From an optimization exercise on the open Yosys and OpenROAD flow, aimed at small area; shortcuts taken in it are not production practice.
The RTL was checked by simulation tests, not by an equivalence proof against the original design.
Some runs may be left out. An edit can pass the tests and still lose a function that they never use.

File: constraint.sdc
create_clock -name core_clock -period 10.0 [get_ports {pclk}]
set_input_delay 2.0000 -clock core_clock [delete_from_list [all_inputs] [get_ports {pclk}]]
set_output_delay 2.0000 -clock core_clock [all_outputs]
set_load 0.01 [all_outputs]
File: run.sh
#!/bin/bash
# synth_recipe.tcl (not shown) runs the flow's synth.tcl, then flattens the netlist and writes it again
# the make line also repeats each setting of config.mk as NAME=value (left out here)
make -C /OpenROAD-flow-scripts/flow DESIGN_CONFIG=/design/flow/config.mk WORK_HOME=/design/flow/orfs CLKGATE_MAP_FILE= SYNTH_SCRIPT=/design/flow/synth_recipe.tcl finish
File: design.v
module i2c_master (
    input   clk,
    input   rst,
    input   newd,
    input  [6:0]  addr,
    input   op,          
    input   mode_sel,    
    input  [7:0]  reg_addr,    
    input  sda_in,
    output sda_out,
    output  scl,
    input  [31:0] din,
    output [31:0] dout,
    output reg busy,
    output reg ack_err,
    output reg done
);
    parameter  CLK_DIV1 = (40_000_000 / 100_000) / 4;   
parameter  [8:0] CLK1 = CLK_DIV1 - 1;    
parameter  [8:0] CLK2 = (CLK_DIV1 * 2) - 1;   
parameter  [8:0] CLK3 = (CLK_DIV1 * 3) - 1;   
parameter  [8:0] CLK4 = (CLK_DIV1 * 4) - 1;   
    reg [8:0] count1;
    reg [1:0] pulse;
    always @(posedge clk) begin
        if (rst || !busy) begin
            pulse  <= 2'd0;
            count1 <= 9'd0;
        end else begin
            if      (count1 == CLK1) begin pulse <= 2'd1; count1 <= count1 + 9'd1; end
            else if (count1 == CLK2) begin pulse <= 2'd2; count1 <= count1 + 9'd1; end
            else if (count1 == CLK3) begin pulse <= 2'd3; count1 <= count1 + 9'd1; end
            else if (count1 == CLK4) begin pulse <= 2'd0; count1 <= 9'd0;          end
            else                          count1 <= count1 + 9'd1;
        end
    end
parameter [3:0] IDLE       = 4'd0;
parameter [3:0] START      = 4'd1;
parameter [3:0] WR_SLVADDR = 4'd2;
parameter [3:0] ACK_SA     = 4'd3;
parameter [3:0] WR_REGADDR = 4'd4;
parameter [3:0] ACK_RA     = 4'd5;
parameter [3:0] WR_DATA    = 4'd6;
parameter [3:0] ACK_WR     = 4'd7;
parameter [3:0] RD_DATA    = 4'd8;
parameter [3:0] MSTR_ACK   = 4'd9;
parameter [3:0] MSTR_NACK  = 4'd10;
parameter [3:0] STOP       = 4'd11;
reg [3:0] state;
    reg        scl_t;
    reg        sda_t;
    reg        sda_en;
    reg [3:0]  bitcount;
    reg [1:0]  byte_idx;
    reg [7:0]  sh_addr_w;    
    reg [7:0]  sh_addr_r;    
    reg [7:0]  sh_regaddr;
    reg [31:0] sh_tx;
    reg [31:0] rx_data;
    reg [31:0] dout_r;       
    reg        r_ack;
    wire [7:0] tx_byte;
    assign tx_byte = (mode_sel == 1'b0) ? sh_tx[31:24]   :
                     (byte_idx == 2'd0) ? sh_tx[31:24]  :
                     (byte_idx == 2'd1) ? sh_tx[23:16]  :
                     (byte_idx == 2'd2) ? sh_tx[15:8]   :
                                          sh_tx[7:0];
    wire last_byte;
    assign last_byte = (mode_sel == 1'b0) ? (byte_idx == 2'd0)
                                          : (byte_idx == 2'd3);
    always @(posedge clk) begin
        if (rst) begin
            state      <= IDLE;
            scl_t      <= 1'b1;
            sda_t      <= 1'b1;
            sda_en     <= 1'b0;
            bitcount   <= 4'd0;
            byte_idx   <= 2'd0;
            sh_addr_w  <= 8'd0;
            sh_addr_r  <= 8'd0;
            sh_regaddr <= 8'd0;
            sh_tx      <= 32'd0;
            rx_data    <= 32'd0;
            dout_r     <= 32'd0;
            r_ack      <= 1'b0;
            busy       <= 1'b0;
            ack_err    <= 1'b0;
            done       <= 1'b0;
        end else begin
            case (state)
                IDLE: begin
                    ack_err <= 1'b0;
                    scl_t   <= 1'b1;
                    sda_t   <= 1'b1;
                    sda_en  <= 1'b0;
                    if (newd) begin
                        sh_addr_w  <= {addr, 1'b0};
                        sh_addr_r  <= {addr, 1'b1};
                        sh_regaddr <= reg_addr;
                        sh_tx      <= din;
                        rx_data    <= 32'd0;
                        byte_idx   <= 2'd0;
                        bitcount   <= 4'd0;
                        done    <= 1'b0;
                        busy       <= 1'b1;
                        state      <= START;
                    end else begin
                        busy <= 1'b0;
                    end
                end
                START: begin
                    sda_en <= 1'b1;
                    case (pulse)
                        2'd0: begin scl_t <= 1'b1; sda_t <= 1'b1; end
                        2'd1: begin scl_t <= 1'b1; sda_t <= 1'b1; end
                        2'd2: begin scl_t <= 1'b1; sda_t <= 1'b0; end   
                        2'd3: begin scl_t <= 1'b1; sda_t <= 1'b0; end
                        default: ;
                    endcase
                    if (count1 == CLK4) begin
                        scl_t    <= 1'b0;
                        bitcount <= 4'd0;
                        state    <= WR_SLVADDR;
                    end
                end
                WR_SLVADDR: begin
                    sda_en <= 1'b1;
                    if (bitcount <= 4'd7) begin
                        case (pulse)
                            2'd0: begin scl_t <= 1'b0; end
                            2'd1: begin
                                scl_t <= 1'b0;
                                sda_t <= (op == 1'b0)
       ? sh_addr_w[3'd7 - bitcount[2:0]]
       : sh_addr_r[3'd7 - bitcount[2:0]];
                            end
                            2'd2: begin scl_t <= 1'b1; end
                            2'd3: begin scl_t <= 1'b1; end
                            default: ;
                        endcase
                        if (count1 == CLK4) begin
                            scl_t    <= 1'b0;
                            bitcount <= bitcount + 4'd1;
                        end
                    end else begin
                        bitcount <= 4'd0;
                        sda_en   <= 1'b0;    
                        state    <= ACK_SA;
                    end
                end
                ACK_SA: begin
                    sda_en <= 1'b0;
                    case (pulse)
                        2'd0: begin scl_t <= 1'b0; end
                        2'd1: begin scl_t <= 1'b0; end
                        2'd2: begin scl_t <= 1'b1; r_ack <= sda_in; end   
                        2'd3: begin scl_t <= 1'b1; end
                        default: ;
                    endcase
                    if (count1 == CLK4) begin
                        scl_t <= 1'b0;
                        if (r_ack == 1'b0) begin         
                            bitcount <= 4'd0;
                            sda_en   <= 1'b1;
                            state    <= WR_REGADDR;
                        end else begin                   
                            ack_err <= 1'b1;
                            sda_en  <= 1'b1;
                            state   <= STOP;
                        end
                    end
                end
                WR_REGADDR: begin
                    sda_en <= 1'b1;
                    if (bitcount <= 4'd7) begin
                        case (pulse)
                            2'd0: begin scl_t <= 1'b0; end
                            2'd1: begin
                                scl_t <= 1'b0;
                                sda_t <= sh_regaddr[3'd7 - bitcount[2:0]];
                            end
                            2'd2: begin scl_t <= 1'b1; end
                            2'd3: begin scl_t <= 1'b1; end
                            default: ;
                        endcase
                        if (count1 == CLK4) begin
                            scl_t    <= 1'b0;
                            bitcount <= bitcount + 4'd1;
                        end
                    end else begin
                        bitcount <= 4'd0;
                        sda_en   <= 1'b0;    
                        state    <= ACK_RA;
                    end
                end
                ACK_RA: begin
                    sda_en <= 1'b0;
                    case (pulse)
                        2'd0: begin scl_t <= 1'b0; end
                        2'd1: begin scl_t <= 1'b0; end
                        2'd2: begin scl_t <= 1'b1; r_ack <= sda_in; end   
                        2'd3: begin scl_t <= 1'b1; end
                        default: ;
                    endcase
                    if (count1 == CLK4) begin
                        scl_t    <= 1'b0;
                        bitcount <= 4'd0;
                        if (r_ack == 1'b0) begin
                            if (op == 1'b0) begin
                                sda_en <= 1'b1;
                                state  <= WR_DATA;    
                            end else begin
                                sda_en <= 1'b0;       
                                state  <= RD_DATA;    
                            end
                        end else begin
                            ack_err <= 1'b1;
                            sda_en  <= 1'b1;
                            state   <= STOP;
                        end
                    end
                end
                WR_DATA: begin
                    sda_en <= 1'b1;
                    if (bitcount <= 4'd7) begin
                        case (pulse)
                            2'd0: begin scl_t <= 1'b0; end
                            2'd1: begin
                                scl_t <= 1'b0;
                                sda_t <= tx_byte[3'd7 - bitcount[2:0]];
                            end
                            2'd2: begin scl_t <= 1'b1; end
                            2'd3: begin scl_t <= 1'b1; end
                            default: ;
                        endcase
                        if (count1 == CLK4) begin
                            scl_t    <= 1'b0;
                            bitcount <= bitcount + 4'd1;
                        end
                    end else begin
                        bitcount <= 4'd0;
                        sda_en   <= 1'b0;    
                        state    <= ACK_WR;
                    end
                end
                ACK_WR: begin
                    sda_en <= 1'b0;
                    case (pulse)
                        2'd0: begin scl_t <= 1'b0; end
                        2'd1: begin scl_t <= 1'b0; end
                        2'd2: begin scl_t <= 1'b1; r_ack <= sda_in; end   
                        2'd3: begin scl_t <= 1'b1; end
                        default: ;
                    endcase
                    if (count1 == CLK4) begin
                        scl_t <= 1'b0;
                        if (r_ack == 1'b0) begin
                            if (last_byte) begin
                                sda_en <= 1'b1;
                                state  <= STOP;          
                            end else begin
                                byte_idx <= byte_idx + 2'd1;
                                bitcount <= 4'd0;
                                sda_en   <= 1'b1;
                                state    <= WR_DATA;     
                            end
                        end else begin
                            ack_err <= 1'b1;
                            sda_en  <= 1'b1;
                            state   <= STOP;
                        end
                    end
                end
                RD_DATA: begin
                    sda_en <= 1'b0;      
                    if (bitcount <= 4'd7) begin
                        case (pulse)
                            2'd0: begin scl_t <= 1'b0; end
                            2'd1: begin scl_t <= 1'b0; end
                            2'd2: begin
    scl_t <= 1'b1;
    if (count1 == CLK3) begin
        if(mode_sel == 1'b0)
            rx_data[7:0] <= {rx_data[6:0], sda_in};
        else begin
            case(byte_idx)
                2'd0: rx_data[31:24] <= {rx_data[30:24], sda_in};
                2'd1: rx_data[23:16] <= {rx_data[22:16], sda_in};
                2'd2: rx_data[15:8]  <= {rx_data[14:8],  sda_in};
                2'd3: rx_data[7:0]   <= {rx_data[6:0],   sda_in};
                default: ;
            endcase
        end
    end
end
                                                       2'd3: begin scl_t <= 1'b1; end
                            default: ;
                        endcase
                        if (count1 == CLK4) begin
                            scl_t    <= 1'b0;
                            bitcount <= bitcount + 4'd1;
                        end
                    end else begin
                        bitcount <= 4'd0;
                        sda_en   <= 1'b1;
                        state    <= last_byte ? MSTR_NACK : MSTR_ACK;
                    end
                end
                MSTR_ACK: begin
                    sda_en <= 1'b1;
                    case (pulse)
                        2'd0: begin scl_t <= 1'b0; sda_t <= 1'b0; end
                        2'd1: begin scl_t <= 1'b0; sda_t <= 1'b0; end
                        2'd2: begin scl_t <= 1'b1; sda_t <= 1'b0; end
                        2'd3: begin scl_t <= 1'b1; sda_t <= 1'b0; end
                        default: ;
                    endcase
                    if (count1 == CLK4) begin
                        scl_t    <= 1'b0;
                        byte_idx <= byte_idx + 2'd1;
                        bitcount <= 4'd0;
                        sda_en   <= 1'b0;
                        state    <= RD_DATA;
                    end
                end
                MSTR_NACK: begin
                    sda_en <= 1'b1;
                    case (pulse)
                        2'd0: begin scl_t <= 1'b0; sda_t <= 1'b1; end
                        2'd1: begin scl_t <= 1'b0; sda_t <= 1'b1; end
                        2'd2: begin scl_t <= 1'b1; sda_t <= 1'b1; end
                        2'd3: begin scl_t <= 1'b1; sda_t <= 1'b1; end
                        default: ;
                    endcase
                    if (count1 == CLK4) begin
                        dout_r <= rx_data;
                        scl_t  <= 1'b0;
                        sda_t  <= 1'b0;    
                        sda_en <= 1'b1;
                        state  <= STOP;
                    end
                end
                STOP: begin
                    sda_en <= 1'b1;
                    case (pulse)
                        2'd0: begin scl_t <= 1'b0; sda_t <= 1'b0; end
                        2'd1: begin scl_t <= 1'b1; sda_t <= 1'b0; end   
                        2'd2: begin scl_t <= 1'b1; sda_t <= 1'b1; end   
                        2'd3: begin scl_t <= 1'b1; sda_t <= 1'b1; end
                        default: ;
                    endcase
                    if (count1 == CLK4) begin
                        scl_t  <= 1'b1;
                        sda_t  <= 1'b1;
                        sda_en <= 1'b0;
                        busy   <= 1'b0;
                        done   <= 1'b1;
                       state  <= IDLE;
                    end
                end
                default: state <= IDLE;
            endcase
        end
    end
    assign sda_out  = (sda_en && (sda_t == 1'b0)) ? 1'b0 : 1'b1;
    assign scl  = scl_t;
    assign dout = dout_r;
endmodule
module i2c_register #(
parameter ADDR_WIDTH = 8,
parameter DATA_WIDTH = 32
)(
input  logic                    pclk,
input  logic                    presetn,
input  logic [ADDR_WIDTH-1:0]   paddr,
input  logic                    psel,
input  logic                    penable,
input  logic                    pwrite,
input  logic [DATA_WIDTH-1:0]   pwdata,
output logic [DATA_WIDTH-1:0]   prdata,
output logic                    pready,
output logic                    pslverr,
output logic [3:0]              control_reg,
output logic [6:0]              addr_reg,
output logic [31:0]             reg_addr_out,
output logic [31:0]             data_in_reg,
input  logic                    i2c_busy,
input  logic                    i2c_done,
input  logic                    i2c_ack_err,
input  logic [31:0]             i2c_rx_data
);
localparam CONTROL  = 8'h00;    
localparam ADDR     = 8'h04;    
localparam REG_ADDR = 8'h08;    
localparam DATA_IN  = 8'h0C;    
localparam DATA_OUT = 8'h10;    
localparam STATUS   = 8'h14;    
logic [31:0] slave_addr_reg;
logic [31:0] reg_addr_reg;
logic [31:0] data_reg;
logic [31:0] status_reg;
logic write_en;
logic read_en;
logic access_en;
logic addr_valid;
logic write_to_ro;
assign write_en  = psel & penable & pwrite;
assign read_en   = psel & penable & ~pwrite;
assign access_en = psel & penable;
assign pready = psel & penable;
always_comb begin
    case (paddr)
        CONTROL,
        ADDR,
        REG_ADDR,
        DATA_IN,
        DATA_OUT,
        STATUS : addr_valid = 1'b1;
        default  : addr_valid = 1'b0;
    endcase
end
assign write_to_ro =
    write_en &&
    ((paddr == STATUS) || (paddr == DATA_OUT));
assign pslverr =
    access_en &&
    (~addr_valid || write_to_ro);
always_ff @(posedge pclk or negedge presetn) begin
    if (!presetn) begin
        control_reg    <= 4'b0000;
        slave_addr_reg <= 32'd0;
        reg_addr_reg   <= 32'd0;
        data_reg       <= 32'd0;
        status_reg <= 32'd0;
    end
    else begin
        if (addr_valid ) begin 
            if( write_en) begin
            case (paddr)
                CONTROL  : control_reg    <= pwdata[3:0];
                ADDR     : slave_addr_reg <= pwdata;
                REG_ADDR : reg_addr_reg   <= pwdata;
                DATA_IN  : data_reg       <= pwdata;
                               default  : ;
            endcase
        end
            else begin
                status_reg <= {29'd0, i2c_ack_err,i2c_busy};
            end
        end
        if (control_reg[0])
            control_reg[0] <= 1'b0;
    end
end
assign addr_reg       = slave_addr_reg[6:0];
assign reg_addr_out   = reg_addr_reg;
assign data_in_reg    = data_reg;
logic [31:0] prdata_int;
always_comb begin
    prdata_int = 32'd0;
    if (addr_valid && penable && psel) begin
        case (paddr)
            CONTROL :
                prdata_int = {28'd0, control_reg};
            ADDR :
                prdata_int = slave_addr_reg;
            REG_ADDR :
                prdata_int = reg_addr_reg;
            DATA_IN :
                prdata_int = data_reg;
            DATA_OUT :
                prdata_int = i2c_rx_data;
            STATUS :
                prdata_int = status_reg; 
            default: prdata_int=32'h0;
        endcase
    end
end
assign prdata = (pwrite==0)?prdata_int:'h0;
endmodule
module i2c_wrapper #(
    parameter ADDR_WIDTH = 8,
    parameter DATA_WIDTH = 32
)(
    input  logic                    pclk,
    input  logic                    presetn,
    input  logic [ADDR_WIDTH-1:0]   paddr,
    input  logic                    psel,
    input  logic                    penable,
    input  logic                    pwrite,
    input  logic [DATA_WIDTH-1:0]   pwdata,
    output logic [DATA_WIDTH-1:0]   prdata,
    output logic                    pready,
    output logic                    pslverr,
    input  logic                     sda_in,
    output logic                     sda_out,
    output wire                     scl
);
wire [3:0]  control_reg_wire;
wire mode_sel;
assign mode_sel = control_reg_wire[2];
wire [6:0]  wire_addr;
wire [31:0] wire_reg_addr;
wire [31:0] wire_tx_data;
wire [31:0] wire_rx_data;
wire         wire_busy;
wire         wire_done;
wire         wire_error;
i2c_register #(
    .ADDR_WIDTH (ADDR_WIDTH),
    .DATA_WIDTH (DATA_WIDTH)
) i2c_reg (
    .pclk           (pclk),
    .presetn        (presetn),
    .paddr          (paddr),
    .psel           (psel),
    .penable        (penable),
    .pwrite         (pwrite),
    .pwdata         (pwdata),
    .prdata         (prdata),
    .pready         (pready),
    .pslverr        (pslverr),
    .control_reg    (control_reg_wire),
    .addr_reg       (wire_addr),
    .reg_addr_out   (wire_reg_addr),
    .data_in_reg    (wire_tx_data),
    .i2c_busy       (wire_busy),
    .i2c_done       (wire_done),
    .i2c_ack_err    (wire_error),
    .i2c_rx_data    (wire_rx_data)
);
i2c_master i2c (
    .clk            (pclk),
    .rst            (~presetn),
    .newd           (control_reg_wire[0]),
    .op             (control_reg_wire[1]),
    .mode_sel(mode_sel),
    .addr           (wire_addr),
    .reg_addr (wire_reg_addr[7:0]),
    .din       (wire_tx_data),
    .dout         (wire_rx_data),
    .sda_in           (sda_in),
    .sda_out           (sda_out),
    .scl            (scl),
    .busy           (wire_busy),
    .done           (wire_done),
    .ack_err        (wire_error)
);
endmodule
File: config.mk
export PLATFORM = sky130hd
export DESIGN_NAME = i2c_wrapper
export DESIGN_NICKNAME = i2c_wrapper
export VERILOG_FILES = /design/flow/design.v
export SDC_FILE = /design/flow/constraint.sdc
export NUM_CORES = 4
export LEC_CHECK = 0
export CAP_MARGIN = 20
export CORE_MARGIN = 2
export CORE_UTILIZATION = 40
export SLEW_MARGIN = 20
Run 1, pin map:
Scale bar: 50 um. Pins as bars across the die edge, other pins in gray.
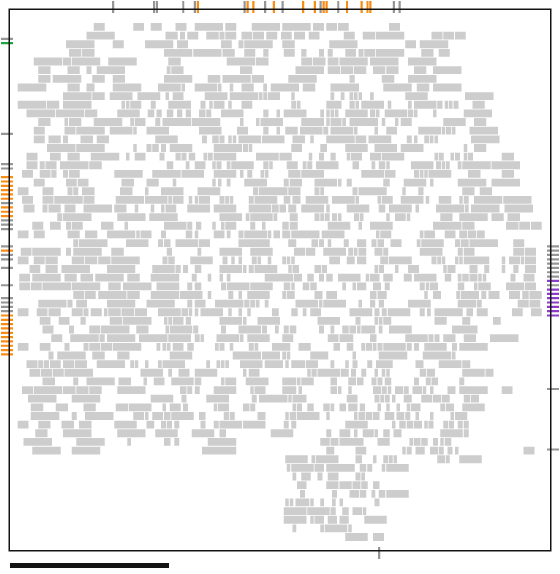
prdata: marked orange, pins 32, direction output, edge 20 left, 12 top. presetn: marked green, pins 1, direction input, edge left. paddr: marked purple, pins 8, direction input, edge right.
All pins by edge: 38 left, 24 top, 19 right, 1 bottom.

Run 1, CTS result over the die:
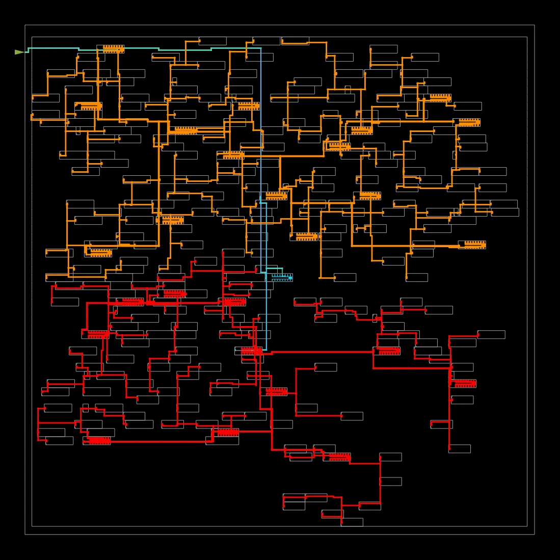
CTS H-tree depth: 1
CTS buffer count: 27

==> flow_metrics.py, run 1 <==
metrics = {
    "die": {
        "io_pins": 82,
        "start_util_pct": 40.8,
    },
    "outcome": {
        "status": "finished clean",
    },
    "yosys": {
        "syn_nets": 1180,
        "synth_edf_count": 0,
        "yosysSeqAreaShare_pct": 48.5,
        "synth_top_cell_by_area": "dfxtp_1",
        "yosys_most_used_dff": "dfxtp_1",
        "synthTopCellsByCount": "nand2_1 (164), dfxtp_1 (139), a21oi_1 (124)",
        "synth_cell_types": 68,
        "ys_async_sr_fraction_pct": 42.3,
        "synth_area_leaders": "dfxtp_1 (25%), dfrtp_1 (23%), mux2_2 (11%), a21oi_1 (5.6%), nand2_1 (5.6%)",
        "syn_area_um2": 11000,
        "synth-warning-count": 2,
        "syn_inst": 1128,
    },
    "routing": {
        "drt-total-wl_mm": 29.6,
        "wl_per_cell_um": 19.3,
        "drtPass1Iterations": 7,
        "route.detailed.drc": 0,
        "ant_nets": 0,
    },
    "timing": {
        "fmax_mhz": 145,
        "relSlewSlack_pct": 37.7,
        "period_minus_slack_ps": 6900,
        "finalSetupViolCount": 0,
    },
    "global_routing": {
        "grt_use_total_pct": 20.7,
        "grt_pass1_vias": 8234,
        "grt_pass1_wl_mm": 47.3,
        "overflow": 0,
    },
    "cts": {
        "clk_latency_ps": 550,
        "clk_path_buf_depth": 3,
        "postCtsResizedCells": 0,
        "postCtsHoldBufs": 0,
    },
    "worst_setup_path": {
        "critPathSlowestCell": "clkdlybuf4s50_1",
        "crit_path_end_kind": "primary output",
        "cp_data_required_time_ps": 8000,
        "path_cells": "clkdlybuf4s50_1, or4_4, nor2_2, nand3b_2, nor2_2, buf_4, a22oi_1, a21oi_1, clkdlybuf4s50_1",
        "r2r_cells": 6,
        "path_class": "in2out",
    },
    "cells_and_area": {
        "n_fill_cell": 2543,
        "insertedDiodeCount": 0,
        "area_delta_synth_final_pct": 17.0,
        "ff_latch_area_um2": 5340,
    },
    "place": {
        "gp_congestion": 0.858,
        "io_buffers": 81,
        "dp_worst_setup_slack_ps": 3080,
    },
}
Run 1, flops by top-level scope:
Other cells in gray.
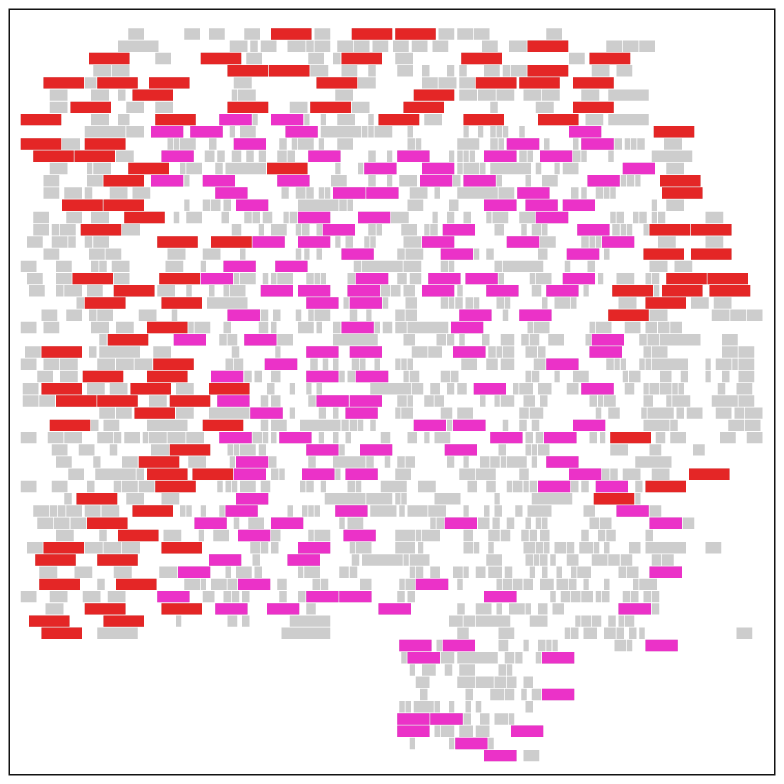
i2c_reg: marked red, sequential cells 102, where spread over the die. i2c: marked magenta, sequential cells 139.
Non-Filler Instances: 1536
post-layout util: 47.8%
Die ar.: 28900 um^2

Run 1, M2 wires:
Scale bar: 50 um.
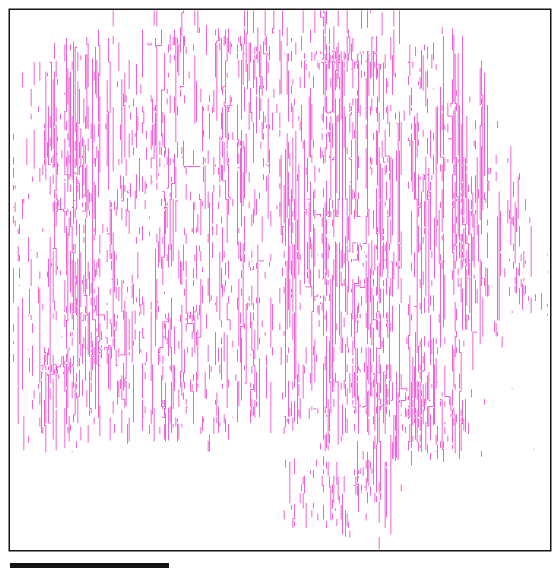
The layer holds 45% of the routed length. The wires run mostly vertical. The longest straight run is 82.1 um.

run 1: final timing paths:
kind | startpoint | end | slack [ps]
max in group asynchronous | presetn | i2c_reg.control_reg[0] | 7080
worst max-delay path | paddr[0] | prdata[0] | 3100
worst max register to register | i2c.state[0] | i2c.byte_idx[0] | 7350
worst min register to register | i2c.sh_tx[11] | i2c.sh_tx[11] | 460
min in group asynchronous | presetn | i2c_reg.data_reg[18] | 1790
worst min-delay path | i2c.sh_tx[11] | i2c.sh_tx[11] | 460
run 1: cell usage in the layout (no fill, tap or decap), drive strengths merged, types with 8 or more instances in the layout:
cell             n
clkinv           9
nand2          164
buf             19
inv             17
nand2b          36
clkdlybuf4s50   80
nor2            83
dfxtp          139
mux2i           48
a222oi          28
mux2           109
or3              9
a21oi          125
clkbuf          40
o211ai           8
nand3           35
nor3            12
a31oi            9
o21ai           27
dfrtp          102
and3            11
run 1: worst max-delay path, delay by kind of cell:
family / cells / cell delay [ps]
buf+inv: 3 / 1390
simple gates: 4 / 1080
compound gates: 2 / 420
run 1: per-layer routing:
layer / routed length (um) / global-route usage (%) / up-vias / share of wire, %
met1: 14100 / 30.7 / 4171 / 48
met3: 2030 / 3.56 / 31 / 6.8
li1: - / - / 4100 / -
met2: 13200 / 32.0 / 297 / 44
met5: 0 / 0 / - / 0
met4: 309 / 4.12 / 0 / 1.0
run 1: per-stage QoR:
step	util (%)	hold WS [ps]	cell area [um^2]
4_1_cts	47.7	458	12900
3_5_place_dp	44.6	450	12000
5_1_grt	47.8	475	12900
6_report	47.8	457	12900
2_1_floorplan	-	430	11000
3_3_place_gp	44.6	442	12000
run 1: final cells by class:
cell class	count	share of cell area, %
clock buffer	40	5.87
clock inverter	9	0.660
inverter	18	0.534
multi-input combinational	788	40.7
sequential	241	41.4
tap	341	3.31
timing repair buffer	99	7.48
run 1: kinds of logic after synthesis:
| family | after synthesis | share of synthesized area (%) |
|---|---|---|
| buf+inv | 99 | 4.08 |
| xor+xnor | 7 | 0.557 |
| compound gates | 235 | 13.4 |
| mux | 159 | 15.9 |
| simple gates | 381 | 16.9 |
| fa+ha+maj | 6 | 0.682 |
| flops | 241 | 48.5 |
## Run 2: files that changed since run 1, shown whole
==> design.v <==
module i2c_wrapper #(
    parameter ADDR_WIDTH = 8,
    parameter DATA_WIDTH = 32
)(
    input  logic                    pclk,
    input  logic                    presetn,
    input  logic [ADDR_WIDTH-1:0]   paddr,
    input  logic                    psel,
    input  logic                    penable,
    input  logic                    pwrite,
    input  logic [DATA_WIDTH-1:0]   pwdata,
    output logic [DATA_WIDTH-1:0]   prdata,
    output logic                    pready,
    output logic                    pslverr,
    input  logic                    sda_in,
    output logic                    sda_out,
    output wire                     scl
);
    wire a_ctl = (paddr == 8'h00);
    wire a_adr = (paddr == 8'h04);
    wire a_reg = (paddr == 8'h08);
    wire a_din = (paddr == 8'h0C);
    wire a_out = (paddr == 8'h10);
    wire a_sts = (paddr == 8'h14);
    wire a_ok  = a_ctl | a_adr | a_reg | a_din | a_out | a_sts;
    wire acc = psel & penable;
    wire wr  = acc & pwrite;
    assign pready  = acc;
    assign pslverr = acc & (~a_ok | (pwrite & (a_out | a_sts)));
    reg  [3:0]  ctrl;                  
    reg  [31:0] r_adr, r_reg, r_din;   
    reg  [31:0] r_out;                 
    reg         v_adr, v_reg, v_din, v_out;
    reg         st_busy, st_err;       
    wire op   = ctrl[1];
    wire mode = ctrl[2];
    always @(posedge pclk or negedge presetn) begin
        if (!presetn) begin
            ctrl  <= 4'd0;
            v_adr <= 1'b0;
            v_reg <= 1'b0;
            v_din <= 1'b0;
        end else begin
            if (wr & a_ctl) ctrl[3:1] <= pwdata[3:1];
            ctrl[0] <= ~ctrl[0] & wr & a_ctl & pwdata[0];
            if (wr & a_adr) v_adr <= 1'b1;
            if (wr & a_reg) v_reg <= 1'b1;
            if (wr & a_din) v_din <= 1'b1;
        end
    end
    always @(posedge pclk) begin
        if (wr & a_adr) r_adr <= pwdata;
        if (wr & a_reg) r_reg <= pwdata;
        if (wr & a_din) r_din <= pwdata;
    end
    localparam [3:0] IDLE = 4'd0,  START = 4'd1,  SLV  = 4'd2,  ACK_SA = 4'd3,
                     REG  = 4'd4,  ACK_RA = 4'd5, WRD  = 4'd6,  ACK_WR = 4'd7,
                     RDD  = 4'd8,  MACK = 4'd9,   MNACK = 4'd10, STOP = 4'd11;
    reg [3:0] state;
    reg [3:0] bitcnt;
    reg [1:0] byte_idx;
    reg [1:0] q;           
    reg [6:0] s;           
    reg       scl_t, sda_t, sda_en;
    reg       r_ack, ack_err;
    reg [6:0] sa;          
    reg [7:0] sr;          
    reg [31:0] buf_q;      
    reg       sa_v, sr_v, tx_v;
    wire busy = (state != IDLE);
    wire term = s[6] & ~s[5] & s[4] & s[2] & s[0];    
    wire clk3 = (q == 2'd2) & term;
    wire clk4 = (q == 2'd3) & term;
    wire bit_last = bitcnt[3];
    always @(posedge pclk) begin
        if (!busy | term) s <= 7'd1;
        else              s <= {s[5:0], s[6] ^ s[5]};
        if (!busy)        q <= 2'd0;
        else if (term)    q <= q + 2'd1;
    end
    wire last_byte = mode ? (byte_idx == 2'd3) : (byte_idx == 2'd0);
    wire [1:0] tsel   = mode ? byte_idx : 2'd0;
    wire [2:0] bsel   = 3'd7 - bitcnt[2:0];
    wire [31:0] bufsw = buf_q;
    wire tx_bit  = bufsw[{~tsel, bsel}] & tx_v;
    wire sa_bit  = (bitcnt[2:0] == 3'd7) ? op : (sa[bsel - 3'd1] & sa_v);
    wire sr_bit  = sr[bsel] & sr_v;
    wire sample = (state == RDD) & ~bit_last & clk3;
    wire [3:0] sh;
    assign sh[0] = sample & (~mode | (byte_idx == 2'd3));    
    assign sh[1] = sample & mode & (byte_idx == 2'd2);
    assign sh[2] = sample & mode & (byte_idx == 2'd1);
    assign sh[3] = sample & mode & (byte_idx == 2'd0);
    wire rd_enter = (state == ACK_RA) & clk4 & ~r_ack & op;
    integer i;
    always @(posedge pclk) begin
        if (!busy) begin
            sa    <= r_adr[6:0];
            sr    <= r_reg[7:0];
            buf_q <= r_din;
            sa_v  <= v_adr;
            sr_v  <= v_reg;
            tx_v  <= v_din;
        end else if (rd_enter) begin
            buf_q <= 32'd0;
        end else begin
            for (i = 0; i < 4; i = i + 1)
                if (sh[i]) buf_q[8*i +: 8] <= {buf_q[8*i +: 7], sda_in};
        end
    end
    always @(posedge pclk or negedge presetn) begin
        if (!presetn) begin
            state    <= IDLE;
            scl_t    <= 1'b1;
            sda_t    <= 1'b1;
            sda_en   <= 1'b0;
            bitcnt   <= 4'd0;
            byte_idx <= 2'd0;
            r_ack    <= 1'b0;
            ack_err  <= 1'b0;
            v_out    <= 1'b0;
        end else begin
            case (state)
            IDLE: begin
                ack_err <= 1'b0;
                scl_t   <= 1'b1;
                sda_t   <= 1'b1;
                sda_en  <= 1'b0;
                bitcnt  <= 4'd0;
                byte_idx <= 2'd0;
                if (ctrl[0]) state <= START;
            end
            START: begin
                sda_en <= 1'b1;
                scl_t  <= ~clk4;
                sda_t  <= ~q[1];
                if (clk4) state <= SLV;
            end
            SLV, REG, WRD: begin
                if (!bit_last) begin
                    sda_en <= 1'b1;
                    scl_t  <= q[1] & ~clk4;
                    if (q == 2'd1)
                        sda_t <= (state == SLV) ? sa_bit : (state == REG) ? sr_bit : tx_bit;
                    if (clk4) bitcnt <= bitcnt + 4'd1;
                end else begin
                    bitcnt <= 4'd0;
                    sda_en <= 1'b0;
                    state  <= state + 4'd1;
                end
            end
            ACK_SA, ACK_RA, ACK_WR: begin
                sda_en <= 1'b0;
                scl_t  <= q[1] & ~clk4;
                if (clk3) r_ack <= sda_in;
                if (clk4) begin
                    sda_en <= 1'b1;
                    if (r_ack) begin
                        ack_err <= 1'b1;
                        state   <= STOP;
                    end else if (state == ACK_SA) begin
                        state <= REG;
                    end else if (state == ACK_RA) begin
                        if (op) begin sda_en <= 1'b0; state <= RDD; end
                        else state <= WRD;
                    end else begin
                        if (last_byte) state <= STOP;
                        else begin byte_idx <= byte_idx + 2'd1; state <= WRD; end
                    end
                end
            end
            RDD: begin
                if (!bit_last) begin
                    sda_en <= 1'b0;
                    scl_t  <= q[1] & ~clk4;
                    if (clk4) bitcnt <= bitcnt + 4'd1;
                end else begin
                    bitcnt <= 4'd0;
                    sda_en <= 1'b1;
                    state  <= last_byte ? MNACK : MACK;
                end
            end
            MACK: begin
                sda_en <= 1'b1;
                scl_t  <= q[1] & ~clk4;
                sda_t  <= 1'b0;
                if (clk4) begin
                    byte_idx <= byte_idx + 2'd1;
                    sda_en   <= 1'b0;
                    state    <= RDD;
                end
            end
            MNACK: begin
                sda_en <= 1'b1;
                scl_t  <= q[1] & ~clk4;
                sda_t  <= ~clk4;
                if (clk4) begin
                    v_out <= 1'b1;
                    state <= STOP;
                end
            end
            STOP: begin
                sda_en <= ~clk4;
                scl_t  <= (q != 2'd0);
                sda_t  <= q[1];
                if (clk4) state <= IDLE;
            end
            default: state <= IDLE;
            endcase
        end
    end
    always @(posedge pclk) begin
        if ((state == MNACK) & clk4) r_out <= buf_q;
        st_busy <= busy;
        st_err  <= ack_err;
    end
    assign scl     = scl_t;
    assign sda_out = ~sda_en | sda_t;
    always @(*) begin
        prdata = 32'd0;
        if (a_ctl) prdata = {28'd0, ctrl};
        if (a_adr & v_adr) prdata = r_adr;
        if (a_reg & v_reg) prdata = r_reg;
        if (a_din & v_din) prdata = r_din;
        if (a_out & v_out) prdata = r_out;
        if (a_sts) prdata = {30'd0, st_err, st_busy};
    end
endmodule
==> config.mk <==
export PLATFORM = sky130hd
export DESIGN_NAME = i2c_wrapper
export DESIGN_NICKNAME = i2c_wrapper
export VERILOG_FILES = /design/flow/design.v
export SDC_FILE = /design/flow/constraint.sdc
export NUM_CORES = 4
export LEC_CHECK = 0
export CAP_MARGIN = 20
export CORE_MARGIN = 2
export CORE_UTILIZATION = 40
export CTS_BUF_LIST = sky130_fd_sc_hd__clkbuf_4
export SLEW_MARGIN = 20
==> run 2 against run 1 <==
Compared with the run above:
- still clean
- non-clock buffer count decreased by 4
- clock skew increased by 15 ps
- global-route usage decreased by 1.7 points
- via count decreased by 28%
- count of clock-buffer cells in the layout increased by 42
- worst hold slack got worse by 84 ps
- flip-flop and latch count decreased by 29
- critical path type unchanged
- critical endpoint is now prdata[6]
- highest routed layer unchanged
==> flow_metrics.py, run 2 <==
metrics = {
    "global_routing": {
        "grt_use_total_pct": 19.0,
        "overflow": 0,
        "use_met2_pct": 30.8,
        "grt_use_met1_pct": 25.4,
        "grt_pass1_vias": 6452,
    },
    "routing": {
        "drt-total-wl_mm": 22.4,
        "wl_per_cell_um": 20.5,
        "ant_nets": 0,
    },
    "cells_and_area": {
        "final_common_cell": "edfxtp_1",
        "n_fill_cell": 2035,
    },
    "worst_setup_path": {
        "cp.depth": 8,
    },
    "die": {
        "dieArea_um2": 24100,
        "io_pins": 82,
    },
    "yosys": {
        "ys_async_sr_fraction_pct": 10.8,
        "syn_inst": 656,
        "yosysSeqAreaShare_pct": 67.1,
        "synth_area_leaders": "edfxtp_1 (58%), dfrtp_1 (5.7%), a22o_1 (3.5%), nand2_1 (3.5%), a222oi_1 (3.3%)",
        "yosys.area_share.simple_pct": 10.6,
        "synthTopCellsByCount": "edfxtp_1 (178), nand2_1 (85), a22o_1 (37)",
    },
    "place": {
        "dp_worst_setup_slack_ps": 3030,
    },
    "outcome": {
        "status": "finished clean",
    },
    "timing": {
        "fmax_mhz": 145,
        "finalSetupViolCount": 0,
    },
    "cts": {
        "htree_levels": 2,
        "cts_made_buffers": 54,
        "postCtsResizedCells": 0,
    },
}
==> run 2: cell types whose count changed after synthesis, sizes merged, moves of 25 or more <==
cell    before  now
a21oi      125   16
mux2       109   15
mux2i       48    7
dfrtp      102   21
nand2      164   85
nand3       35   10
nand2b      36   10
dfxtp      139   11
edfxtp       0  178
a22o         0   37
clkbuf      39   13
nor2        83   15
==> run 2: layer usage <==
layer	share of wire, %	routed length [um]
met5	0	0
met4	1.7	379
met3	6.1	1370
met2	48	10900
met1	44	9810
==> run 2: layout make-up <==
| type | instances | area share [%] |
|---|---|---|
| Clock buffer | 82 | 5.62 |
| Antenna cell | 1 | 0.0228 |
| Clock inverter | 15 | 0.799 |
| Tap cell | 285 | 3.25 |
| Inverter | 20 | 0.685 |
| Sequential cell | 212 | 56.1 |
| Timing Repair Buffer | 95 | 8.54 |
| Multi-Input combinational cell | 381 | 25.0 |
==> run 2: cell families after synthesis <==
group | count (synthesis)
multiplexers | 26
AO/OA/AOI/OAI | 152
XOR/XNOR | 1
AND/OR/NAND/NOR | 186
adder cells (fa/ha/maj) | 16
buffers and inverters | 63
flip-flops | 212
==> run 2: per-stage QoR <==
step                      instances  utilization, %  area, um^2  hold slack (ps)
after floorplan                 656               -        9150              341
after global placement          992            45.3       10200              365
after detailed placement        992            45.3       10200              361
after CTS                      1089            48.4       10900              380
after global routing           1091            48.5       11000              395
final                          1091            48.5       11000              374
==> run 2: worst register-to-register path: cells and delay by family (launching register included) <==
kind / cells / cell delay [ps]
buffers and inverters: 1 / 140
adder cells (fa/ha/maj): 1 / 580
flip-flops: 1 / 440
AO/OA/AOI/OAI: 1 / 660
AND/OR/NAND/NOR: 2 / 840
==> run 2: worst paths after layout <==
check,start,end,slack [ps]
max,paddr[0],prdata[6],3090
min,ack_err,st_err,370
max reg2reg,state[0],buf_q[19],6920
min reg2reg,ack_err,st_err,370
max in group asynchronous,presetn,sda_t,7950
min in group asynchronous,presetn,r_ack,1750
Run 2, clock network drawn from the DEF:
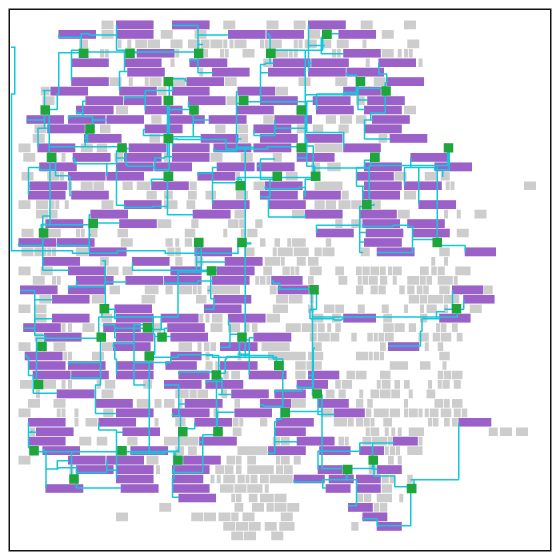
clock wires: marked cyan, length 2810 um. flip-flops: marked purple, count 212. cells driving clock nets: marked green, count 54.
There are 55 routed clock nets.
later-pin clock latency in the skew report: 640 ps
Worst Skew: 41.1 ps

Run 2, track usage over the die:
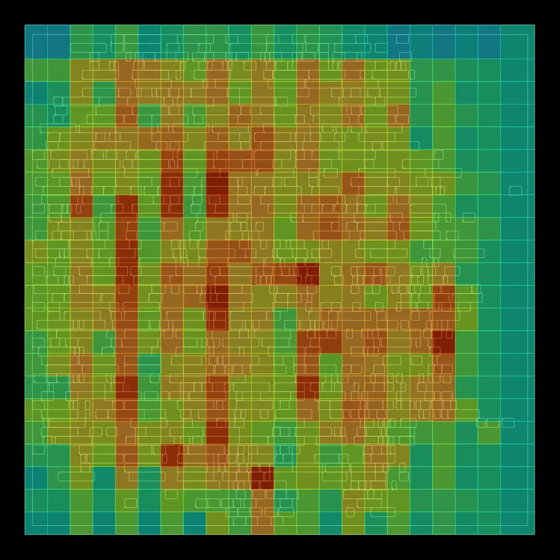
met3 GRT Util: 4.87%
Top Usage Layer GRT: met2

Run 2, pin map:
Scale bar: 50 um. Pins as bars across the die edge, other pins in gray.
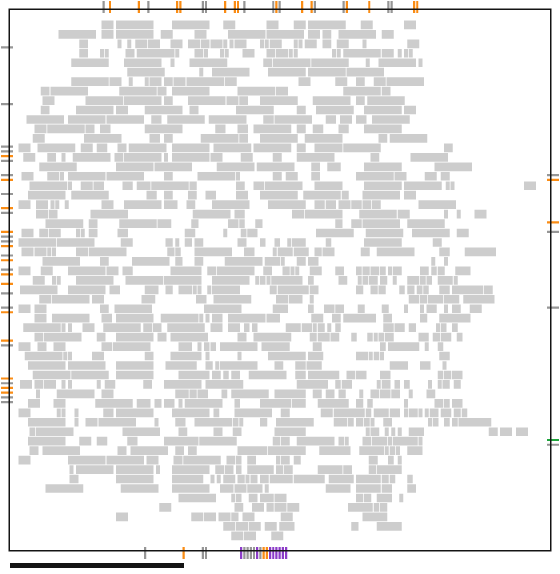
prdata: marked orange, pins 32, direction output, edge 14 top, 13 left, 3 bottom, 2 right. paddr: marked purple, pins 8, direction input, edge bottom. presetn: marked green, pins 1, direction input, edge right.

--- run 3 (diff from run 2) ---
--- a/config.mk
+++ b/config.mk
@@ -9,4 +9,3 @@
 export CORE_MARGIN = 2
 export CORE_UTILIZATION = 40
-export CTS_BUF_LIST = sky130_fd_sc_hd__clkbuf_4
 export SLEW_MARGIN = 20
==> run 3 against run 2 <==
Compared with the run above:
- still clean on timing, DRC and antenna
- wire length decreased by 1.0%
- critical path depth stayed put
- register-to-register slack improved by 30 ps
- sequential share of layout area fell by 0.23 points
- cell count decreased by 5.1%
- count of clock-buffer cells in the layout fell by 53
- flip-flop and latch count is the same
- highest routed layer unchanged
==> flow_metrics.py, run 3 <==
metrics = {
    "timing": {
        "report.final.slew_viol_count": 0,
        "finalSetupViolCount": 0,
        "finClkSkew_ps": 13.4,
        "hold_slack_ps": 375,
        "fmax_mhz": 145,
    },
    "cts": {
        "postCtsResizedCells": 0,
        "clock_tree.root_cell": "clkbuf_16",
        "clk_latency_ps": 510,
        "cts_made_buffers": 23,
        "htree_levels": 1,
        "clkSinkCount": 212,
    },
    "worst_setup_path": {
        "crit_path_end_kind": "primary output",
        "rrSetupSlack_ps": 6950,
        "path_cells": "clkdlybuf4s50_1, nor4_2, nor4b_4, and3_1, buf_4, nand2_1, nand2_1, clkdlybuf4s50_1",
        "r2r_end": "buf_q[8]",
        "r2r-start": "state[0]",
    },
    "global_routing": {
        "antenna_found_initial": 0,
        "overflow": 0,
        "grt_pass1_vias": 6186,
    },
    "yosys": {
        "synth-warning-count": 1,
        "syn_inst": 656,
        "yosys_most_used_dff": "edfxtp_1",
        "ys_ff_latch": 212,
        "synth.most_common_cell": "edfxtp_1",
        "synth_top_area_share_pct": 58.4,
        "synth_top_cell_by_area": "edfxtp_1",
        "yosysSeqAreaShare_pct": 67.1,
        "ys_async_sr_fraction_pct": 10.8,
        "synthTopCellsByCount": "edfxtp_1 (178), nand2_1 (85), a22o_1 (37)",
        "synth_area_leaders": "edfxtp_1 (58%), dfrtp_1 (5.7%), a22o_1 (3.5%), nand2_1 (3.5%), a222oi_1 (3.3%)",
    },
    "routing": {
        "drt-total-wl_mm": 22.2,
        "ant_nets": 0,
    },
    "cells_and_area": {
        "n_fill_cell": 1974,
        "final_common_cell": "edfxtp_1",
        "drive_above_1_share_pct": 11.6,
        "insertedDiodeCount": 0,
    },
    "die": {
        "io_pins": 82,
        "dieArea_um2": 24100,
        "fp-row-count": 55,
    },
    "outcome": {
        "status": "finished clean",
    },
    "hold_path": {
        "holdCritStartpoint": "ack_err",
        "worstHoldEndpoint": "st_err",
    },
}
==> run 3: cell types whose count changed in the layout (fill, tap and decap cells not counted), moves of 2 or more <==
cell       before  now
inv_6           0    2
clkbuf_1        0    3
clkbuf_16       0   25
clkinv_2        4    6
clkbuf_4       82    0
clkinv_1       10    2
==> run 3: worst max-delay path: cells and delay by family <==
kind,cells,cell delay (ps)
simple gates,5,1600
buf+inv,3,1300
==> run 3: final cells by class <==
class / count / area (um^2) / area share (%)
flip-flops and latches: 212 / 6140 / 55.8
multi-input cells: 381 / 2740 / 24.9
repair buffers: 95 / 936 / 8.51
clock buffers: 29 / 651 / 5.91
well taps: 285 / 357 / 3.24
clock inverters: 13 / 100 / 0.910
inverters: 20 / 75.1 / 0.682
==> run 3: logic make-up (layout without fill, tap and decap cells) <==
logic type / Yosys count / in the layout / synth area share [%]
DFF: 212 / 212 / 67.1
buffers and inverters: 63 / 157 / 3.20
and+or+nand+nor: 186 / 186 / 10.6
adders and majority gates: 16 / 16 / 2.19
muxes: 26 / 26 / 3.60
xor gates and xnor gates: 1 / 1 / 0.0958
AOI/OAI and AO/OA: 152 / 152 / 13.2
==> run 3: metal layers <==
| metal | wire [um] | global-route usage [%] |
|---|---|---|
| met1 | 9640 | 25.4 |
| met2 | 10800 | 31.1 |
| met3 | 1340 | 3.37 |
| met4 | 354 | 4.19 |
| met5 | 0 | 0 |
==> run 3: stage by stage <==
| step | worst slack (ps) | util [%] | area [um^2] | cells |
|---|---|---|---|---|
| 3_5_place_dp | 3030 | 45.3 | 10200 | 992 |
| 3_3_place_gp | 3120 | 45.3 | 10200 | 992 |
| 5_1_grt | 2820 | 48.7 | 11000 | 1035 |
| 6_report | 3090 | 48.7 | 11000 | 1035 |
| 2_1_floorplan | 3800 | - | 9150 | 656 |
| 4_1_cts | 3030 | 48.6 | 11000 | 1034 |
==> run 3: worst max-delay path by stage <==
stage,start,to,slack [ps],depth (start not counted)
global placement,paddr[0],prdata[15],3120,8
finish,paddr[0],prdata[6],3090,8
global route,paddr[0],prdata[19],2820,8
detailed placement,paddr[0],prdata[17],3030,8
CTS,paddr[0],prdata[17],3030,8
floorplan,paddr[0],r_adr[0],3800,3
Run 3, PDN straps and rails:
Scale bar: 50 um. Pins as bars on the die edge.
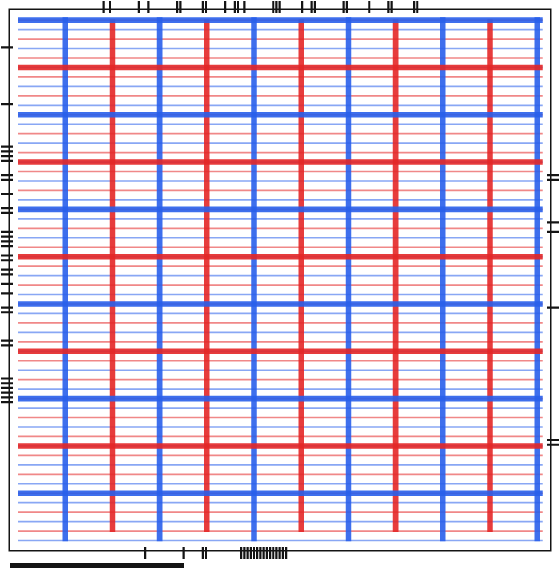
VSS: marked blue. VDD: marked red.
The core has 55 rows. 11 straps on met4. 82 signal pins sit on the boundary. 11 straps on met5. 56 met1 rails follow the rows.

Run 3, M2 wires:
Scale bar: 50 um.
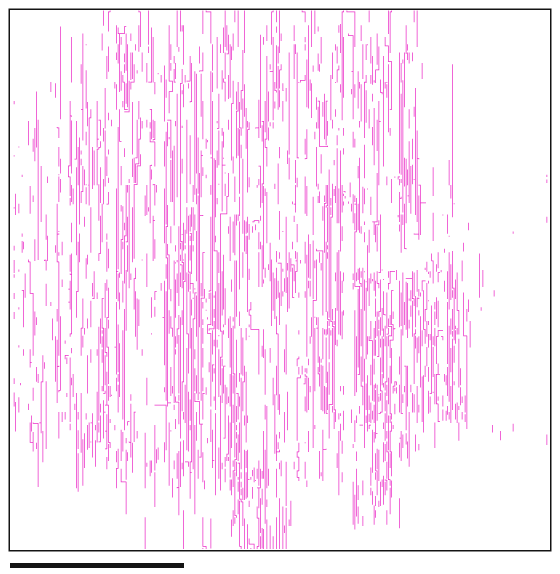
The wires run mostly vertical. The layer carries 10800 um of wire.
met2 Use GR: 31.1%
via count: 6014

Run 3, track usage over the die:
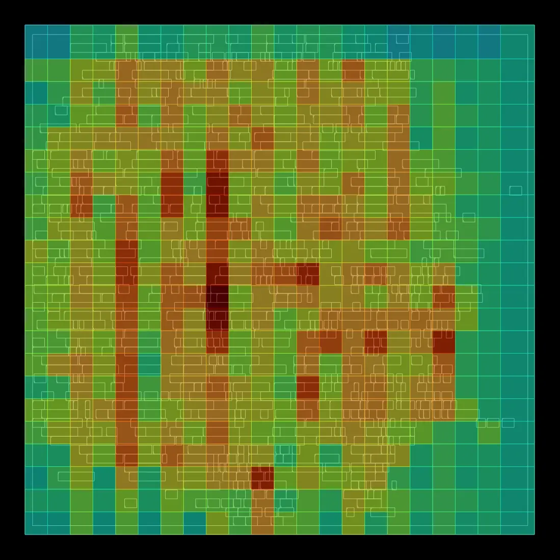
drt wl/cell: 21.4 um
met3 GRT Util: 3.37%
post-layout util: 48.7%
met1 usage: 25.4%
GRT Total Usage: 18.5%

--- run 4 (diff from run 3) ---
--- a/config.mk
+++ b/config.mk
@@ -9,3 +9,4 @@
 export CORE_MARGIN = 2
 export CORE_UTILIZATION = 40
+export CTS_BUF_LIST = sky130_fd_sc_hd__clkbuf_2
 export SLEW_MARGIN = 20
==> run 4 against run 3 <==
Compared with the run above:
- still clean
- critical endpoint unchanged
- maximum frequency increased by 0.21%
- critical path type unchanged
- non-clock buffer count is the same
- global-route usage grew 0.44 points
- via count up 3.0%
- utilization is 1.2 points lower
- register-to-register slack got worse by 30 ps
- count of clock-buffer cells in the layout up 54
- sequential share of layout area rose by 1.4 points
==> flow_metrics.py, run 4 <==
metrics = {
    "timing": {
        "worst_slack_ps": 3100,
        "report.final.slew_viol_count": 0,
        "fmax_mhz": 145,
        "finClkSkew_ps": 39.7,
        "finalSetupViolCount": 0,
    },
    "worst_setup_path": {
        "crit_path_end_kind": "primary output",
        "cp_data_required_time_ps": 8000,
        "path_cells": "clkdlybuf4s50_1, nor4_2, nor4b_4, and3_1, buf_4, nand2_1, nand2_1, clkdlybuf4s50_1",
        "crit_buf_inv": 3,
    },
    "die": {
        "dieArea_um2": 24100,
        "io_pins": 82,
        "fp-row-count": 55,
    },
    "global_routing": {
        "grt_use_total_pct": 19.0,
        "overflow": 0,
        "antenna_found_initial": 1,
    },
    "cells_and_area": {
        "fin_cells": 1090,
        "final_common_cell": "edfxtp_1",
        "drive_above_1_share_pct": 17.0,
    },
    "cts": {
        "postCtsResizedCells": 0,
        "clk_latency_ps": 780,
    },
    "yosys": {
        "synth_top_cell_by_area": "edfxtp_1",
        "synth_area_leaders": "edfxtp_1 (58%), dfrtp_1 (5.7%), a22o_1 (3.5%), nand2_1 (3.5%), a222oi_1 (3.3%)",
        "synth_top_area_share_pct": 58.4,
        "synth.most_common_cell": "edfxtp_1",
        "syn_inst": 656,
        "yosys_most_used_dff": "edfxtp_1",
        "ys_ff_latch": 212,
        "yosysSeqAreaShare_pct": 67.1,
        "ys_async_sr_fraction_pct": 10.8,
    },
    "routing": {
        "wl_met1_mm": 9.79,
        "wl_met2_mm": 10.8,
        "top_layer_used": "met4",
        "drt-total-wl_mm": 22.5,
        "dr_wl_met3_mm": 1.44,
    },
    "outcome": {
        "status": "finished clean",
    },
    "place": {
        "dp_worst_setup_slack_ps": 3030,
    },
}
-- run 4: cell types whose count changed in the layout (fill, tap and decap cells not counted), sizes merged --
| cell | previous run | this run |
|---|---|---|
| clkinv | 9 | 12 |
| clkbuf | 29 | 83 |
| bufinv | 1 | 0 |
| inv | 23 | 21 |
| diode | 0 | 1 |
-- run 4: area by class of cell --
class / instances / area [um^2] / area share [%]
antenna: 1 / 2.50 / 0.0233
clock buffer: 83 / 415 / 3.87
clock inverter: 13 / 56.3 / 0.525
inverter: 20 / 75.1 / 0.700
multi-input combinational: 381 / 2740 / 25.5
sequential: 212 / 6140 / 57.3
tap: 285 / 357 / 3.32
timing repair buffer: 95 / 936 / 8.73
-- run 4: worst register-to-register path, cell delays in order (launching register included) --
cell and delay [ps]:
dfrtp_1 460, inv_1 140, ha_1 570, or4b_1 560, or2_1 280, o21ai_1 680
-- run 4: metal layers --
| metal | GRT usage, % | vias to the layer above |
|---|---|---|
| met1 | 25.5 | 3081 |
| met2 | 30.5 | 228 |
| met4 | 6.03 | 0 |
| li1 | - | 2850 |
| met5 | 0 | - |
| met3 | 4.76 | 36 |
-- run 4: logic make-up (layout without fill, tap and decap cells) --
kind of cell,Yosys count,in the layout,synth area share [%]
other,0,1,0
adders and majority gates,16,16,2.19
DFF,212,212,67.1
AOI/OAI and AO/OA,152,152,13.2
and+or+nand+nor,186,186,10.6
xor gates and xnor gates,1,1,0.0958
muxes,26,26,3.60
buffers and inverters,63,211,3.20
-- run 4: per-stage QoR --
stage	cell area, um^2	hold WS, ps
after CTS	10700	392
after global routing	10700	408
after global placement	10200	365
after detailed placement	10200	361
after floorplan	9150	341
final	10700	386
-- run 4: path summary, 6_finish.rpt --
kind                            startpoint        end  slack (ps)  depth (start not counted)
worst max-delay path              paddr[0]  prdata[6]        3100                          8
worst min-delay path               ack_err     st_err         390                          0
worst max register to register    state[0]  buf_q[13]        6920                          5
worst min register to register     ack_err     st_err         390                          0
max in group asynchronous          presetn      sda_t        8060                          2
min in group asynchronous          presetn    ctrl[0]        1600                          2
Run 4, CTS result over the die:
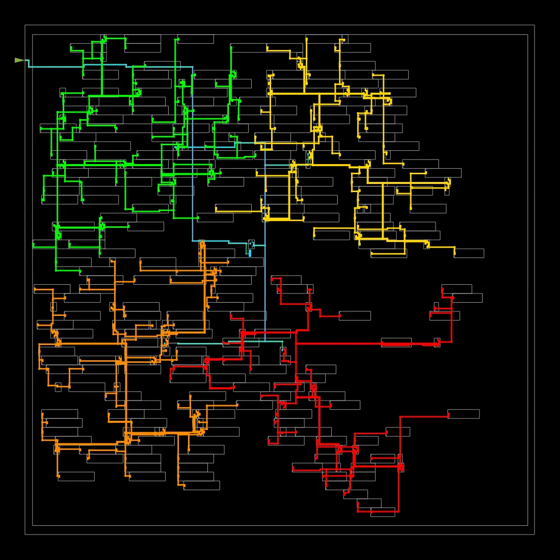
CTS buffer count: 53
clk root buf: clkbuf_2
CTS H-tree depth: 2
clock sinks: 212
Seq cells: 212

Run 4, track usage over the die:
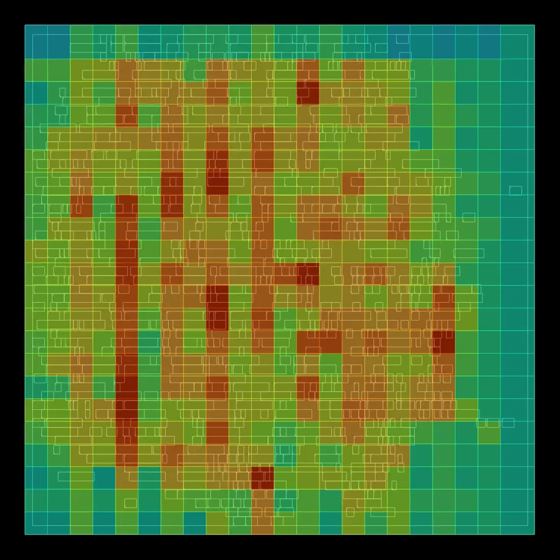
post-layout util: 47.5%
drt wl/cell: 20.6 um

Run 4, pin map:
Scale bar: 50 um. Pins as bars across the die edge, other pins in gray.
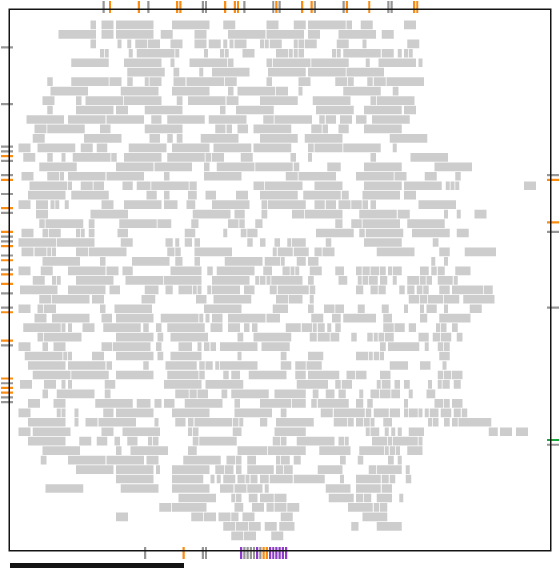
paddr: marked purple, pins 8, direction input, edge bottom. prdata: marked orange, pins 32, direction output, edge 14 top, 13 left, 3 bottom, 2 right. presetn: marked green, pins 1, direction input, edge right.
All pins by edge: 31 left, 25 top, 19 bottom, 7 right.
input/output buffers: 81
chip width: 155 um
Die Ht: 155 um

--- run 5 (diff from run 4) ---
--- a/config.mk
+++ b/config.mk
@@ -6,7 +6,7 @@
 export NUM_CORES = 4
 export LEC_CHECK = 0
+export ABC_AREA = 1
 export CAP_MARGIN = 20
 export CORE_MARGIN = 2
 export CORE_UTILIZATION = 40
-export CTS_BUF_LIST = sky130_fd_sc_hd__clkbuf_2
 export SLEW_MARGIN = 20
==> run 5 against run 4 <==
Compared with the run above:
- still clean
- cell area increased by 4.8%
- via count increased by 6.1%
- non-clock buffer count decreased by 3
- highest routed layer unchanged
- cell count increased by 15%
==> flow_metrics.py, run 5 <==
metrics = {
    "cells_and_area": {
        "final_common_cell": "nand2_1",
        "postLayoutCellArea_um2": 11200,
        "insertedDiodeCount": 0,
        "drive_above_1_share_pct": 8.04,
        "multi_input_area_um2": 2630,
        "ff_latch_area_um2": 6140,
    },
    "worst_setup_path": {
        "path_cells": "clkdlybuf4s50_1, nor2_1, nand2_1, nor2_1, nand3_1, nor2_4, inv_1, o21ai_0, o22ai_1, inv_1, clkdlybuf4s50_1",
        "cp_data_required_time_ps": 8000,
        "r2r_end": "buf_q[22]",
        "crit_path_end_kind": "primary output",
        "r2r_cells": 7,
    },
    "global_routing": {
        "antenna_found_initial": 0,
        "overflow": 0,
    },
    "yosys": {
        "syn_inst": 865,
        "ys_ff_latch": 212,
        "yosys_most_used_dff": "edfxtp_1",
        "yosysSeqAreaShare_pct": 66.3,
        "synth_top_cell_by_area": "edfxtp_1",
    },
    "routing": {
        "drt-total-wl_mm": 22.3,
        "wl_per_cell_um": 17.8,
    },
    "die": {
        "dieHeight_um": 156,
        "io_pins": 82,
        "dieArea_um2": 24400,
        "fp.dieW_um": 156,
    },
    "hold_path": {
        "worstHoldEndpoint": "st_err",
        "hold_depth": 0,
    },
    "timing": {
        "fmax_mhz": 142,
        "report.final.slew_viol_count": 0,
        "worst_slack_ps": 2950,
        "finalSetupViolCount": 0,
        "finClkSkew_ps": 9.58,
    },
    "outcome": {
        "status": "finished clean",
    },
    "cts": {
        "clk_latency_ps": 500,
        "htree_levels": 1,
        "clock_tree.root_cell": "clkbuf_16",
    },
    "place": {
        "dp_worst_setup_slack_ps": 2950,
        "post_dp_cell_area_um2": 10400,
    },
}
==> run 5: metrics by stage <==
stage | std cells | hold WS, ps | util, %
after CTS | 1252 | 404 | 49.1
after floorplan | 865 | 341 | -
after detailed placement | 1211 | 389 | 45.8
final | 1255 | 387 | 49.5
after global routing | 1255 | 411 | 49.5
after global placement | 1211 | 367 | 45.8
==> run 5: cell families (layout without fill, tap and decap cells) <==
family / count (synthesis) / in the layout / synth area share [%]
mux: 2 / 2 / 0.243
compound gates: 129 / 129 / 8.93
simple gates: 371 / 371 / 16.5
xor+xnor: 2 / 2 / 0.189
fa+ha+maj: 16 / 16 / 2.16
flops: 212 / 212 / 66.3
buf+inv: 133 / 238 / 5.59
==> run 5: critical path: cells and delay by family <==
family / cells / cell delay [ps]
buffers and inverters: 4 / 1370
and+or+nand+nor: 5 / 1310
AOI/OAI and AO/OA: 2 / 360
==> run 5: layout make-up <==
type | count | share of cell area (%)
flip-flops and latches | 212 | 54.6
multi-input cells | 520 | 23.4
repair buffers | 92 | 8.48
clock buffers | 29 | 5.60
inverters | 105 | 3.51
well taps | 285 | 3.17
clock inverters | 12 | 1.19
==> run 5: how the worst max path moves through the flow <==
| stage | startpoint | to | slack (ps) | cells after the start |
|---|---|---|---|---|
| after floorplan | paddr[7] | prdata[17] | 4760 | 8 |
| after global placement | paddr[7] | prdata[3] | 3030 | 11 |
| after detailed placement | paddr[6] | prdata[3] | 2950 | 11 |
| after CTS | paddr[7] | prdata[3] | 2950 | 11 |
| after global routing | paddr[1] | prdata[3] | 2690 | 11 |
| final | paddr[7] | prdata[3] | 2950 | 11 |
==> run 5: layer usage <==
metal  part of all wire [%]  GRT usage, %  routed length [um]
met5                      0             0                   0
met4                    1.6          4.15                 347
met3                    5.2          2.56                1160
met2                     44          28.3                9730
met1                     50          28.4               11100
Run 5, clock network drawn from the DEF:
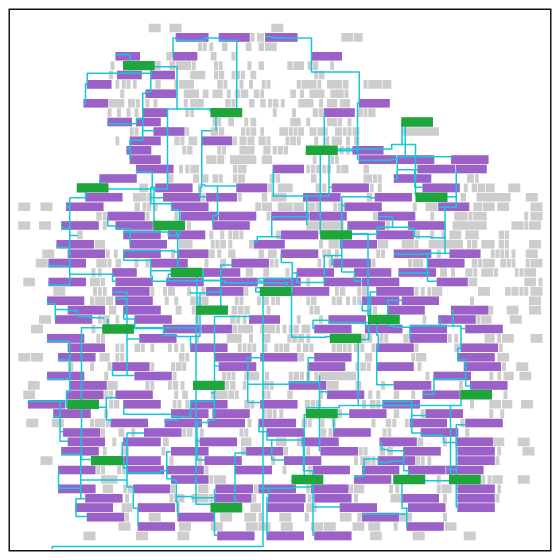
clock wires: marked cyan, length 2590 um. flip-flops: marked purple, count 212. cells driving clock nets: marked green, count 23.
Position of the flops: spread over the die. There are 24 routed clock nets.

Run 5, PDN straps and rails:
Scale bar: 50 um. Pins as bars on the die edge.
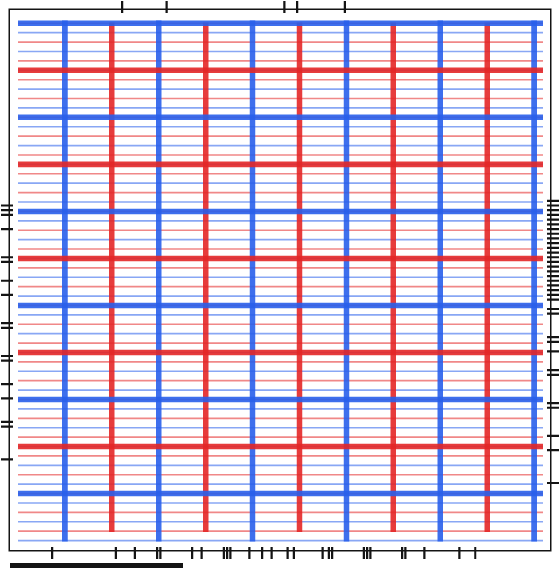
VSS: marked blue. VDD: marked red.
11 straps on met4. 11 straps on met5. 82 signal pins sit on the boundary. The core has 55 rows. 56 met1 rails follow the rows.

Run 5, M2 wires:
Scale bar: 50 um.
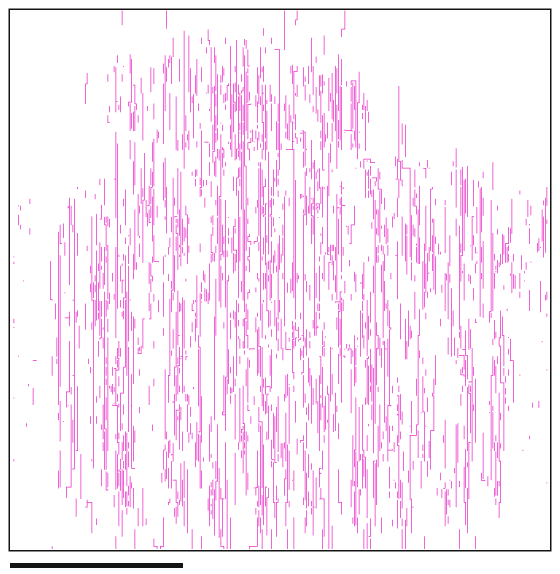
The wires run mostly vertical. The longest straight run is 78.0 um. 822 nets have wire on it.

==> run 6: a larger rewrite; changed files in full <==
removed: run.sh
==> design.v <==
module i2c_wrapper #(
    parameter ADDR_WIDTH = 8,
    parameter DATA_WIDTH = 32
)(
    input  logic                    pclk,
    input  logic                    presetn,
    input  logic [ADDR_WIDTH-1:0]   paddr,
    input  logic                    psel,
    input  logic                    penable,
    input  logic                    pwrite,
    input  logic [DATA_WIDTH-1:0]   pwdata,
    output logic [DATA_WIDTH-1:0]   prdata,
    output logic                    pready,
    output logic                    pslverr,
    input  logic                    sda_in,
    output logic                    sda_out,
    output wire                     scl
);
    wire a_ctl = (paddr == 8'h00);
    wire a_adr = (paddr == 8'h04);
    wire a_reg = (paddr == 8'h08);
    wire a_din = (paddr == 8'h0C);
    wire a_out = (paddr == 8'h10);
    wire a_sts = (paddr == 8'h14);
    wire a_ok  = a_ctl | a_adr | a_reg | a_din | a_out | a_sts;
    wire acc = psel & penable;
    wire wr  = acc & pwrite;
    assign pready  = acc;
    assign pslverr = acc & (~a_ok | (pwrite & (a_out | a_sts)));
    reg  [3:0]  ctrl;                  
    reg  [31:0] r_adr, r_reg, r_din;   
    reg  [31:0] r_out;                 
    reg         v_adr, v_reg, v_din, v_out;
    reg         st_busy, st_err;       
    wire op   = ctrl[1];
    wire mode = ctrl[2];
    always @(posedge pclk or negedge presetn) begin
        if (!presetn) begin
            ctrl  <= 4'd0;
            v_adr <= 1'b0;
            v_reg <= 1'b0;
            v_din <= 1'b0;
        end else begin
            if (wr & a_ctl) ctrl[3:1] <= pwdata[3:1];
            ctrl[0] <= ~ctrl[0] & wr & a_ctl & pwdata[0];
            if (wr & a_adr) v_adr <= 1'b1;
            if (wr & a_reg) v_reg <= 1'b1;
            if (wr & a_din) v_din <= 1'b1;
        end
    end
    always @(posedge pclk) begin
        if (wr & a_adr) r_adr <= pwdata;
        if (wr & a_reg) r_reg <= pwdata;
        if (wr & a_din) r_din <= pwdata;
    end
    localparam [3:0] IDLE = 4'd0,  START = 4'd1,  SLV  = 4'd2,  ACK_SA = 4'd3,
                     REG  = 4'd4,  ACK_RA = 4'd5, WRD  = 4'd6,  ACK_WR = 4'd7,
                     RDD  = 4'd8,  MACK = 4'd9,   MNACK = 4'd10, STOP = 4'd11;
    reg [3:0] state;
    reg [3:0] bitcnt;
    reg [1:0] byte_idx;
    reg [1:0] q;           
    reg [6:0] s;           
    reg       sda_t, sda_en;
    reg       r_ack, ack_err;
    reg [6:0] sa;          
    reg [7:0] sr;          
    reg [31:0] buf_q;      
    reg       sa_v, sr_v, tx_v;
    wire busy = (state != IDLE);
    wire term = s[6] & ~s[5] & s[4] & s[2] & s[0];    
    wire clk3 = (q == 2'd2) & term;
    wire clk4 = (q == 2'd3) & term;
    wire bit_last = bitcnt[3];
    always @(posedge pclk) begin
        if (!busy | term) s <= 7'd1;
        else              s <= {s[5:0], s[6] ^ s[5]};
        if (!busy)        q <= 2'd0;
        else if (term)    q <= q + 2'd1;
    end
    wire last_byte = mode ? (byte_idx == 2'd3) : (byte_idx == 2'd0);
    wire [1:0] tsel   = mode ? byte_idx : 2'd0;
    wire [2:0] bsel   = 3'd7 - bitcnt[2:0];
    wire tx_bit  = buf_q[{~tsel, 3'd7}] & tx_v;
    wire sa_bit  = (bitcnt[2:0] == 3'd7) ? op : (sa[bsel - 3'd1] & sa_v);
    wire sr_bit  = sr[bsel] & sr_v;
    wire sample = (state == RDD) & ~bit_last & clk3;
    wire rot    = (state == WRD) & ~bit_last & clk4;
    wire [3:0] sh;
    assign sh[0] = rot | (sample & (~mode | (byte_idx == 2'd3)));    
    assign sh[1] = rot | (sample & mode & (byte_idx == 2'd2));
    assign sh[2] = rot | (sample & mode & (byte_idx == 2'd1));
    assign sh[3] = rot | (sample & mode & (byte_idx == 2'd0));
    wire rd_enter = (state == ACK_RA) & clk4 & ~r_ack & op;
    wire keep = busy & ~rd_enter;
    wire [31:0] prev;
    wire [31:0] buf_d;
    wire [3:0]  buf_en;
    genvar k;
    generate
        for (k = 0; k < 4; k = k + 1) begin : g_byte
            assign prev[8*k +: 8] = {buf_q[8*k +: 7], rot ? buf_q[8*k+7] : sda_in};
            assign buf_en[k] = ~busy | rd_enter | sh[k];
        end
    endgenerate
    assign buf_d = ({32{keep}} & prev) | ({32{~busy}} & r_din);
    integer i;
    always @(posedge pclk) begin
        for (i = 0; i < 4; i = i + 1)
            if (buf_en[i]) buf_q[8*i +: 8] <= buf_d[8*i +: 8];
        if (!busy) begin
            sa    <= r_adr[6:0];
            sr    <= r_reg[7:0];
            sa_v  <= v_adr;
            sr_v  <= v_reg;
            tx_v  <= v_din;
        end
    end
    always @(posedge pclk or negedge presetn) begin
        if (!presetn) begin
            state    <= IDLE;
            sda_t    <= 1'b1;
            sda_en   <= 1'b0;
            bitcnt   <= 4'd0;
            byte_idx <= 2'd0;
            r_ack    <= 1'b0;
            ack_err  <= 1'b0;
            v_out    <= 1'b0;
        end else begin
            case (state)
            IDLE: begin
                ack_err <= 1'b0;
                sda_t   <= 1'b1;
                sda_en  <= 1'b0;
                bitcnt  <= 4'd0;
                byte_idx <= 2'd0;
                if (ctrl[0]) state <= START;
            end
            START: begin
                sda_en <= 1'b1;
                sda_t  <= ~q[1];
                if (clk4) state <= SLV;
            end
            SLV, REG, WRD: begin
                if (!bit_last) begin
                    sda_en <= 1'b1;
                    if (q == 2'd1)
                        sda_t <= (state == SLV) ? sa_bit : (state == REG) ? sr_bit : tx_bit;
                    if (clk4) bitcnt <= bitcnt + 4'd1;
                end else begin
                    bitcnt <= 4'd0;
                    sda_en <= 1'b0;
                    state  <= state + 4'd1;
                end
            end
            ACK_SA, ACK_RA, ACK_WR: begin
                sda_en <= 1'b0;
                if (clk3) r_ack <= sda_in;
                if (clk4) begin
                    sda_en <= 1'b1;
                    if (r_ack) begin
                        ack_err <= 1'b1;
                        state   <= STOP;
                    end else if (state == ACK_SA) begin
                        state <= REG;
                    end else if (state == ACK_RA) begin
                        if (op) begin sda_en <= 1'b0; state <= RDD; end
                        else state <= WRD;
                    end else begin
                        if (last_byte) state <= STOP;
                        else begin byte_idx <= byte_idx + 2'd1; state <= WRD; end
                    end
                end
            end
            RDD: begin
                if (!bit_last) begin
                    sda_en <= 1'b0;
                    if (clk4) bitcnt <= bitcnt + 4'd1;
                end else begin
                    bitcnt <= 4'd0;
                    sda_en <= 1'b1;
                    state  <= last_byte ? MNACK : MACK;
                end
            end
            MACK: begin
                sda_en <= 1'b1;
                sda_t  <= 1'b0;
                if (clk4) begin
                    byte_idx <= byte_idx + 2'd1;
                    sda_en   <= 1'b0;
                    state    <= RDD;
                end
            end
            MNACK: begin
                sda_en <= 1'b1;
                sda_t  <= ~clk4;
                if (clk4) begin
                    v_out <= 1'b1;
                    state <= STOP;
                end
            end
            STOP: begin
                sda_en <= ~clk4;
                sda_t  <= q[1];
                if (clk4) state <= IDLE;
            end
            default: state <= IDLE;
            endcase
        end
    end
    always @(posedge pclk) begin
        if ((state == MNACK) & clk4) r_out <= buf_q;
        st_busy <= busy;
        st_err  <= ack_err;
    end
    wire s_first = (s == 7'd1);
    assign scl = (state == IDLE) | (state == START) |
                 ((state == STOP) ? (q[1] | (q[0] & ~s_first))
                                  : (q[1] & (q[0] | ~s_first)));
    assign sda_out = ~sda_en | sda_t;
    wire s_adr = a_adr & v_adr;
    wire s_reg = a_reg & v_reg;
    wire s_din = a_din & v_din;
    wire s_out = a_out & v_out;
    assign prdata = ({32{s_adr}} & r_adr) | ({32{s_reg}} & r_reg) |
                    ({32{s_din}} & r_din) | ({32{s_out}} & r_out) |
                    {28'd0, {4{a_ctl}} & ctrl} | {30'd0, {2{a_sts}} & {st_err, st_busy}};
endmodule
==> flow/run.sh <==
#!/bin/bash
set -euo pipefail
bash standard.sh 'BUFFER_PORTS_ARGS=-buffer_cell sky130_fd_sc_hd__buf_1' \
  'CTS_ARGS=-sink_clustering_enable -repair_clock_nets -dont_use_dummy_load -buf_list sky130_fd_sc_hd__clkbuf_2' finish > standard_flow.log 2>&1
==> standard.sh <==
#!/bin/bash
# synth_recipe.tcl (not shown) runs the flow's synth.tcl, then flattens the netlist and writes it again
# the make line also repeats each setting of config.mk as NAME=value (left out here)
make -C /OpenROAD-flow-scripts/flow DESIGN_CONFIG=/design/flow/config.mk WORK_HOME=/design/flow/orfs CLKGATE_MAP_FILE= SYNTH_SCRIPT=/design/flow/synth_recipe.tcl "${@:-finish}"
==> config.mk <==
export PLATFORM = sky130hd
export DESIGN_NAME = i2c_wrapper
export DESIGN_NICKNAME = i2c_wrapper
export VERILOG_FILES = /design/flow/design.v
export SDC_FILE = /design/flow/constraint.sdc
export NUM_CORES = 4
export LEC_CHECK = 0
export CAP_MARGIN = 20
export CORE_MARGIN = 2
export CORE_UTILIZATION = 40
export SLEW_MARGIN = 20
==> run 6 against run 5 <==
Compared with the run above:
- count of clock-buffer cells in the layout rose by 23
- non-clock buffer count did not move
- global-route usage fell by 0.25 points
- flip-flop and latch count fell by 1
- critical path type unchanged
- first-iteration DRC count fell by 5.9%
- still clean
- largest cell class unchanged
- utilization fell by 4.9 points
- cell area fell by 14%
- worst hold slack improved by 35 ps
==> flow_metrics.py, run 6 <==
metrics = {
    "timing": {
        "finClkSkew_ps": 128,
        "hold_slack_ps": 421,
        "finalSetupViolCount": 0,
        "period_minus_slack_ps": 6430,
        "fmax_mhz": 155,
        "worst_slack_ps": 3570,
        "tightest_slew_ps": 1050,
    },
    "worst_setup_path": {
        "cp_data_required_time_ps": 8000,
        "crit_family": "simple AND/OR/NAND/NOR gates",
        "r2r_cells": 8,
        "path_cells": "buf_1, nor4_4, nor3b_2, and4b_1, buf_4, a221o_1, buf_1",
        "cp.depth": 7,
        "crit_path_end_kind": "primary output",
        "crit_buf_inv": 3,
    },
    "routing": {
        "wl_per_cell_um": 21.5,
    },
    "cells_and_area": {
        "insertedDiodeCount": 0,
        "final_common_cell": "edfxtp_1",
        "drive_above_1_share_pct": 13.0,
        "postLayoutCellArea_um2": 9710,
    },
    "cts": {
        "clock_tree.root_cell": "clkbuf_2",
        "htree_levels": 2,
    },
    "global_routing": {
        "overflow": 0,
        "busiest_layer": "met2",
        "use_met3_pct": 4.55,
        "antenna_found_initial": 1,
    },
    "die": {
        "io_pins": 82,
        "dieHeight_um": 153,
        "dieArea_um2": 23300,
        "fp.dieW_um": 153,
    },
    "yosys": {
        "ys_ff_latch": 211,
        "synth_top_cell_by_area": "edfxtp_1",
        "ys_async_sr_fraction_pct": 10.4,
        "syn_inst": 612,
        "syn_area_um2": 8860,
        "yosys_most_used_dff": "edfxtp_1",
    },
    "outcome": {
        "status": "finished clean",
    },
    "hold_path": {
        "hold_depth": 0,
    },
}
run 6: changes by cell type in the layout (fill, tap and decap cells not counted), moves of 37 or more:
cell / previous run / this run
a22oi_1: 0 / 37
buf_1: 0 / 81
clkbuf_2: 1 / 52
clkdlybuf4s50_1: 81 / 0
inv_1: 104 / 15
nand2_1: 235 / 16
o21ai_0: 56 / 12
run 6: logic make-up after synthesis:
family	Yosys count	share of synthesized area [%]
AO/OA/AOI/OAI	166	14.9
XOR/XNOR	2	0.198
adder cells (fa/ha/maj)	15	2.12
buffers and inverters	57	2.64
flip-flops	211	69.1
multiplexers	18	2.63
AND/OR/NAND/NOR	143	8.46
run 6: cell type report:
class | count | area (um^2) | area share (%)
Sequential cell | 211 | 6120 | 63.0
Multi-Input combinational cell | 344 | 2530 | 26.0
Timing Repair Buffer | 92 | 399 | 4.11
Tap cell | 280 | 350 | 3.61
Clock buffer | 52 | 260 | 2.68
Inverter | 16 | 60.1 | 0.618
run 6: worst paths after layout:
path / start / to / slack [ps]
setup / recovery: paddr[4] / prdata[15] / 3570
hold / removal: buf_q[26] / r_out[26] / 420
setup reg to reg: state[0] / state[0] / 6840
hold reg to reg: buf_q[26] / r_out[26] / 420
max in group asynchronous: presetn / sda_t / 8410
min in group asynchronous: presetn / byte_idx[0] / 1180
run 6: worst register-to-register path, cell delays in order, from the launching register on:
cell and delay (ps):
dfrtp_1 500, inv_1 110, ha_1 420, nand2_1 180, inv_2 50, buf_4 330, a222oi_1 1020, o221ai_1 270
o21a_1 170
run 6: per-stage QoR:
step	util [%]	std cells
global route	44.7	995
finish	44.7	995
CTS	44.6	994
floorplan	-	612
detailed placement	43.4	942
global placement	43.4	942
run 6: layer usage:
layer	vias to the layer above	routed length, um	part of all wire (%)
met5	-	13	0.061
met4	2	348	1.6
met3	37	1620	7.6
met2	244	9990	47
met1	2875	9430	44
li1	2606	-	-
Run 6, M2 wires:
Scale bar: 50 um.
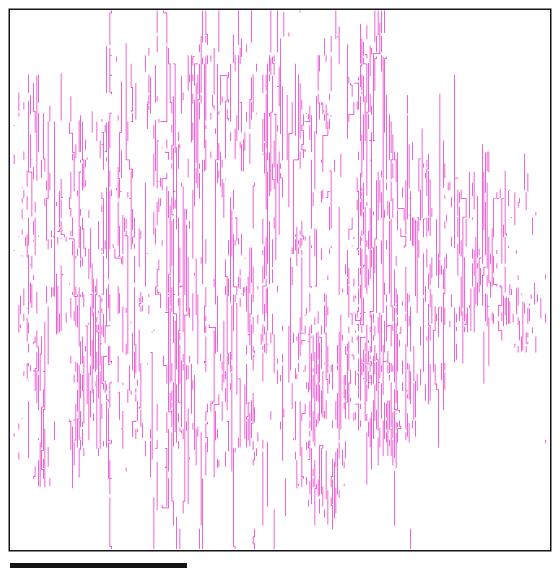
The layer carries 9990 um of wire. 675 nets have wire on it.
met2 Use GR: 29.2%
via count: 5764
drt total wl: 21.4 mm

Run 6, clock network drawn from the DEF:
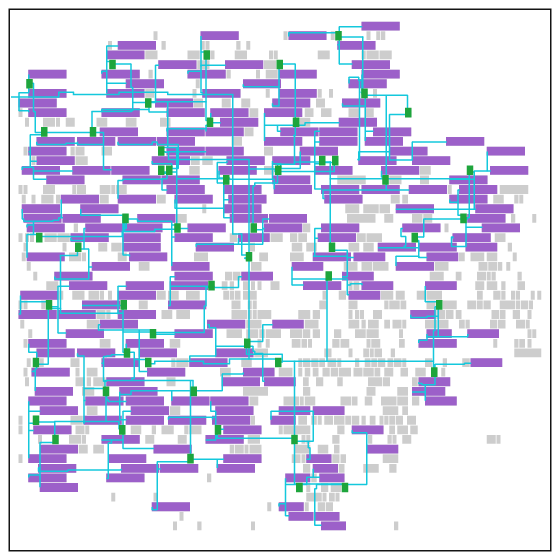
flip-flops: marked purple, count 211. cells driving clock nets: marked green, count 52. clock wires: marked cyan, length 2760 um.
There are 53 routed clock nets. Position of the flops: spread over the die.

Run 6, CTS result over the die:
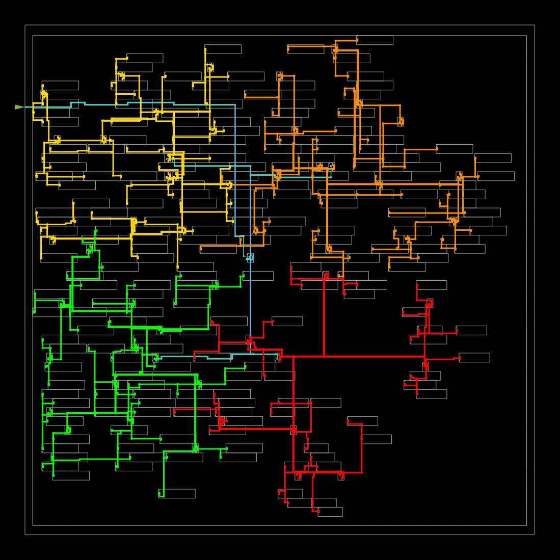
clock sinks: 211
CTS buffer count: 52
Seq cells: 211

--- run 7 (diff from run 6) ---
==> flow/run.sh (replaced) <==
#!/bin/bash
# Layout flow: the standard flow (standard.sh) with three changes.
#  1. After the standard synthesis, the combinational cells are mapped again
#     by ABC with an area-oriented script (flow/area.abc). The flip-flops
#     are black boxes in that step, so every register keeps its instance
#     name and cell type from the standard synthesis.
#  2. The ports are buffered with sky130_fd_sc_hd__buf_1.
#  3. Clock tree synthesis gets its own arguments (flow/cts_args.txt).
# Each tool's output goes to a log file of its own in this folder.
set -euo pipefail
LIB=$FLOW_HOME/platforms/sky130hd/lib/sky130_fd_sc_hd__tt_025C_1v80.lib
R=orfs/results/sky130hd/i2c_wrapper/base
DU=$(grep -A40 "DONT_USE_CELLS +=" $FLOW_HOME/platforms/sky130hd/config.mk | grep -oE "sky130_fd_sc_hd__[a-z0-9_]+" | sed 's/^/-dont_use /' | tr '\n' ' ')

bash standard.sh synth > 1_standard_synth.log 2>&1
cp $R/1_2_yosys.v std_synth.v
python3 flow/comb_lib.py $LIB comb.lib > 2_comb_lib.log 2>&1
yosys -p "read_liberty comb.lib; read_liberty -lib -nooverwrite $LIB; \
  read_verilog std_synth.v; hierarchy -check -top $FLOW_TOP; flatten; rename -hide w:*.*; hierarchy -top $FLOW_TOP; read_liberty -lib -nooverwrite $LIB; opt -purge; \
  abc -liberty $LIB $DU -script flow/area.abc; opt_clean -purge; \
  setundef -zero; \
  hilomap -singleton -hicell sky130_fd_sc_hd__conb_1 HI -locell sky130_fd_sc_hd__conb_1 LO; \
  insbuf -buf sky130_fd_sc_hd__buf_4 A X; opt_clean -purge; \
  check -assert -mapped; stat -liberty $LIB; \
  write_verilog -noattr -nohex -nodec reabc.v" > 3_reabc_yosys.log 2>&1
cp reabc.v $R/1_2_yosys.v
CTS=$(cat flow/cts_args.txt)
bash standard.sh 'BUFFER_PORTS_ARGS=-buffer_cell sky130_fd_sc_hd__buf_1' "CTS_ARGS=$CTS" finish > 4_standard_finish.log 2>&1
==> flow/area.abc (new file) <==
&get -n
&st
&dc2
&dch -f
&nf -R 1000 -p -a
&put
topo
dnsize
==> flow/comb_lib.py (new file) <==
# Writes a copy of a liberty file that keeps only the combinational cells
# (no ff, latch or statetable groups), so that yosys can read their functions
# while the sequential cells stay black boxes.
import re, sys
txt = open(sys.argv[1]).read()
starts = [m.start() for m in re.finditer(r'\n\s*cell \(', txt)]
head = txt[:starts[0]]
starts.append(txt.rindex('}'))
keep = []
for a, b in zip(starts, starts[1:]):
    seg = txt[a:b]
    if re.search(r'\b(ff|latch|statetable)\s*\(', seg):
        continue
    keep.append(seg)
open(sys.argv[2], 'w').write(head + ''.join(keep) + '\n}\n')
==> flow/cts_args.txt (new file) <==
-sink_clustering_enable -repair_clock_nets -dont_use_dummy_load -buf_list sky130_fd_sc_hd__clkbuf_4 -sink_clustering_size 10 -sink_clustering_max_diameter 40
--- a/config.mk
+++ b/config.mk
@@ -6,6 +6,6 @@
 export NUM_CORES = 4
 export LEC_CHECK = 0
-export CAP_MARGIN = 20
+export CAP_MARGIN = 0
 export CORE_MARGIN = 2
 export CORE_UTILIZATION = 40
-export SLEW_MARGIN = 20
+export SLEW_MARGIN = 0
==> run 7 against run 6 <==
Compared with the run above:
- critical path type unchanged
- highest routed layer is now met4
- wire length decreased by 7.0%
- still clean
- largest cell class unchanged
- utilization up 0.99 points
- synthesized cell count down 8.5%
- cell area shrank 4.9%
- critical path depth increased by 2
- critical endpoint is now prdata[31]
- worst hold slack lost 50 ps
- die area fell by 6.9%
- global-route usage is 0.17 points higher
==> flow_metrics.py, run 7 <==
metrics = {
    "global_routing": {
        "antenna_found_initial": 1,
        "overflow": 0,
        "grt_max_degree": 56,
    },
    "worst_setup_path": {
        "crit_path_end_kind": "primary output",
        "path_cells": "buf_1, or3_1, nand2b_1, or2_0, nor2b_2, buf_4, a22oi_1, o21ai_0, buf_1",
        "cp_data_required_time_ps": 8000,
        "arrival_ps": 4100,
        "critPathMaxFanout": 32,
        "path_class": "in2out",
    },
    "place": {
        "dp_hpwl_mm": 12.0,
        "gp_congestion": 0.879,
        "io_buffers": 81,
        "dp_worst_setup_slack_ps": 3920,
    },
    "routing": {
        "wl_per_cell_um": 20.9,
        "drt-total-wl_mm": 19.9,
        "vias": 5432,
        "drtPass1Iterations": 6,
    },
    "timing": {
        "worst_slack_ps": 3900,
        "period_minus_slack_ps": 6100,
        "fmax_mhz": 164,
        "finalSetupViolCount": 0,
        "finClkSkew_ps": 53.7,
        "tightest_slew_ps": 1150,
        "final.setup.tns_ps": 0,
    },
    "job": {
        "drv_cap": 0,
    },
    "cells_and_area": {
        "drive_above_1_share_pct": 7.48,
        "final_common_cell": "edfxtp_1",
        "postLayoutCellArea_um2": 9240,
    },
    "cts": {
        "clkSinkCount": 211,
        "clk_pin_slew_ps": 70,
        "postCtsHoldBufs": 0,
    },
    "outcome": {
        "status": "finished clean",
    },
    "yosys": {
        "syn_area_um2": 8230,
        "syn_nets": 606,
        "syn_inst": 560,
    },
    "die": {
        "dieArea_um2": 21700,
        "io_pins": 82,
    },
}
-- run 7: worst paths after layout --
check	start	to	slack (ps)	cells past startpoint
max in group asynchronous	presetn	sda_t	8330	2
min reg2reg	ack_err	st_err	370	0
min in group asynchronous	presetn	byte_idx[1]	1320	2
min	ack_err	st_err	370	0
max	paddr[0]	prdata[31]	3900	9
max reg2reg	s[5]	buf_q[6]	6870	7
-- run 7: layout make-up --
type,count,area (um^2)
well taps,270,338
inverters,5,18.8
repair buffers,92,387
flip-flops and latches,211,6120
multi-input cells,344,2150
clock buffers,30,225
diodes,1,2.50
fillers,1831,11000
-- run 7: stage by stage --
step                hold slack (ps)  std cells  utilization [%]
finish                          371        953             45.6
global route                    389        953             45.6
CTS                             375        952             45.6
detailed placement              354        922             44.5
global placement                359        922             44.5
floorplan                       347        560                -
-- run 7: layer usage --
layer	GRT usage, %	part of all wire (%)	vias to the layer above
met5	0	0	-
met4	5.24	1.8	0
met3	3.18	5.6	31
met2	31.5	49	175
met1	24.7	44	2706
li1	-	-	2520
-- run 7: worst max-delay path, delay by kind of cell --
family,cells,cell delay (ps)
compound gates,2,350
simple gates,4,1060
buf+inv,3,680
Run 7, PDN straps and rails:
Scale bar: 50 um. Pins as bars on the die edge.
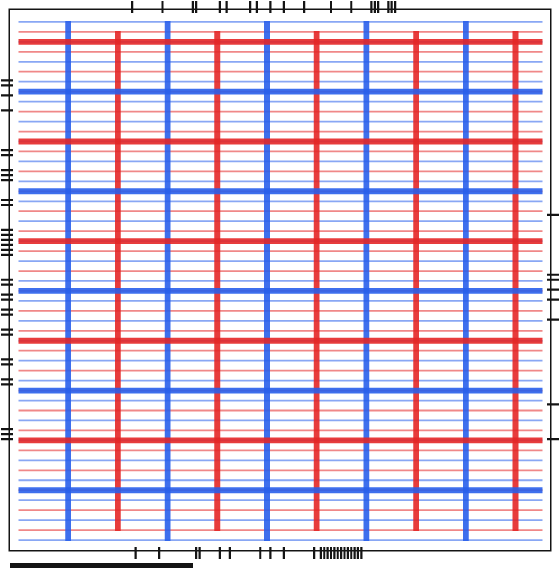
VSS: marked blue. VDD: marked red.
10 straps on met5. The core has 52 rows. 10 straps on met4. 53 met1 rails follow the rows. 82 signal pins sit on the boundary.

Run 7, CTS result over the die:
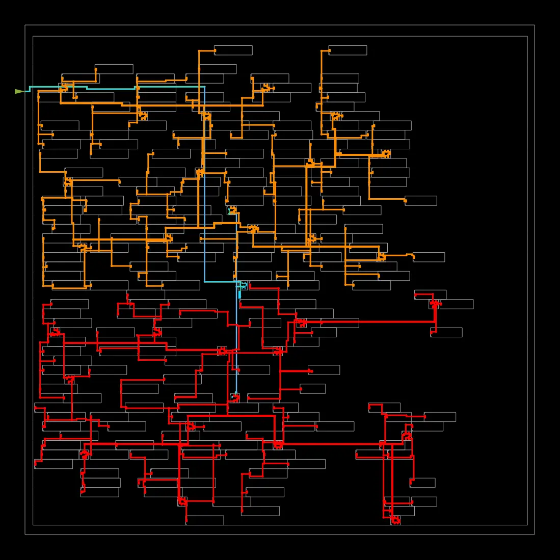
CTS H-tree depth: 1
CTS buffer count: 30
clk root buf: clkbuf_4

Run 7, pin map:
Scale bar: 50 um. Pins as bars across the die edge, other pins in gray.
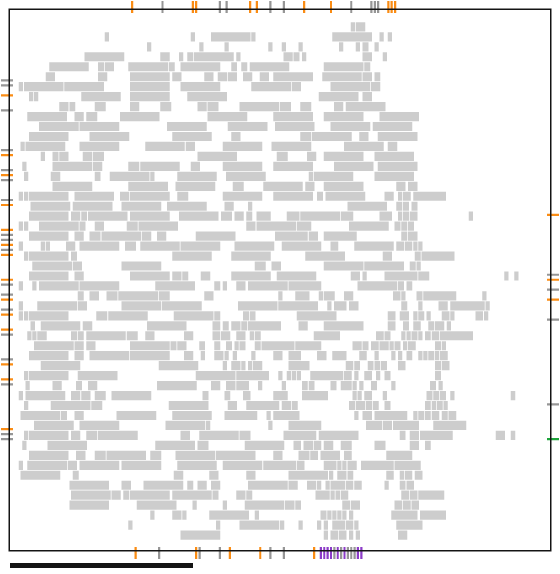
prdata: marked orange, pins 32, direction output, edge 14 left, 10 top, 5 bottom, 3 right. paddr: marked purple, pins 8, direction input, edge bottom. presetn: marked green, pins 1, direction input, edge right.
Die Ht: 147 um
chip width: 147 um

--- run 8 (diff from run 7) ---
--- a/config.mk
+++ b/config.mk
@@ -8,4 +8,4 @@
 export CAP_MARGIN = 0
 export CORE_MARGIN = 2
-export CORE_UTILIZATION = 40
+export CORE_UTILIZATION = 55
 export SLEW_MARGIN = 0
==> run 8 against run 7 <==
Compared with the run above:
- still clean
- cell count is 9.0% lower
- register-to-register slack better by 190 ps
- global-route usage is 6.0 points higher
- cell area decreased by 1.1%
- worst setup slack better by 84 ps
- synthesized cell count is the same
- non-clock buffer count rose by 2
- via count up 2.2%
- sequential share of layout area is 0.74 points higher
- highest routed layer unchanged
==> flow_metrics.py, run 8 <==
metrics = {
    "outcome": {
        "status": "finished clean",
    },
    "hold_path": {
        "holdCritStartpoint": "ack_err",
        "hold_depth": 0,
        "worstHoldEndpoint": "st_err",
    },
    "routing": {
        "vias": 5554,
        "vias_per_cell": 6.41,
        "route.detailed.drc": 0,
    },
    "worst_setup_path": {
        "r2r_end": "buf_q[6]",
        "r2r_cells": 7,
        "critPathMaxFanout": 32,
        "rrSetupSlack_ps": 7060,
        "path_class": "in2out",
        "crit_path_end_kind": "primary output",
        "r2r-start": "s[5]",
        "arrival_ps": 4010,
        "cp_data_required_time_ps": 8000,
    },
    "timing": {
        "tightest_slew_ps": 1060,
        "fmax_mhz": 166,
        "finalSetupViolCount": 0,
        "period_minus_slack_ps": 6010,
        "finClkSkew_ps": 80.0,
        "worst_slack_ps": 3990,
        "final.setup.tns_ps": 0,
    },
    "place": {
        "gp_congestion": 0.917,
        "dp_worst_setup_slack_ps": 3990,
        "io_buffers": 81,
        "dp_hpwl_mm": 11.3,
    },
    "cells_and_area": {
        "drive_above_1_share_pct": 7.61,
        "multi_input_area_um2": 2150,
        "ff_latch_area_um2": 6120,
        "final_common_cell": "edfxtp_1",
        "n_fill_cell": 1155,
        "insertedDiodeCount": 0,
    },
    "global_routing": {
        "antenna_found_initial": 0,
        "overflow": 0,
        "grt_max_degree": 55,
    },
    "cts": {
        "cts_made_buffers": 29,
        "clk_pin_slew_ps": 100,
        "htree_levels": 1,
        "clock_tree.root_cell": "clkbuf_4",
        "clkSinkCount": 211,
        "postCtsHoldBufs": 0,
    },
    "die": {
        "io_pins": 82,
        "dieArea_um2": 16000,
        "coreArea_um2": 14600,
    },
    "yosys": {
        "syn_area_um2": 8230,
        "syn_inst": 560,
        "syn_nets": 606,
    },
    "job": {
        "drv_cap": 0,
    },
}
==> run 8: final cells by class <==
type                            count  share of cell area [%]
Sequential cell                   211                    67.0
Multi-Input combinational cell    344                    23.5
Timing Repair Buffer               94                    4.40
Tap cell                          184                    2.52
Clock buffer                       29                    2.38
Inverter                            5                   0.206
==> run 8: metrics by stage <==
stage               util (%)  hold slack [ps]  instances  area, um^2
floorplan                  -              347        560        8230
global placement        61.1              397        838        8910
detailed placement      61.1              400        838        8910
CTS                     62.6              420        867        9130
global route            62.6              440        867        9130
finish                  62.6              428        867        9130
==> run 8: routing by layer <==
metal,routed length [um],track usage [%],share of wire [%]
met2,9030,39.5,47
met5,0,0,0
met4,383,6.33,2.0
met1,8450,35.1,44
met3,1520,4.56,7.8
==> run 8: critical path: stages <==
cell	delay, ps
buf_1	80
or3_1	430
nand2b_1	190
or2_0	290
nor2b_2	130
buf_4	400
a22oi_1	150
o21ai_0	130
buf_1	200
==> run 8: worst max path at each step <==
stage / startpoint / to / slack [ps] / cells after the start
after global routing: paddr[0] / prdata[15] / 3820 / 9
after global placement: paddr[0] / prdata[15] / 4030 / 9
after detailed placement: paddr[0] / prdata[15] / 3990 / 9
final: paddr[0] / prdata[15] / 3990 / 9
after CTS: paddr[0] / prdata[15] / 3980 / 9
after floorplan: state[0] / buf_q[10] / 2570 / 3
Run 8, pin map:
Scale bar: 50 um. Pins as bars across the die edge, other pins in gray.
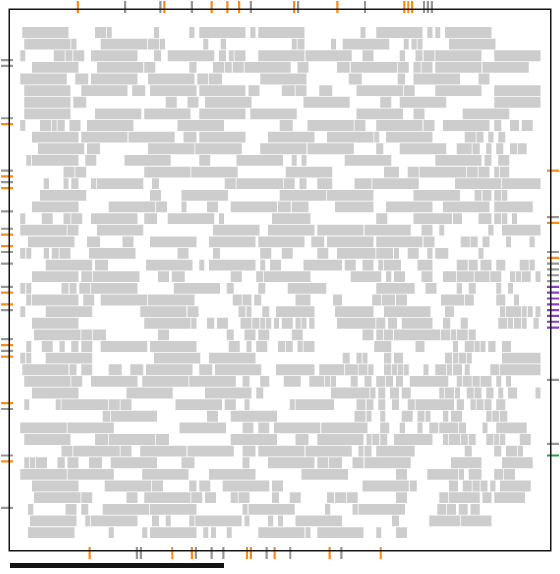
paddr: marked purple, pins 8, direction input, edge right. prdata: marked orange, pins 32, direction output, edge 11 left, 10 top, 8 bottom, 3 right. presetn: marked green, pins 1, direction input, edge right.
All pins by edge: 27 left, 20 right, 19 top, 16 bottom.
Die Ht: 126 um
chip width: 126 um

Run 8, M2 wires:
Scale bar: 50 um.
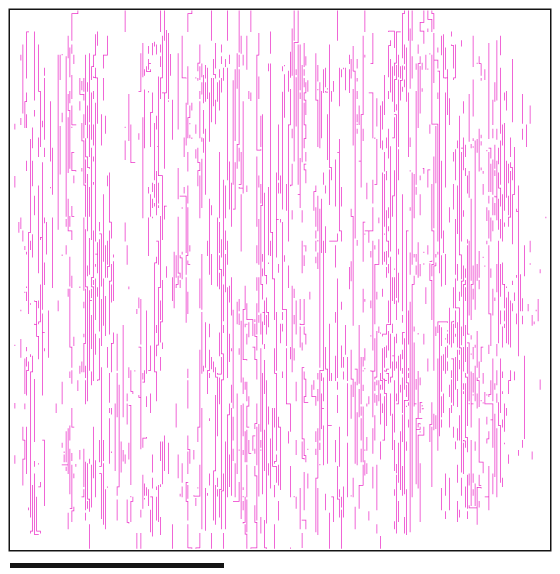
The layer holds 47% of the routed length. 628 nets have wire on it. The wires run mostly vertical. The layer carries 9030 um of wire.
drt total wl: 19.4 mm
met2 Use GR: 39.5%

Run 8, track usage over the die:
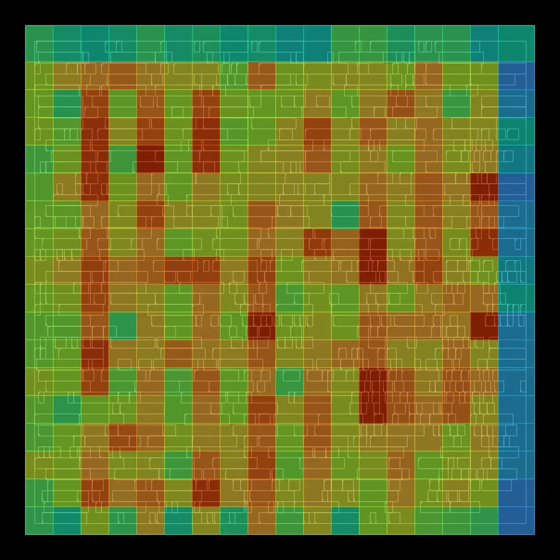
met1 usage: 35.1%
GRT Total Usage: 24.5%
drt wl/cell: 22.4 um

--- run 9 (diff from run 8) ---
==> flow/cts_args.txt (replaced) <==
-sink_clustering_enable -repair_clock_nets -dont_use_dummy_load -buf_list sky130_fd_sc_hd__clkbuf_1 sky130_fd_sc_hd__clkbuf_2
--- a/config.mk
+++ b/config.mk
@@ -6,6 +6,6 @@
 export NUM_CORES = 4
 export LEC_CHECK = 0
-export CAP_MARGIN = 0
+export CAP_MARGIN = 20
 export CORE_MARGIN = 2
 export CORE_UTILIZATION = 55
-export SLEW_MARGIN = 0
+export SLEW_MARGIN = 20
==> run 9 against run 8 <==
Compared with the run above:
- the flow now stops in 4_1_cts
- synthesized cell count did not move
- area after synthesis unchanged
==> flow_metrics.py, run 9 <==
metrics = {
    "place": {
        "dp_hpwl_mm": 11.3,
        "gp_congestion": 0.917,
        "dp_worst_setup_slack_ps": 3990,
        "io_buffers": 81,
    },
    "outcome": {
        "failed_stage": "4_1_cts",
        "status": "did not finish",
        "tool.error": "[ERROR STA-0564] clock_tree_synthesis positional arguments not supported.",
    },
    "die": {
        "io_pins": 82,
        "start_util_pct": 56.4,
        "fp-row-count": 44,
        "fp.dieW_um": 126,
        "dieHeight_um": 126,
    },
    "yosys": {
        "syn_inst": 560,
        "syn_area_per_cell_um2": 14.7,
        "synth-warning-count": 1,
        "syn_nets": 606,
        "syn_area_um2": 8230,
    },
}
## run 9: worst max path at each step
stage / cells after the start / endpoint / startpoint / slack, ps
2_1_floorplan: 3 / buf_q[10] / state[0] / 2570
3_3_place_gp: 9 / prdata[15] / paddr[0] / 4030
3_5_place_dp: 9 / prdata[15] / paddr[0] / 3990
## run 9: metrics by stage
step / cell area, um^2 / instances
detailed placement: 8910 / 838
global placement: 8910 / 838
floorplan: 8230 / 560
--- run 10 (diff from run 9) ---
==> flow/cts_args.txt (replaced) <==
-sink_clustering_enable -repair_clock_nets -dont_use_dummy_load -buf_list sky130_fd_sc_hd__clkbuf_2
--- a/config.mk
+++ b/config.mk
@@ -8,4 +8,4 @@
 export CAP_MARGIN = 20
 export CORE_MARGIN = 2
-export CORE_UTILIZATION = 55
+export CORE_UTILIZATION = 40
 export SLEW_MARGIN = 20
==> run 10 against run 9 <==
Compared with the run above:
- now clean on timing, DRC and antenna
- area after synthesis unchanged
- synthesized cell count unchanged
==> flow_metrics.py, run 10 <==
metrics = {
    "outcome": {
        "status": "finished clean",
    },
    "hold_path": {
        "hp-class": "reg2reg",
    },
    "yosys": {
        "syn_area_per_cell_um2": 14.7,
        "syn_nets": 606,
        "syn_area_um2": 8230,
        "synth-warning-count": 1,
        "syn_inst": 560,
    },
    "die": {
        "io_pins": 82,
        "fp-row-count": 52,
        "coreArea_um2": 20200,
        "start_util_pct": 40.7,
    },
    "cts": {
        "postCtsResizedCells": 0,
        "clkSinkCount": 211,
        "clk_path_buf_depth": 3,
        "post_cts_buffers": 0,
        "clk_pin_slew_ps": 70,
    },
    "worst_setup_path": {
        "critPathMaxFanout": 32,
        "path_class": "in2out",
        "crit_path_end_kind": "primary output",
        "r2r_end": "buf_q[0]",
        "rrSetupSlack_ps": 6800,
        "arrival_ps": 4090,
    },
    "global_routing": {
        "grt_use_total_pct": 18.8,
        "grt_max_degree": 56,
        "antenna_found_initial": 1,
        "grt_pass1_wl_mm": 31.9,
    },
    "cells_and_area": {
        "drive_above_1_share_pct": 10.6,
        "final_common_cell": "edfxtp_1",
        "area_delta_synth_final_pct": 13.3,
        "n_fill_cell": 1825,
        "postLayoutCellArea_um2": 9320,
    },
    "place": {
        "gp_congestion": 0.879,
        "post_dp_cell_area_um2": 9050,
        "dp_hpwl_mm": 12.4,
        "io_buffers": 81,
    },
    "routing": {
        "drt-total-wl_mm": 20.2,
        "drtPass1Iterations": 6,
        "route.detailed.drc": 0,
        "vias": 5560,
    },
    "timing": {
        "finalHoldViolations": 0,
        "tightest_slew_ps": 1050,
        "period_minus_slack_ps": 6090,
        "finalSetupViolCount": 0,
    },
    "job": {
        "drv_cap": 0,
    },
}
## run 10: per-layer routing
| metal | wire length (um) | global-route usage [%] |
|---|---|---|
| met3 | 1280 | 4.10 |
| met4 | 523 | 7.36 |
| met5 | 0 | 0 |
| met2 | 9770 | 31.2 |
| met1 | 8620 | 24.4 |
## run 10: worst max-delay path, cell delays in order
cell and delay (ps):
buf_1 70, or3_1 450, nand2b_1 200, or2_0 300, nor2b_2 130, buf_4 410, a22oi_1 150, o21ai_0 170
buf_1 200
## run 10: cell type report
class	count	area (um^2)	share of cell area (%)
Antenna cell	2	5.00	0.0537
Clock buffer	52	260	2.79
Multi-Input combinational cell	344	2150	23.0
Sequential cell	211	6120	65.6
Timing Repair Buffer	94	434	4.66
Tap cell	270	338	3.62
Inverter	5	18.8	0.201
## run 10: through the flow
step                      std cells  hold WS [ps]  util, %  setup slack (ps)
after floorplan                 560           347        -              2570
after global placement          922           359     44.5              4000
after detailed placement        924           354     44.8              3930
after CTS                       976           387     46.0              3900
after global routing            978           413     46.1              3790
final                           978           383     46.1              3910
## run 10: how the worst max path moves through the flow
stage          startpoint         end  slack (ps)  depth (start not counted)
5_1_grt          paddr[0]  prdata[24]        3790                          9
6_report         paddr[0]  prdata[24]        3910                          9
2_1_floorplan    state[0]   buf_q[10]        2570                          3
3_3_place_gp     paddr[0]  prdata[31]        4000                          9
4_1_cts          paddr[0]  prdata[31]        3900                          9
3_5_place_dp     paddr[0]  prdata[31]        3930                          9
Run 10, CTS result over the die:
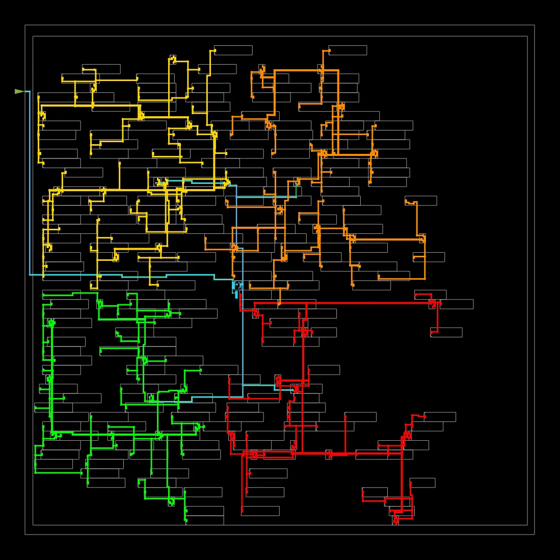
CTS H-tree depth: 2
CTS buffer count: 52
clk root buf: clkbuf_2

Run 10, clock network drawn from the DEF:
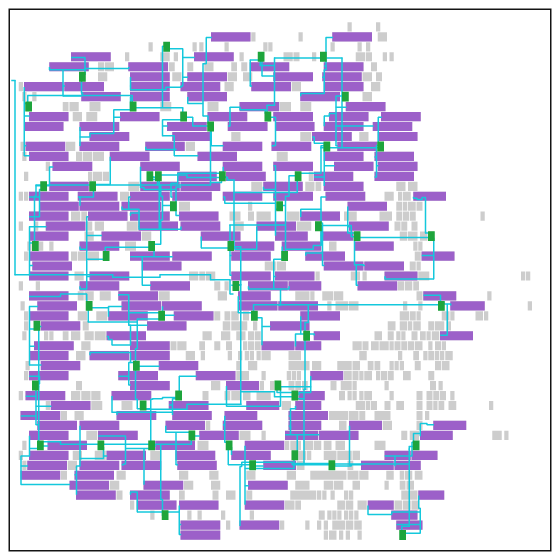
clock wires: marked cyan, length 2480 um. cells driving clock nets: marked green, count 52. flip-flops: marked purple, count 211.
Position of the flops: spread over the die. There are 53 routed clock nets.

Run 10, pin map:
Scale bar: 50 um. Pins as bars across the die edge, other pins in gray.
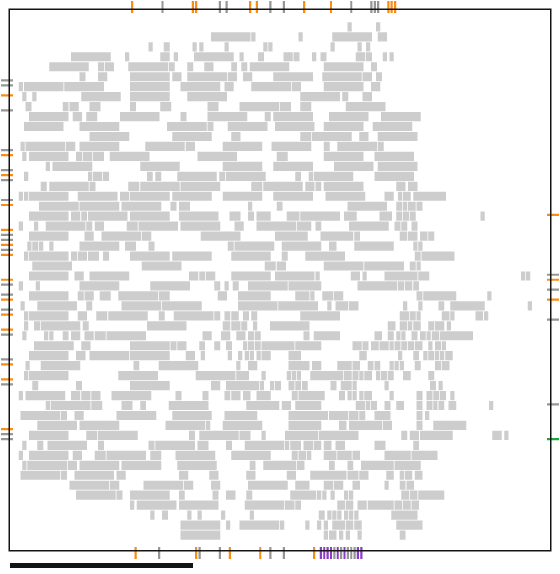
prdata: marked orange, pins 32, direction output, edge 14 left, 10 top, 5 bottom, 3 right. presetn: marked green, pins 1, direction input, edge right. paddr: marked purple, pins 8, direction input, edge bottom.
All pins by edge: 32 left, 23 bottom, 19 top, 8 right.
Die Ht: 147 um
chip width: 147 um

--- run 11: outline of the changes from run 10 ---
design.v: 228 -> 220 lines; modules unchanged: 0
  i2c_wrapper: edited, 228 -> 220 lines
==> flow/area.abc (replaced) <==
&get -n
&st
&dc2
&dch -f
&nf -R 1000 -p -a
&st
&dc2
&dch -f
&nf -R 1000 -p -a
&put
topo
dnsize
==> flow/cts_args.txt (replaced) <==
-sink_clustering_enable -repair_clock_nets -dont_use_dummy_load -buf_list sky130_fd_sc_hd__clkbuf_8 -sink_clustering_size 16 -sink_clustering_max_diameter 30
--- a/config.mk
+++ b/config.mk
@@ -6,6 +6,6 @@
 export NUM_CORES = 4
 export LEC_CHECK = 0
-export CAP_MARGIN = 20
+export CAP_MARGIN = 0
 export CORE_MARGIN = 2
 export CORE_UTILIZATION = 40
-export SLEW_MARGIN = 20
+export SLEW_MARGIN = 0
==> run 11 against run 10 <==
Compared with the run above:
- via count shrank 3.8%
- critical endpoint is now prdata[18]
- critical path type unchanged
- still clean on timing, DRC and antenna
- count of clock-buffer cells in the layout shrank 13
- die area shrank 1.9%
==> flow_metrics.py, run 11 <==
metrics = {
    "global_routing": {
        "grt_max_degree": 34,
        "antenna_found_initial": 1,
        "grt_pass1_wl_mm": 30.5,
    },
    "outcome": {
        "status": "finished clean",
    },
    "yosys": {
        "syn_area_um2": 8070,
        "syn_inst": 547,
        "synth-warning-count": 1,
        "syn_nets": 593,
    },
    "cells_and_area": {
        "n_fill_cell": 1795,
        "area_delta_synth_final_pct": 16.4,
    },
    "timing": {
        "finalHoldViolations": 0,
        "finalSetupViolCount": 0,
        "tightest_slew_ps": 1250,
        "period_minus_slack_ps": 6110,
        "worst_slack_ps": 3890,
    },
    "worst_setup_path": {
        "crit_path_end_kind": "primary output",
        "arrival_ps": 4110,
        "path_class": "in2out",
        "rrSetupSlack_ps": 6680,
    },
    "routing": {
        "drtPass1Iterations": 5,
        "vias": 5348,
    },
    "job": {
        "drv_cap": 0,
    },
    "cts": {
        "clk_pin_slew_ps": 40,
        "postCtsResizedCells": 0,
        "htree_levels": 2,
        "clk_path_buf_depth": 3,
        "post_cts_buffers": 0,
    },
    "hold_path": {
        "hp-class": "reg2reg",
    },
    "die": {
        "fp-row-count": 51,
        "dieHeight_um": 146,
        "io_pins": 82,
        "start_util_pct": 41.1,
    },
    "place": {
        "dp_worst_setup_slack_ps": 3940,
    },
}
## run 11: cell types whose count changed in the layout (fill, tap and decap cells not counted), sizes merged, moves of 8 or more
cell | before | now
a222oi | 2 | 30
nand3 | 17 | 9
o21ai | 56 | 19
nand2 | 43 | 102
clkbuf | 52 | 39
nor2b | 14 | 4
a22oi | 65 | 3
## run 11: worst max-delay path: stages
cell,delay (ps)
buf_1,70
nor3_1,170
nand2_1,120
or2_0,390
nor2_4,750
a222oi_1,310
nand2_1,130
buf_1,150
## run 11: stage by stage
step,hold WS [ps],area (um^2),std cells
2_1_floorplan,348,8070,547
3_3_place_gp,364,8860,906
3_5_place_dp,368,8860,906
4_1_cts,380,9390,945
5_1_grt,395,9390,945
6_report,375,9390,945
## run 11: final timing paths
| kind | from | to | cells past startpoint |
|---|---|---|---|
| min in group asynchronous | presetn | byte_idx[0] | 2 |
| worst max register to register | state[0] | buf_q[16] | 7 |
| worst min-delay path | ack_err | st_err | 0 |
| max in group asynchronous | presetn | sda_t | 2 |
| worst max-delay path | paddr[1] | prdata[18] | 8 |
| worst min register to register | ack_err | st_err | 0 |
## run 11: cell type report
class / count / area [um^2] / area share, %
inverters: 5 / 18.8 / 0.200
repair buffers: 94 / 402 / 4.28
multi-input cells: 335 / 2090 / 22.3
well taps: 265 / 332 / 3.53
clock buffers: 39 / 537 / 5.71
flip-flops and latches: 207 / 6010 / 64.0
## run 11: per-layer routing
layer  share of wire (%)  track usage [%]  up-vias
li1                    -                -     2454
met1                  45             26.6     2597
met2                  44             27.0      255
met3                 8.3             4.25       40
met4                 2.2             6.12        2
met5               0.067                0        -
Run 11, M2 wires:
Scale bar: 50 um.
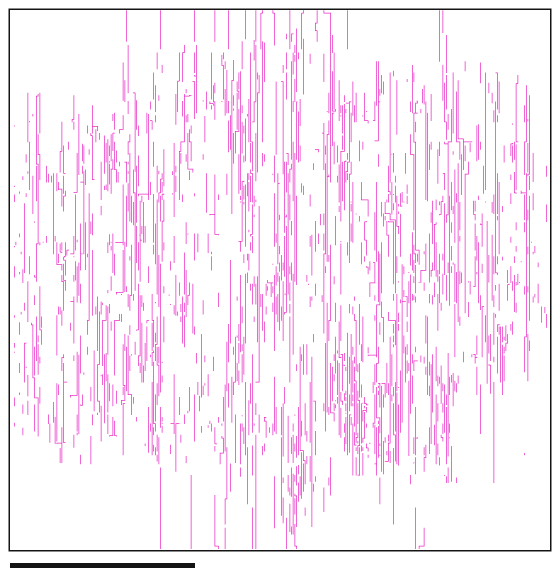
The longest straight run is 47.6 um. The layer carries 8630 um of wire.
drt total wl: 19.5 mm
met2 Use GR: 27.0%

Run 11, track usage over the die:
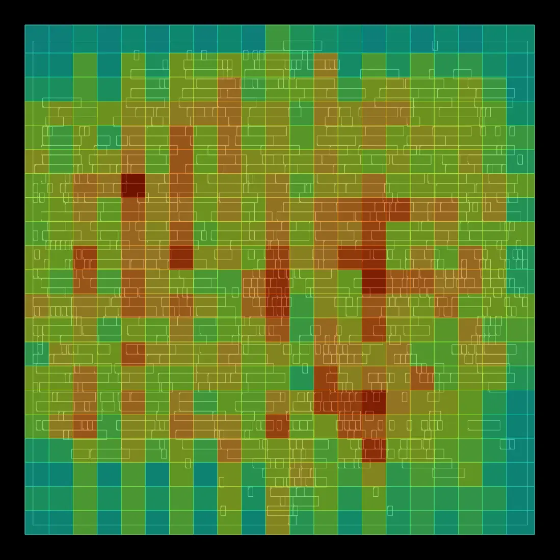
met3 GRT Util: 4.25%
GRT Total Usage: 18.2%
drt wl/cell: 20.7 um
post-layout util: 47.8%

Run 11, CTS result over the die:
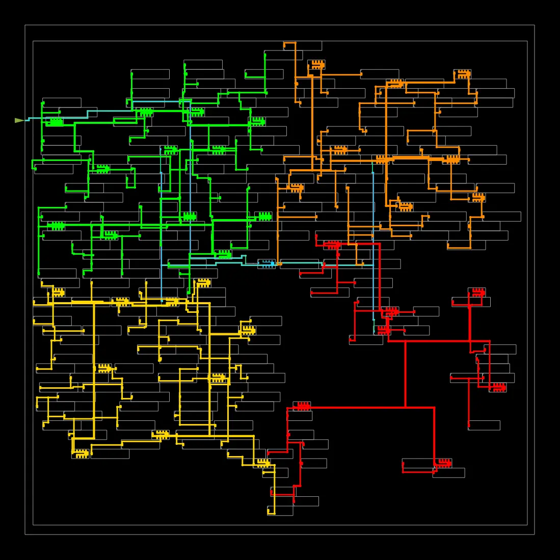
clk root buf: clkbuf_8
clock sinks: 207
Seq cells: 207
CTS buffer count: 39


==> screenshots <==
Clock network drawn from the DEF.
panel A
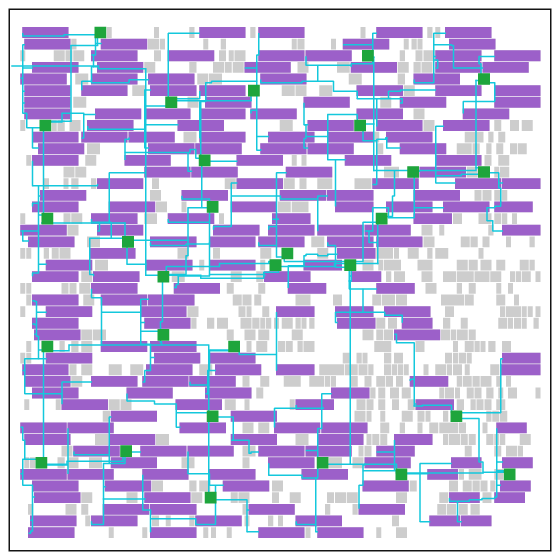
panel B
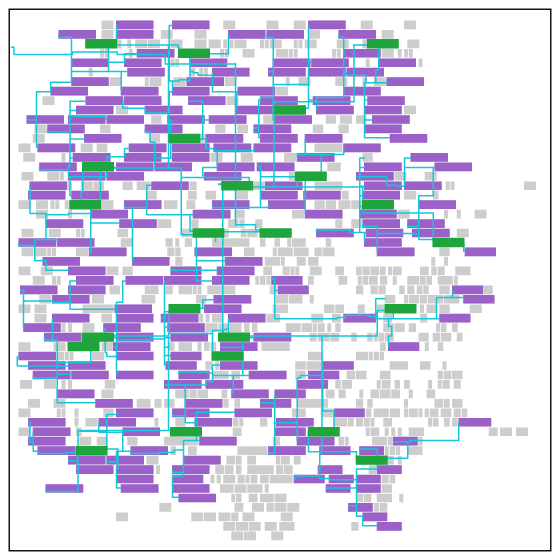
panel C
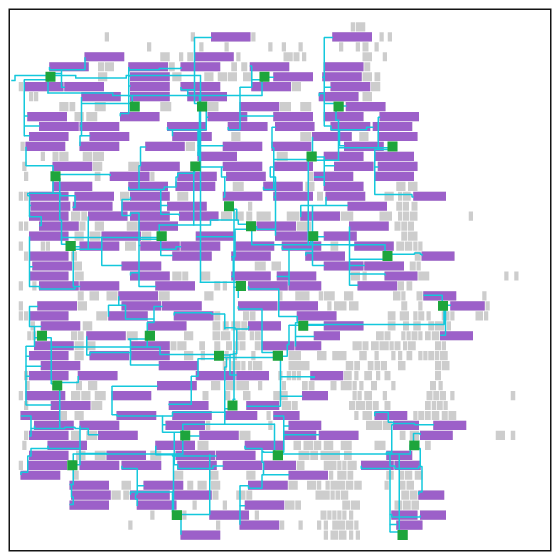
panel D
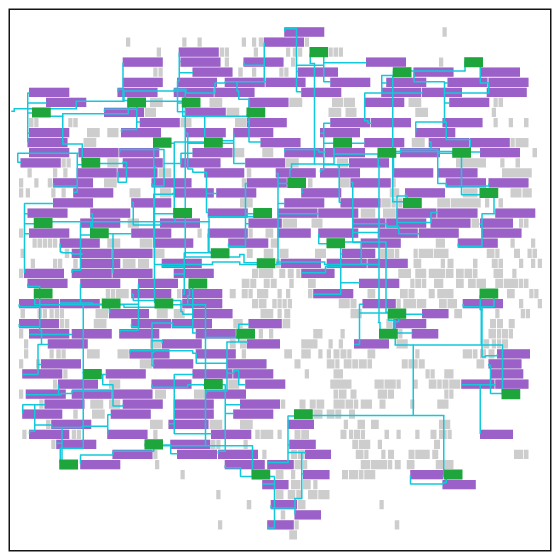
panel E
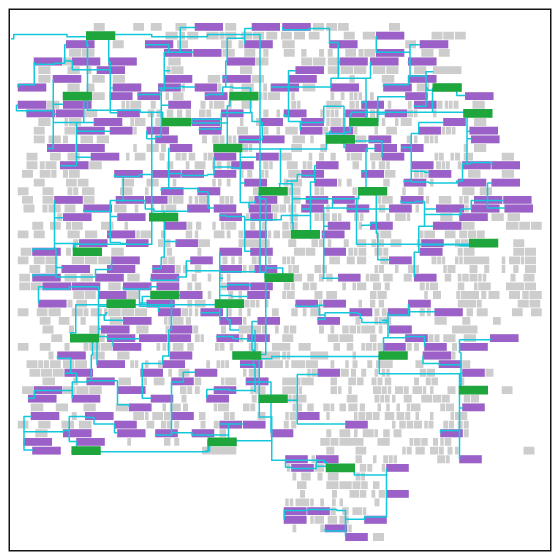
- run 3 = panel B
- run 8 = panel A
- run 7 = panel C
- run 11 = panel D
- run 1 = panel E

Key to panel B:
cells driving clock nets: marked green, count 23. flip-flops: marked purple, count 212. clock wires: marked cyan, length 2520 um.
There are 24 routed clock nets.


==> notes/layouts.md <==
Pictures saved along the way, in no particular order.

CTS result over the die.
image #1
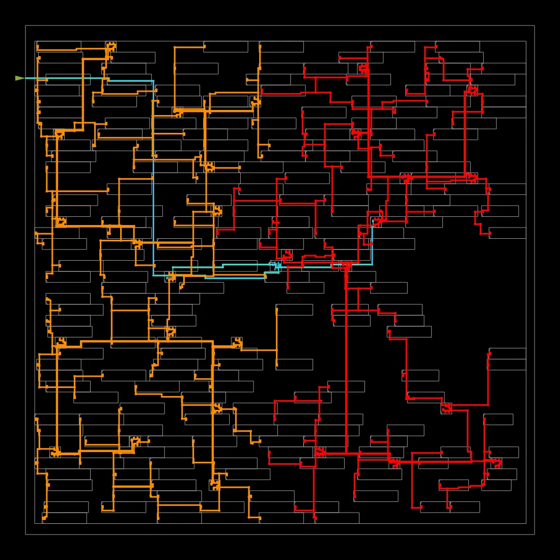
image #2
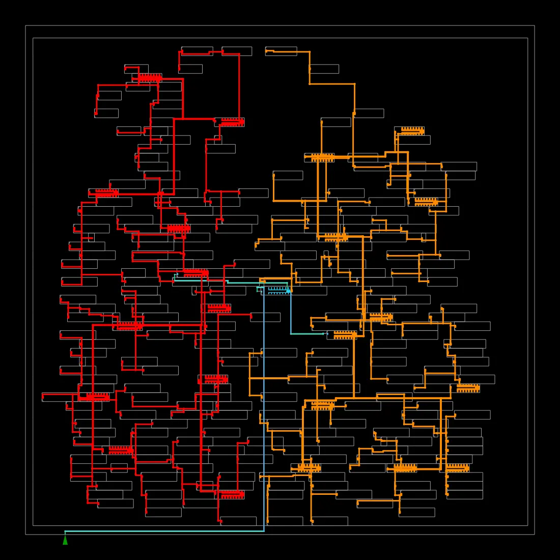
image #3
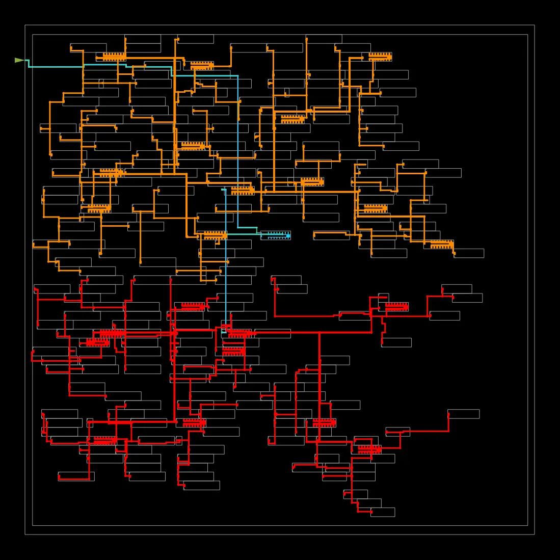
- run 5 = image #2
- run 8 = image #1
- run 3 = image #3

separate check: timing with driven ports:
No port has a modelled driver above. Below, the same layouts with a new extraction and two added sets of constraints. Step 1, drivers: a clkbuf_16 drives pclk and a buf_2 each remaining input, both assumed. Step 2 adds t to the input delays and takes it off the output delays; t is the mean of the earliest and latest rising clock arrival at the registers after step 1. Input paths then give back, and output paths get back, about the clock's delay inside the block. Slacks: no drivers / after step 1 / after step 2; pairs: no drivers / after step 1.
| run | t (ns) | setup slack, ns | hold slack, ns | worst setup path after step 2 | clock arrival spread, ns |
|---|---|---|---|---|---|
| run 1 | 0.584 | 3.104 / 3.081 / 3.081 | 0.457 / 0.457 / 0.457 | input to output | 0.027 / 0.028 |
| run 2 | 0.657 | 3.086 / 3.063 / 3.063 | 0.374 / 0.374 / 0.374 | input to output | 0.045 / 0.044 |
| run 3 | 0.545 | 3.089 / 3.067 / 3.067 | 0.375 / 0.375 / 0.375 | input to output | 0.013 / 0.014 |
| run 4 | 0.800 | 3.104 / 3.082 / 3.082 | 0.386 / 0.386 / 0.386 | input to output | 0.043 / 0.042 |
| run 5 | 0.542 | 2.946 / 2.922 / 2.922 | 0.387 / 0.387 / 0.387 | input to output | 0.011 / 0.010 |
| run 6 | 0.763 | 3.566 / 3.541 / 3.541 | 0.421 / 0.421 / 0.421 | input to output | 0.128 / 0.128 |
| run 7 | 0.671 | 3.905 / 3.874 / 3.874 | 0.371 / 0.371 / 0.371 | input to output | 0.054 / 0.054 |
| run 8 | 0.666 | 3.989 / 3.964 / 3.964 | 0.428 / 0.428 / 0.428 | input to output | 0.080 / 0.080 |
| run 10 | 0.773 | 3.914 / 3.894 / 3.894 | 0.383 / 0.383 / 0.383 | input to output | 0.080 / 0.079 |
| run 11 | 0.541 | 3.887 / 3.866 / 3.866 | 0.375 / 0.375 / 0.375 | input to output | 0.071 / 0.072 |
After both steps every run listed still meets setup and hold. The setup slack of run 7, which loses most, moves by -0.031 ns with the drivers and by -0.031 ns with both steps.
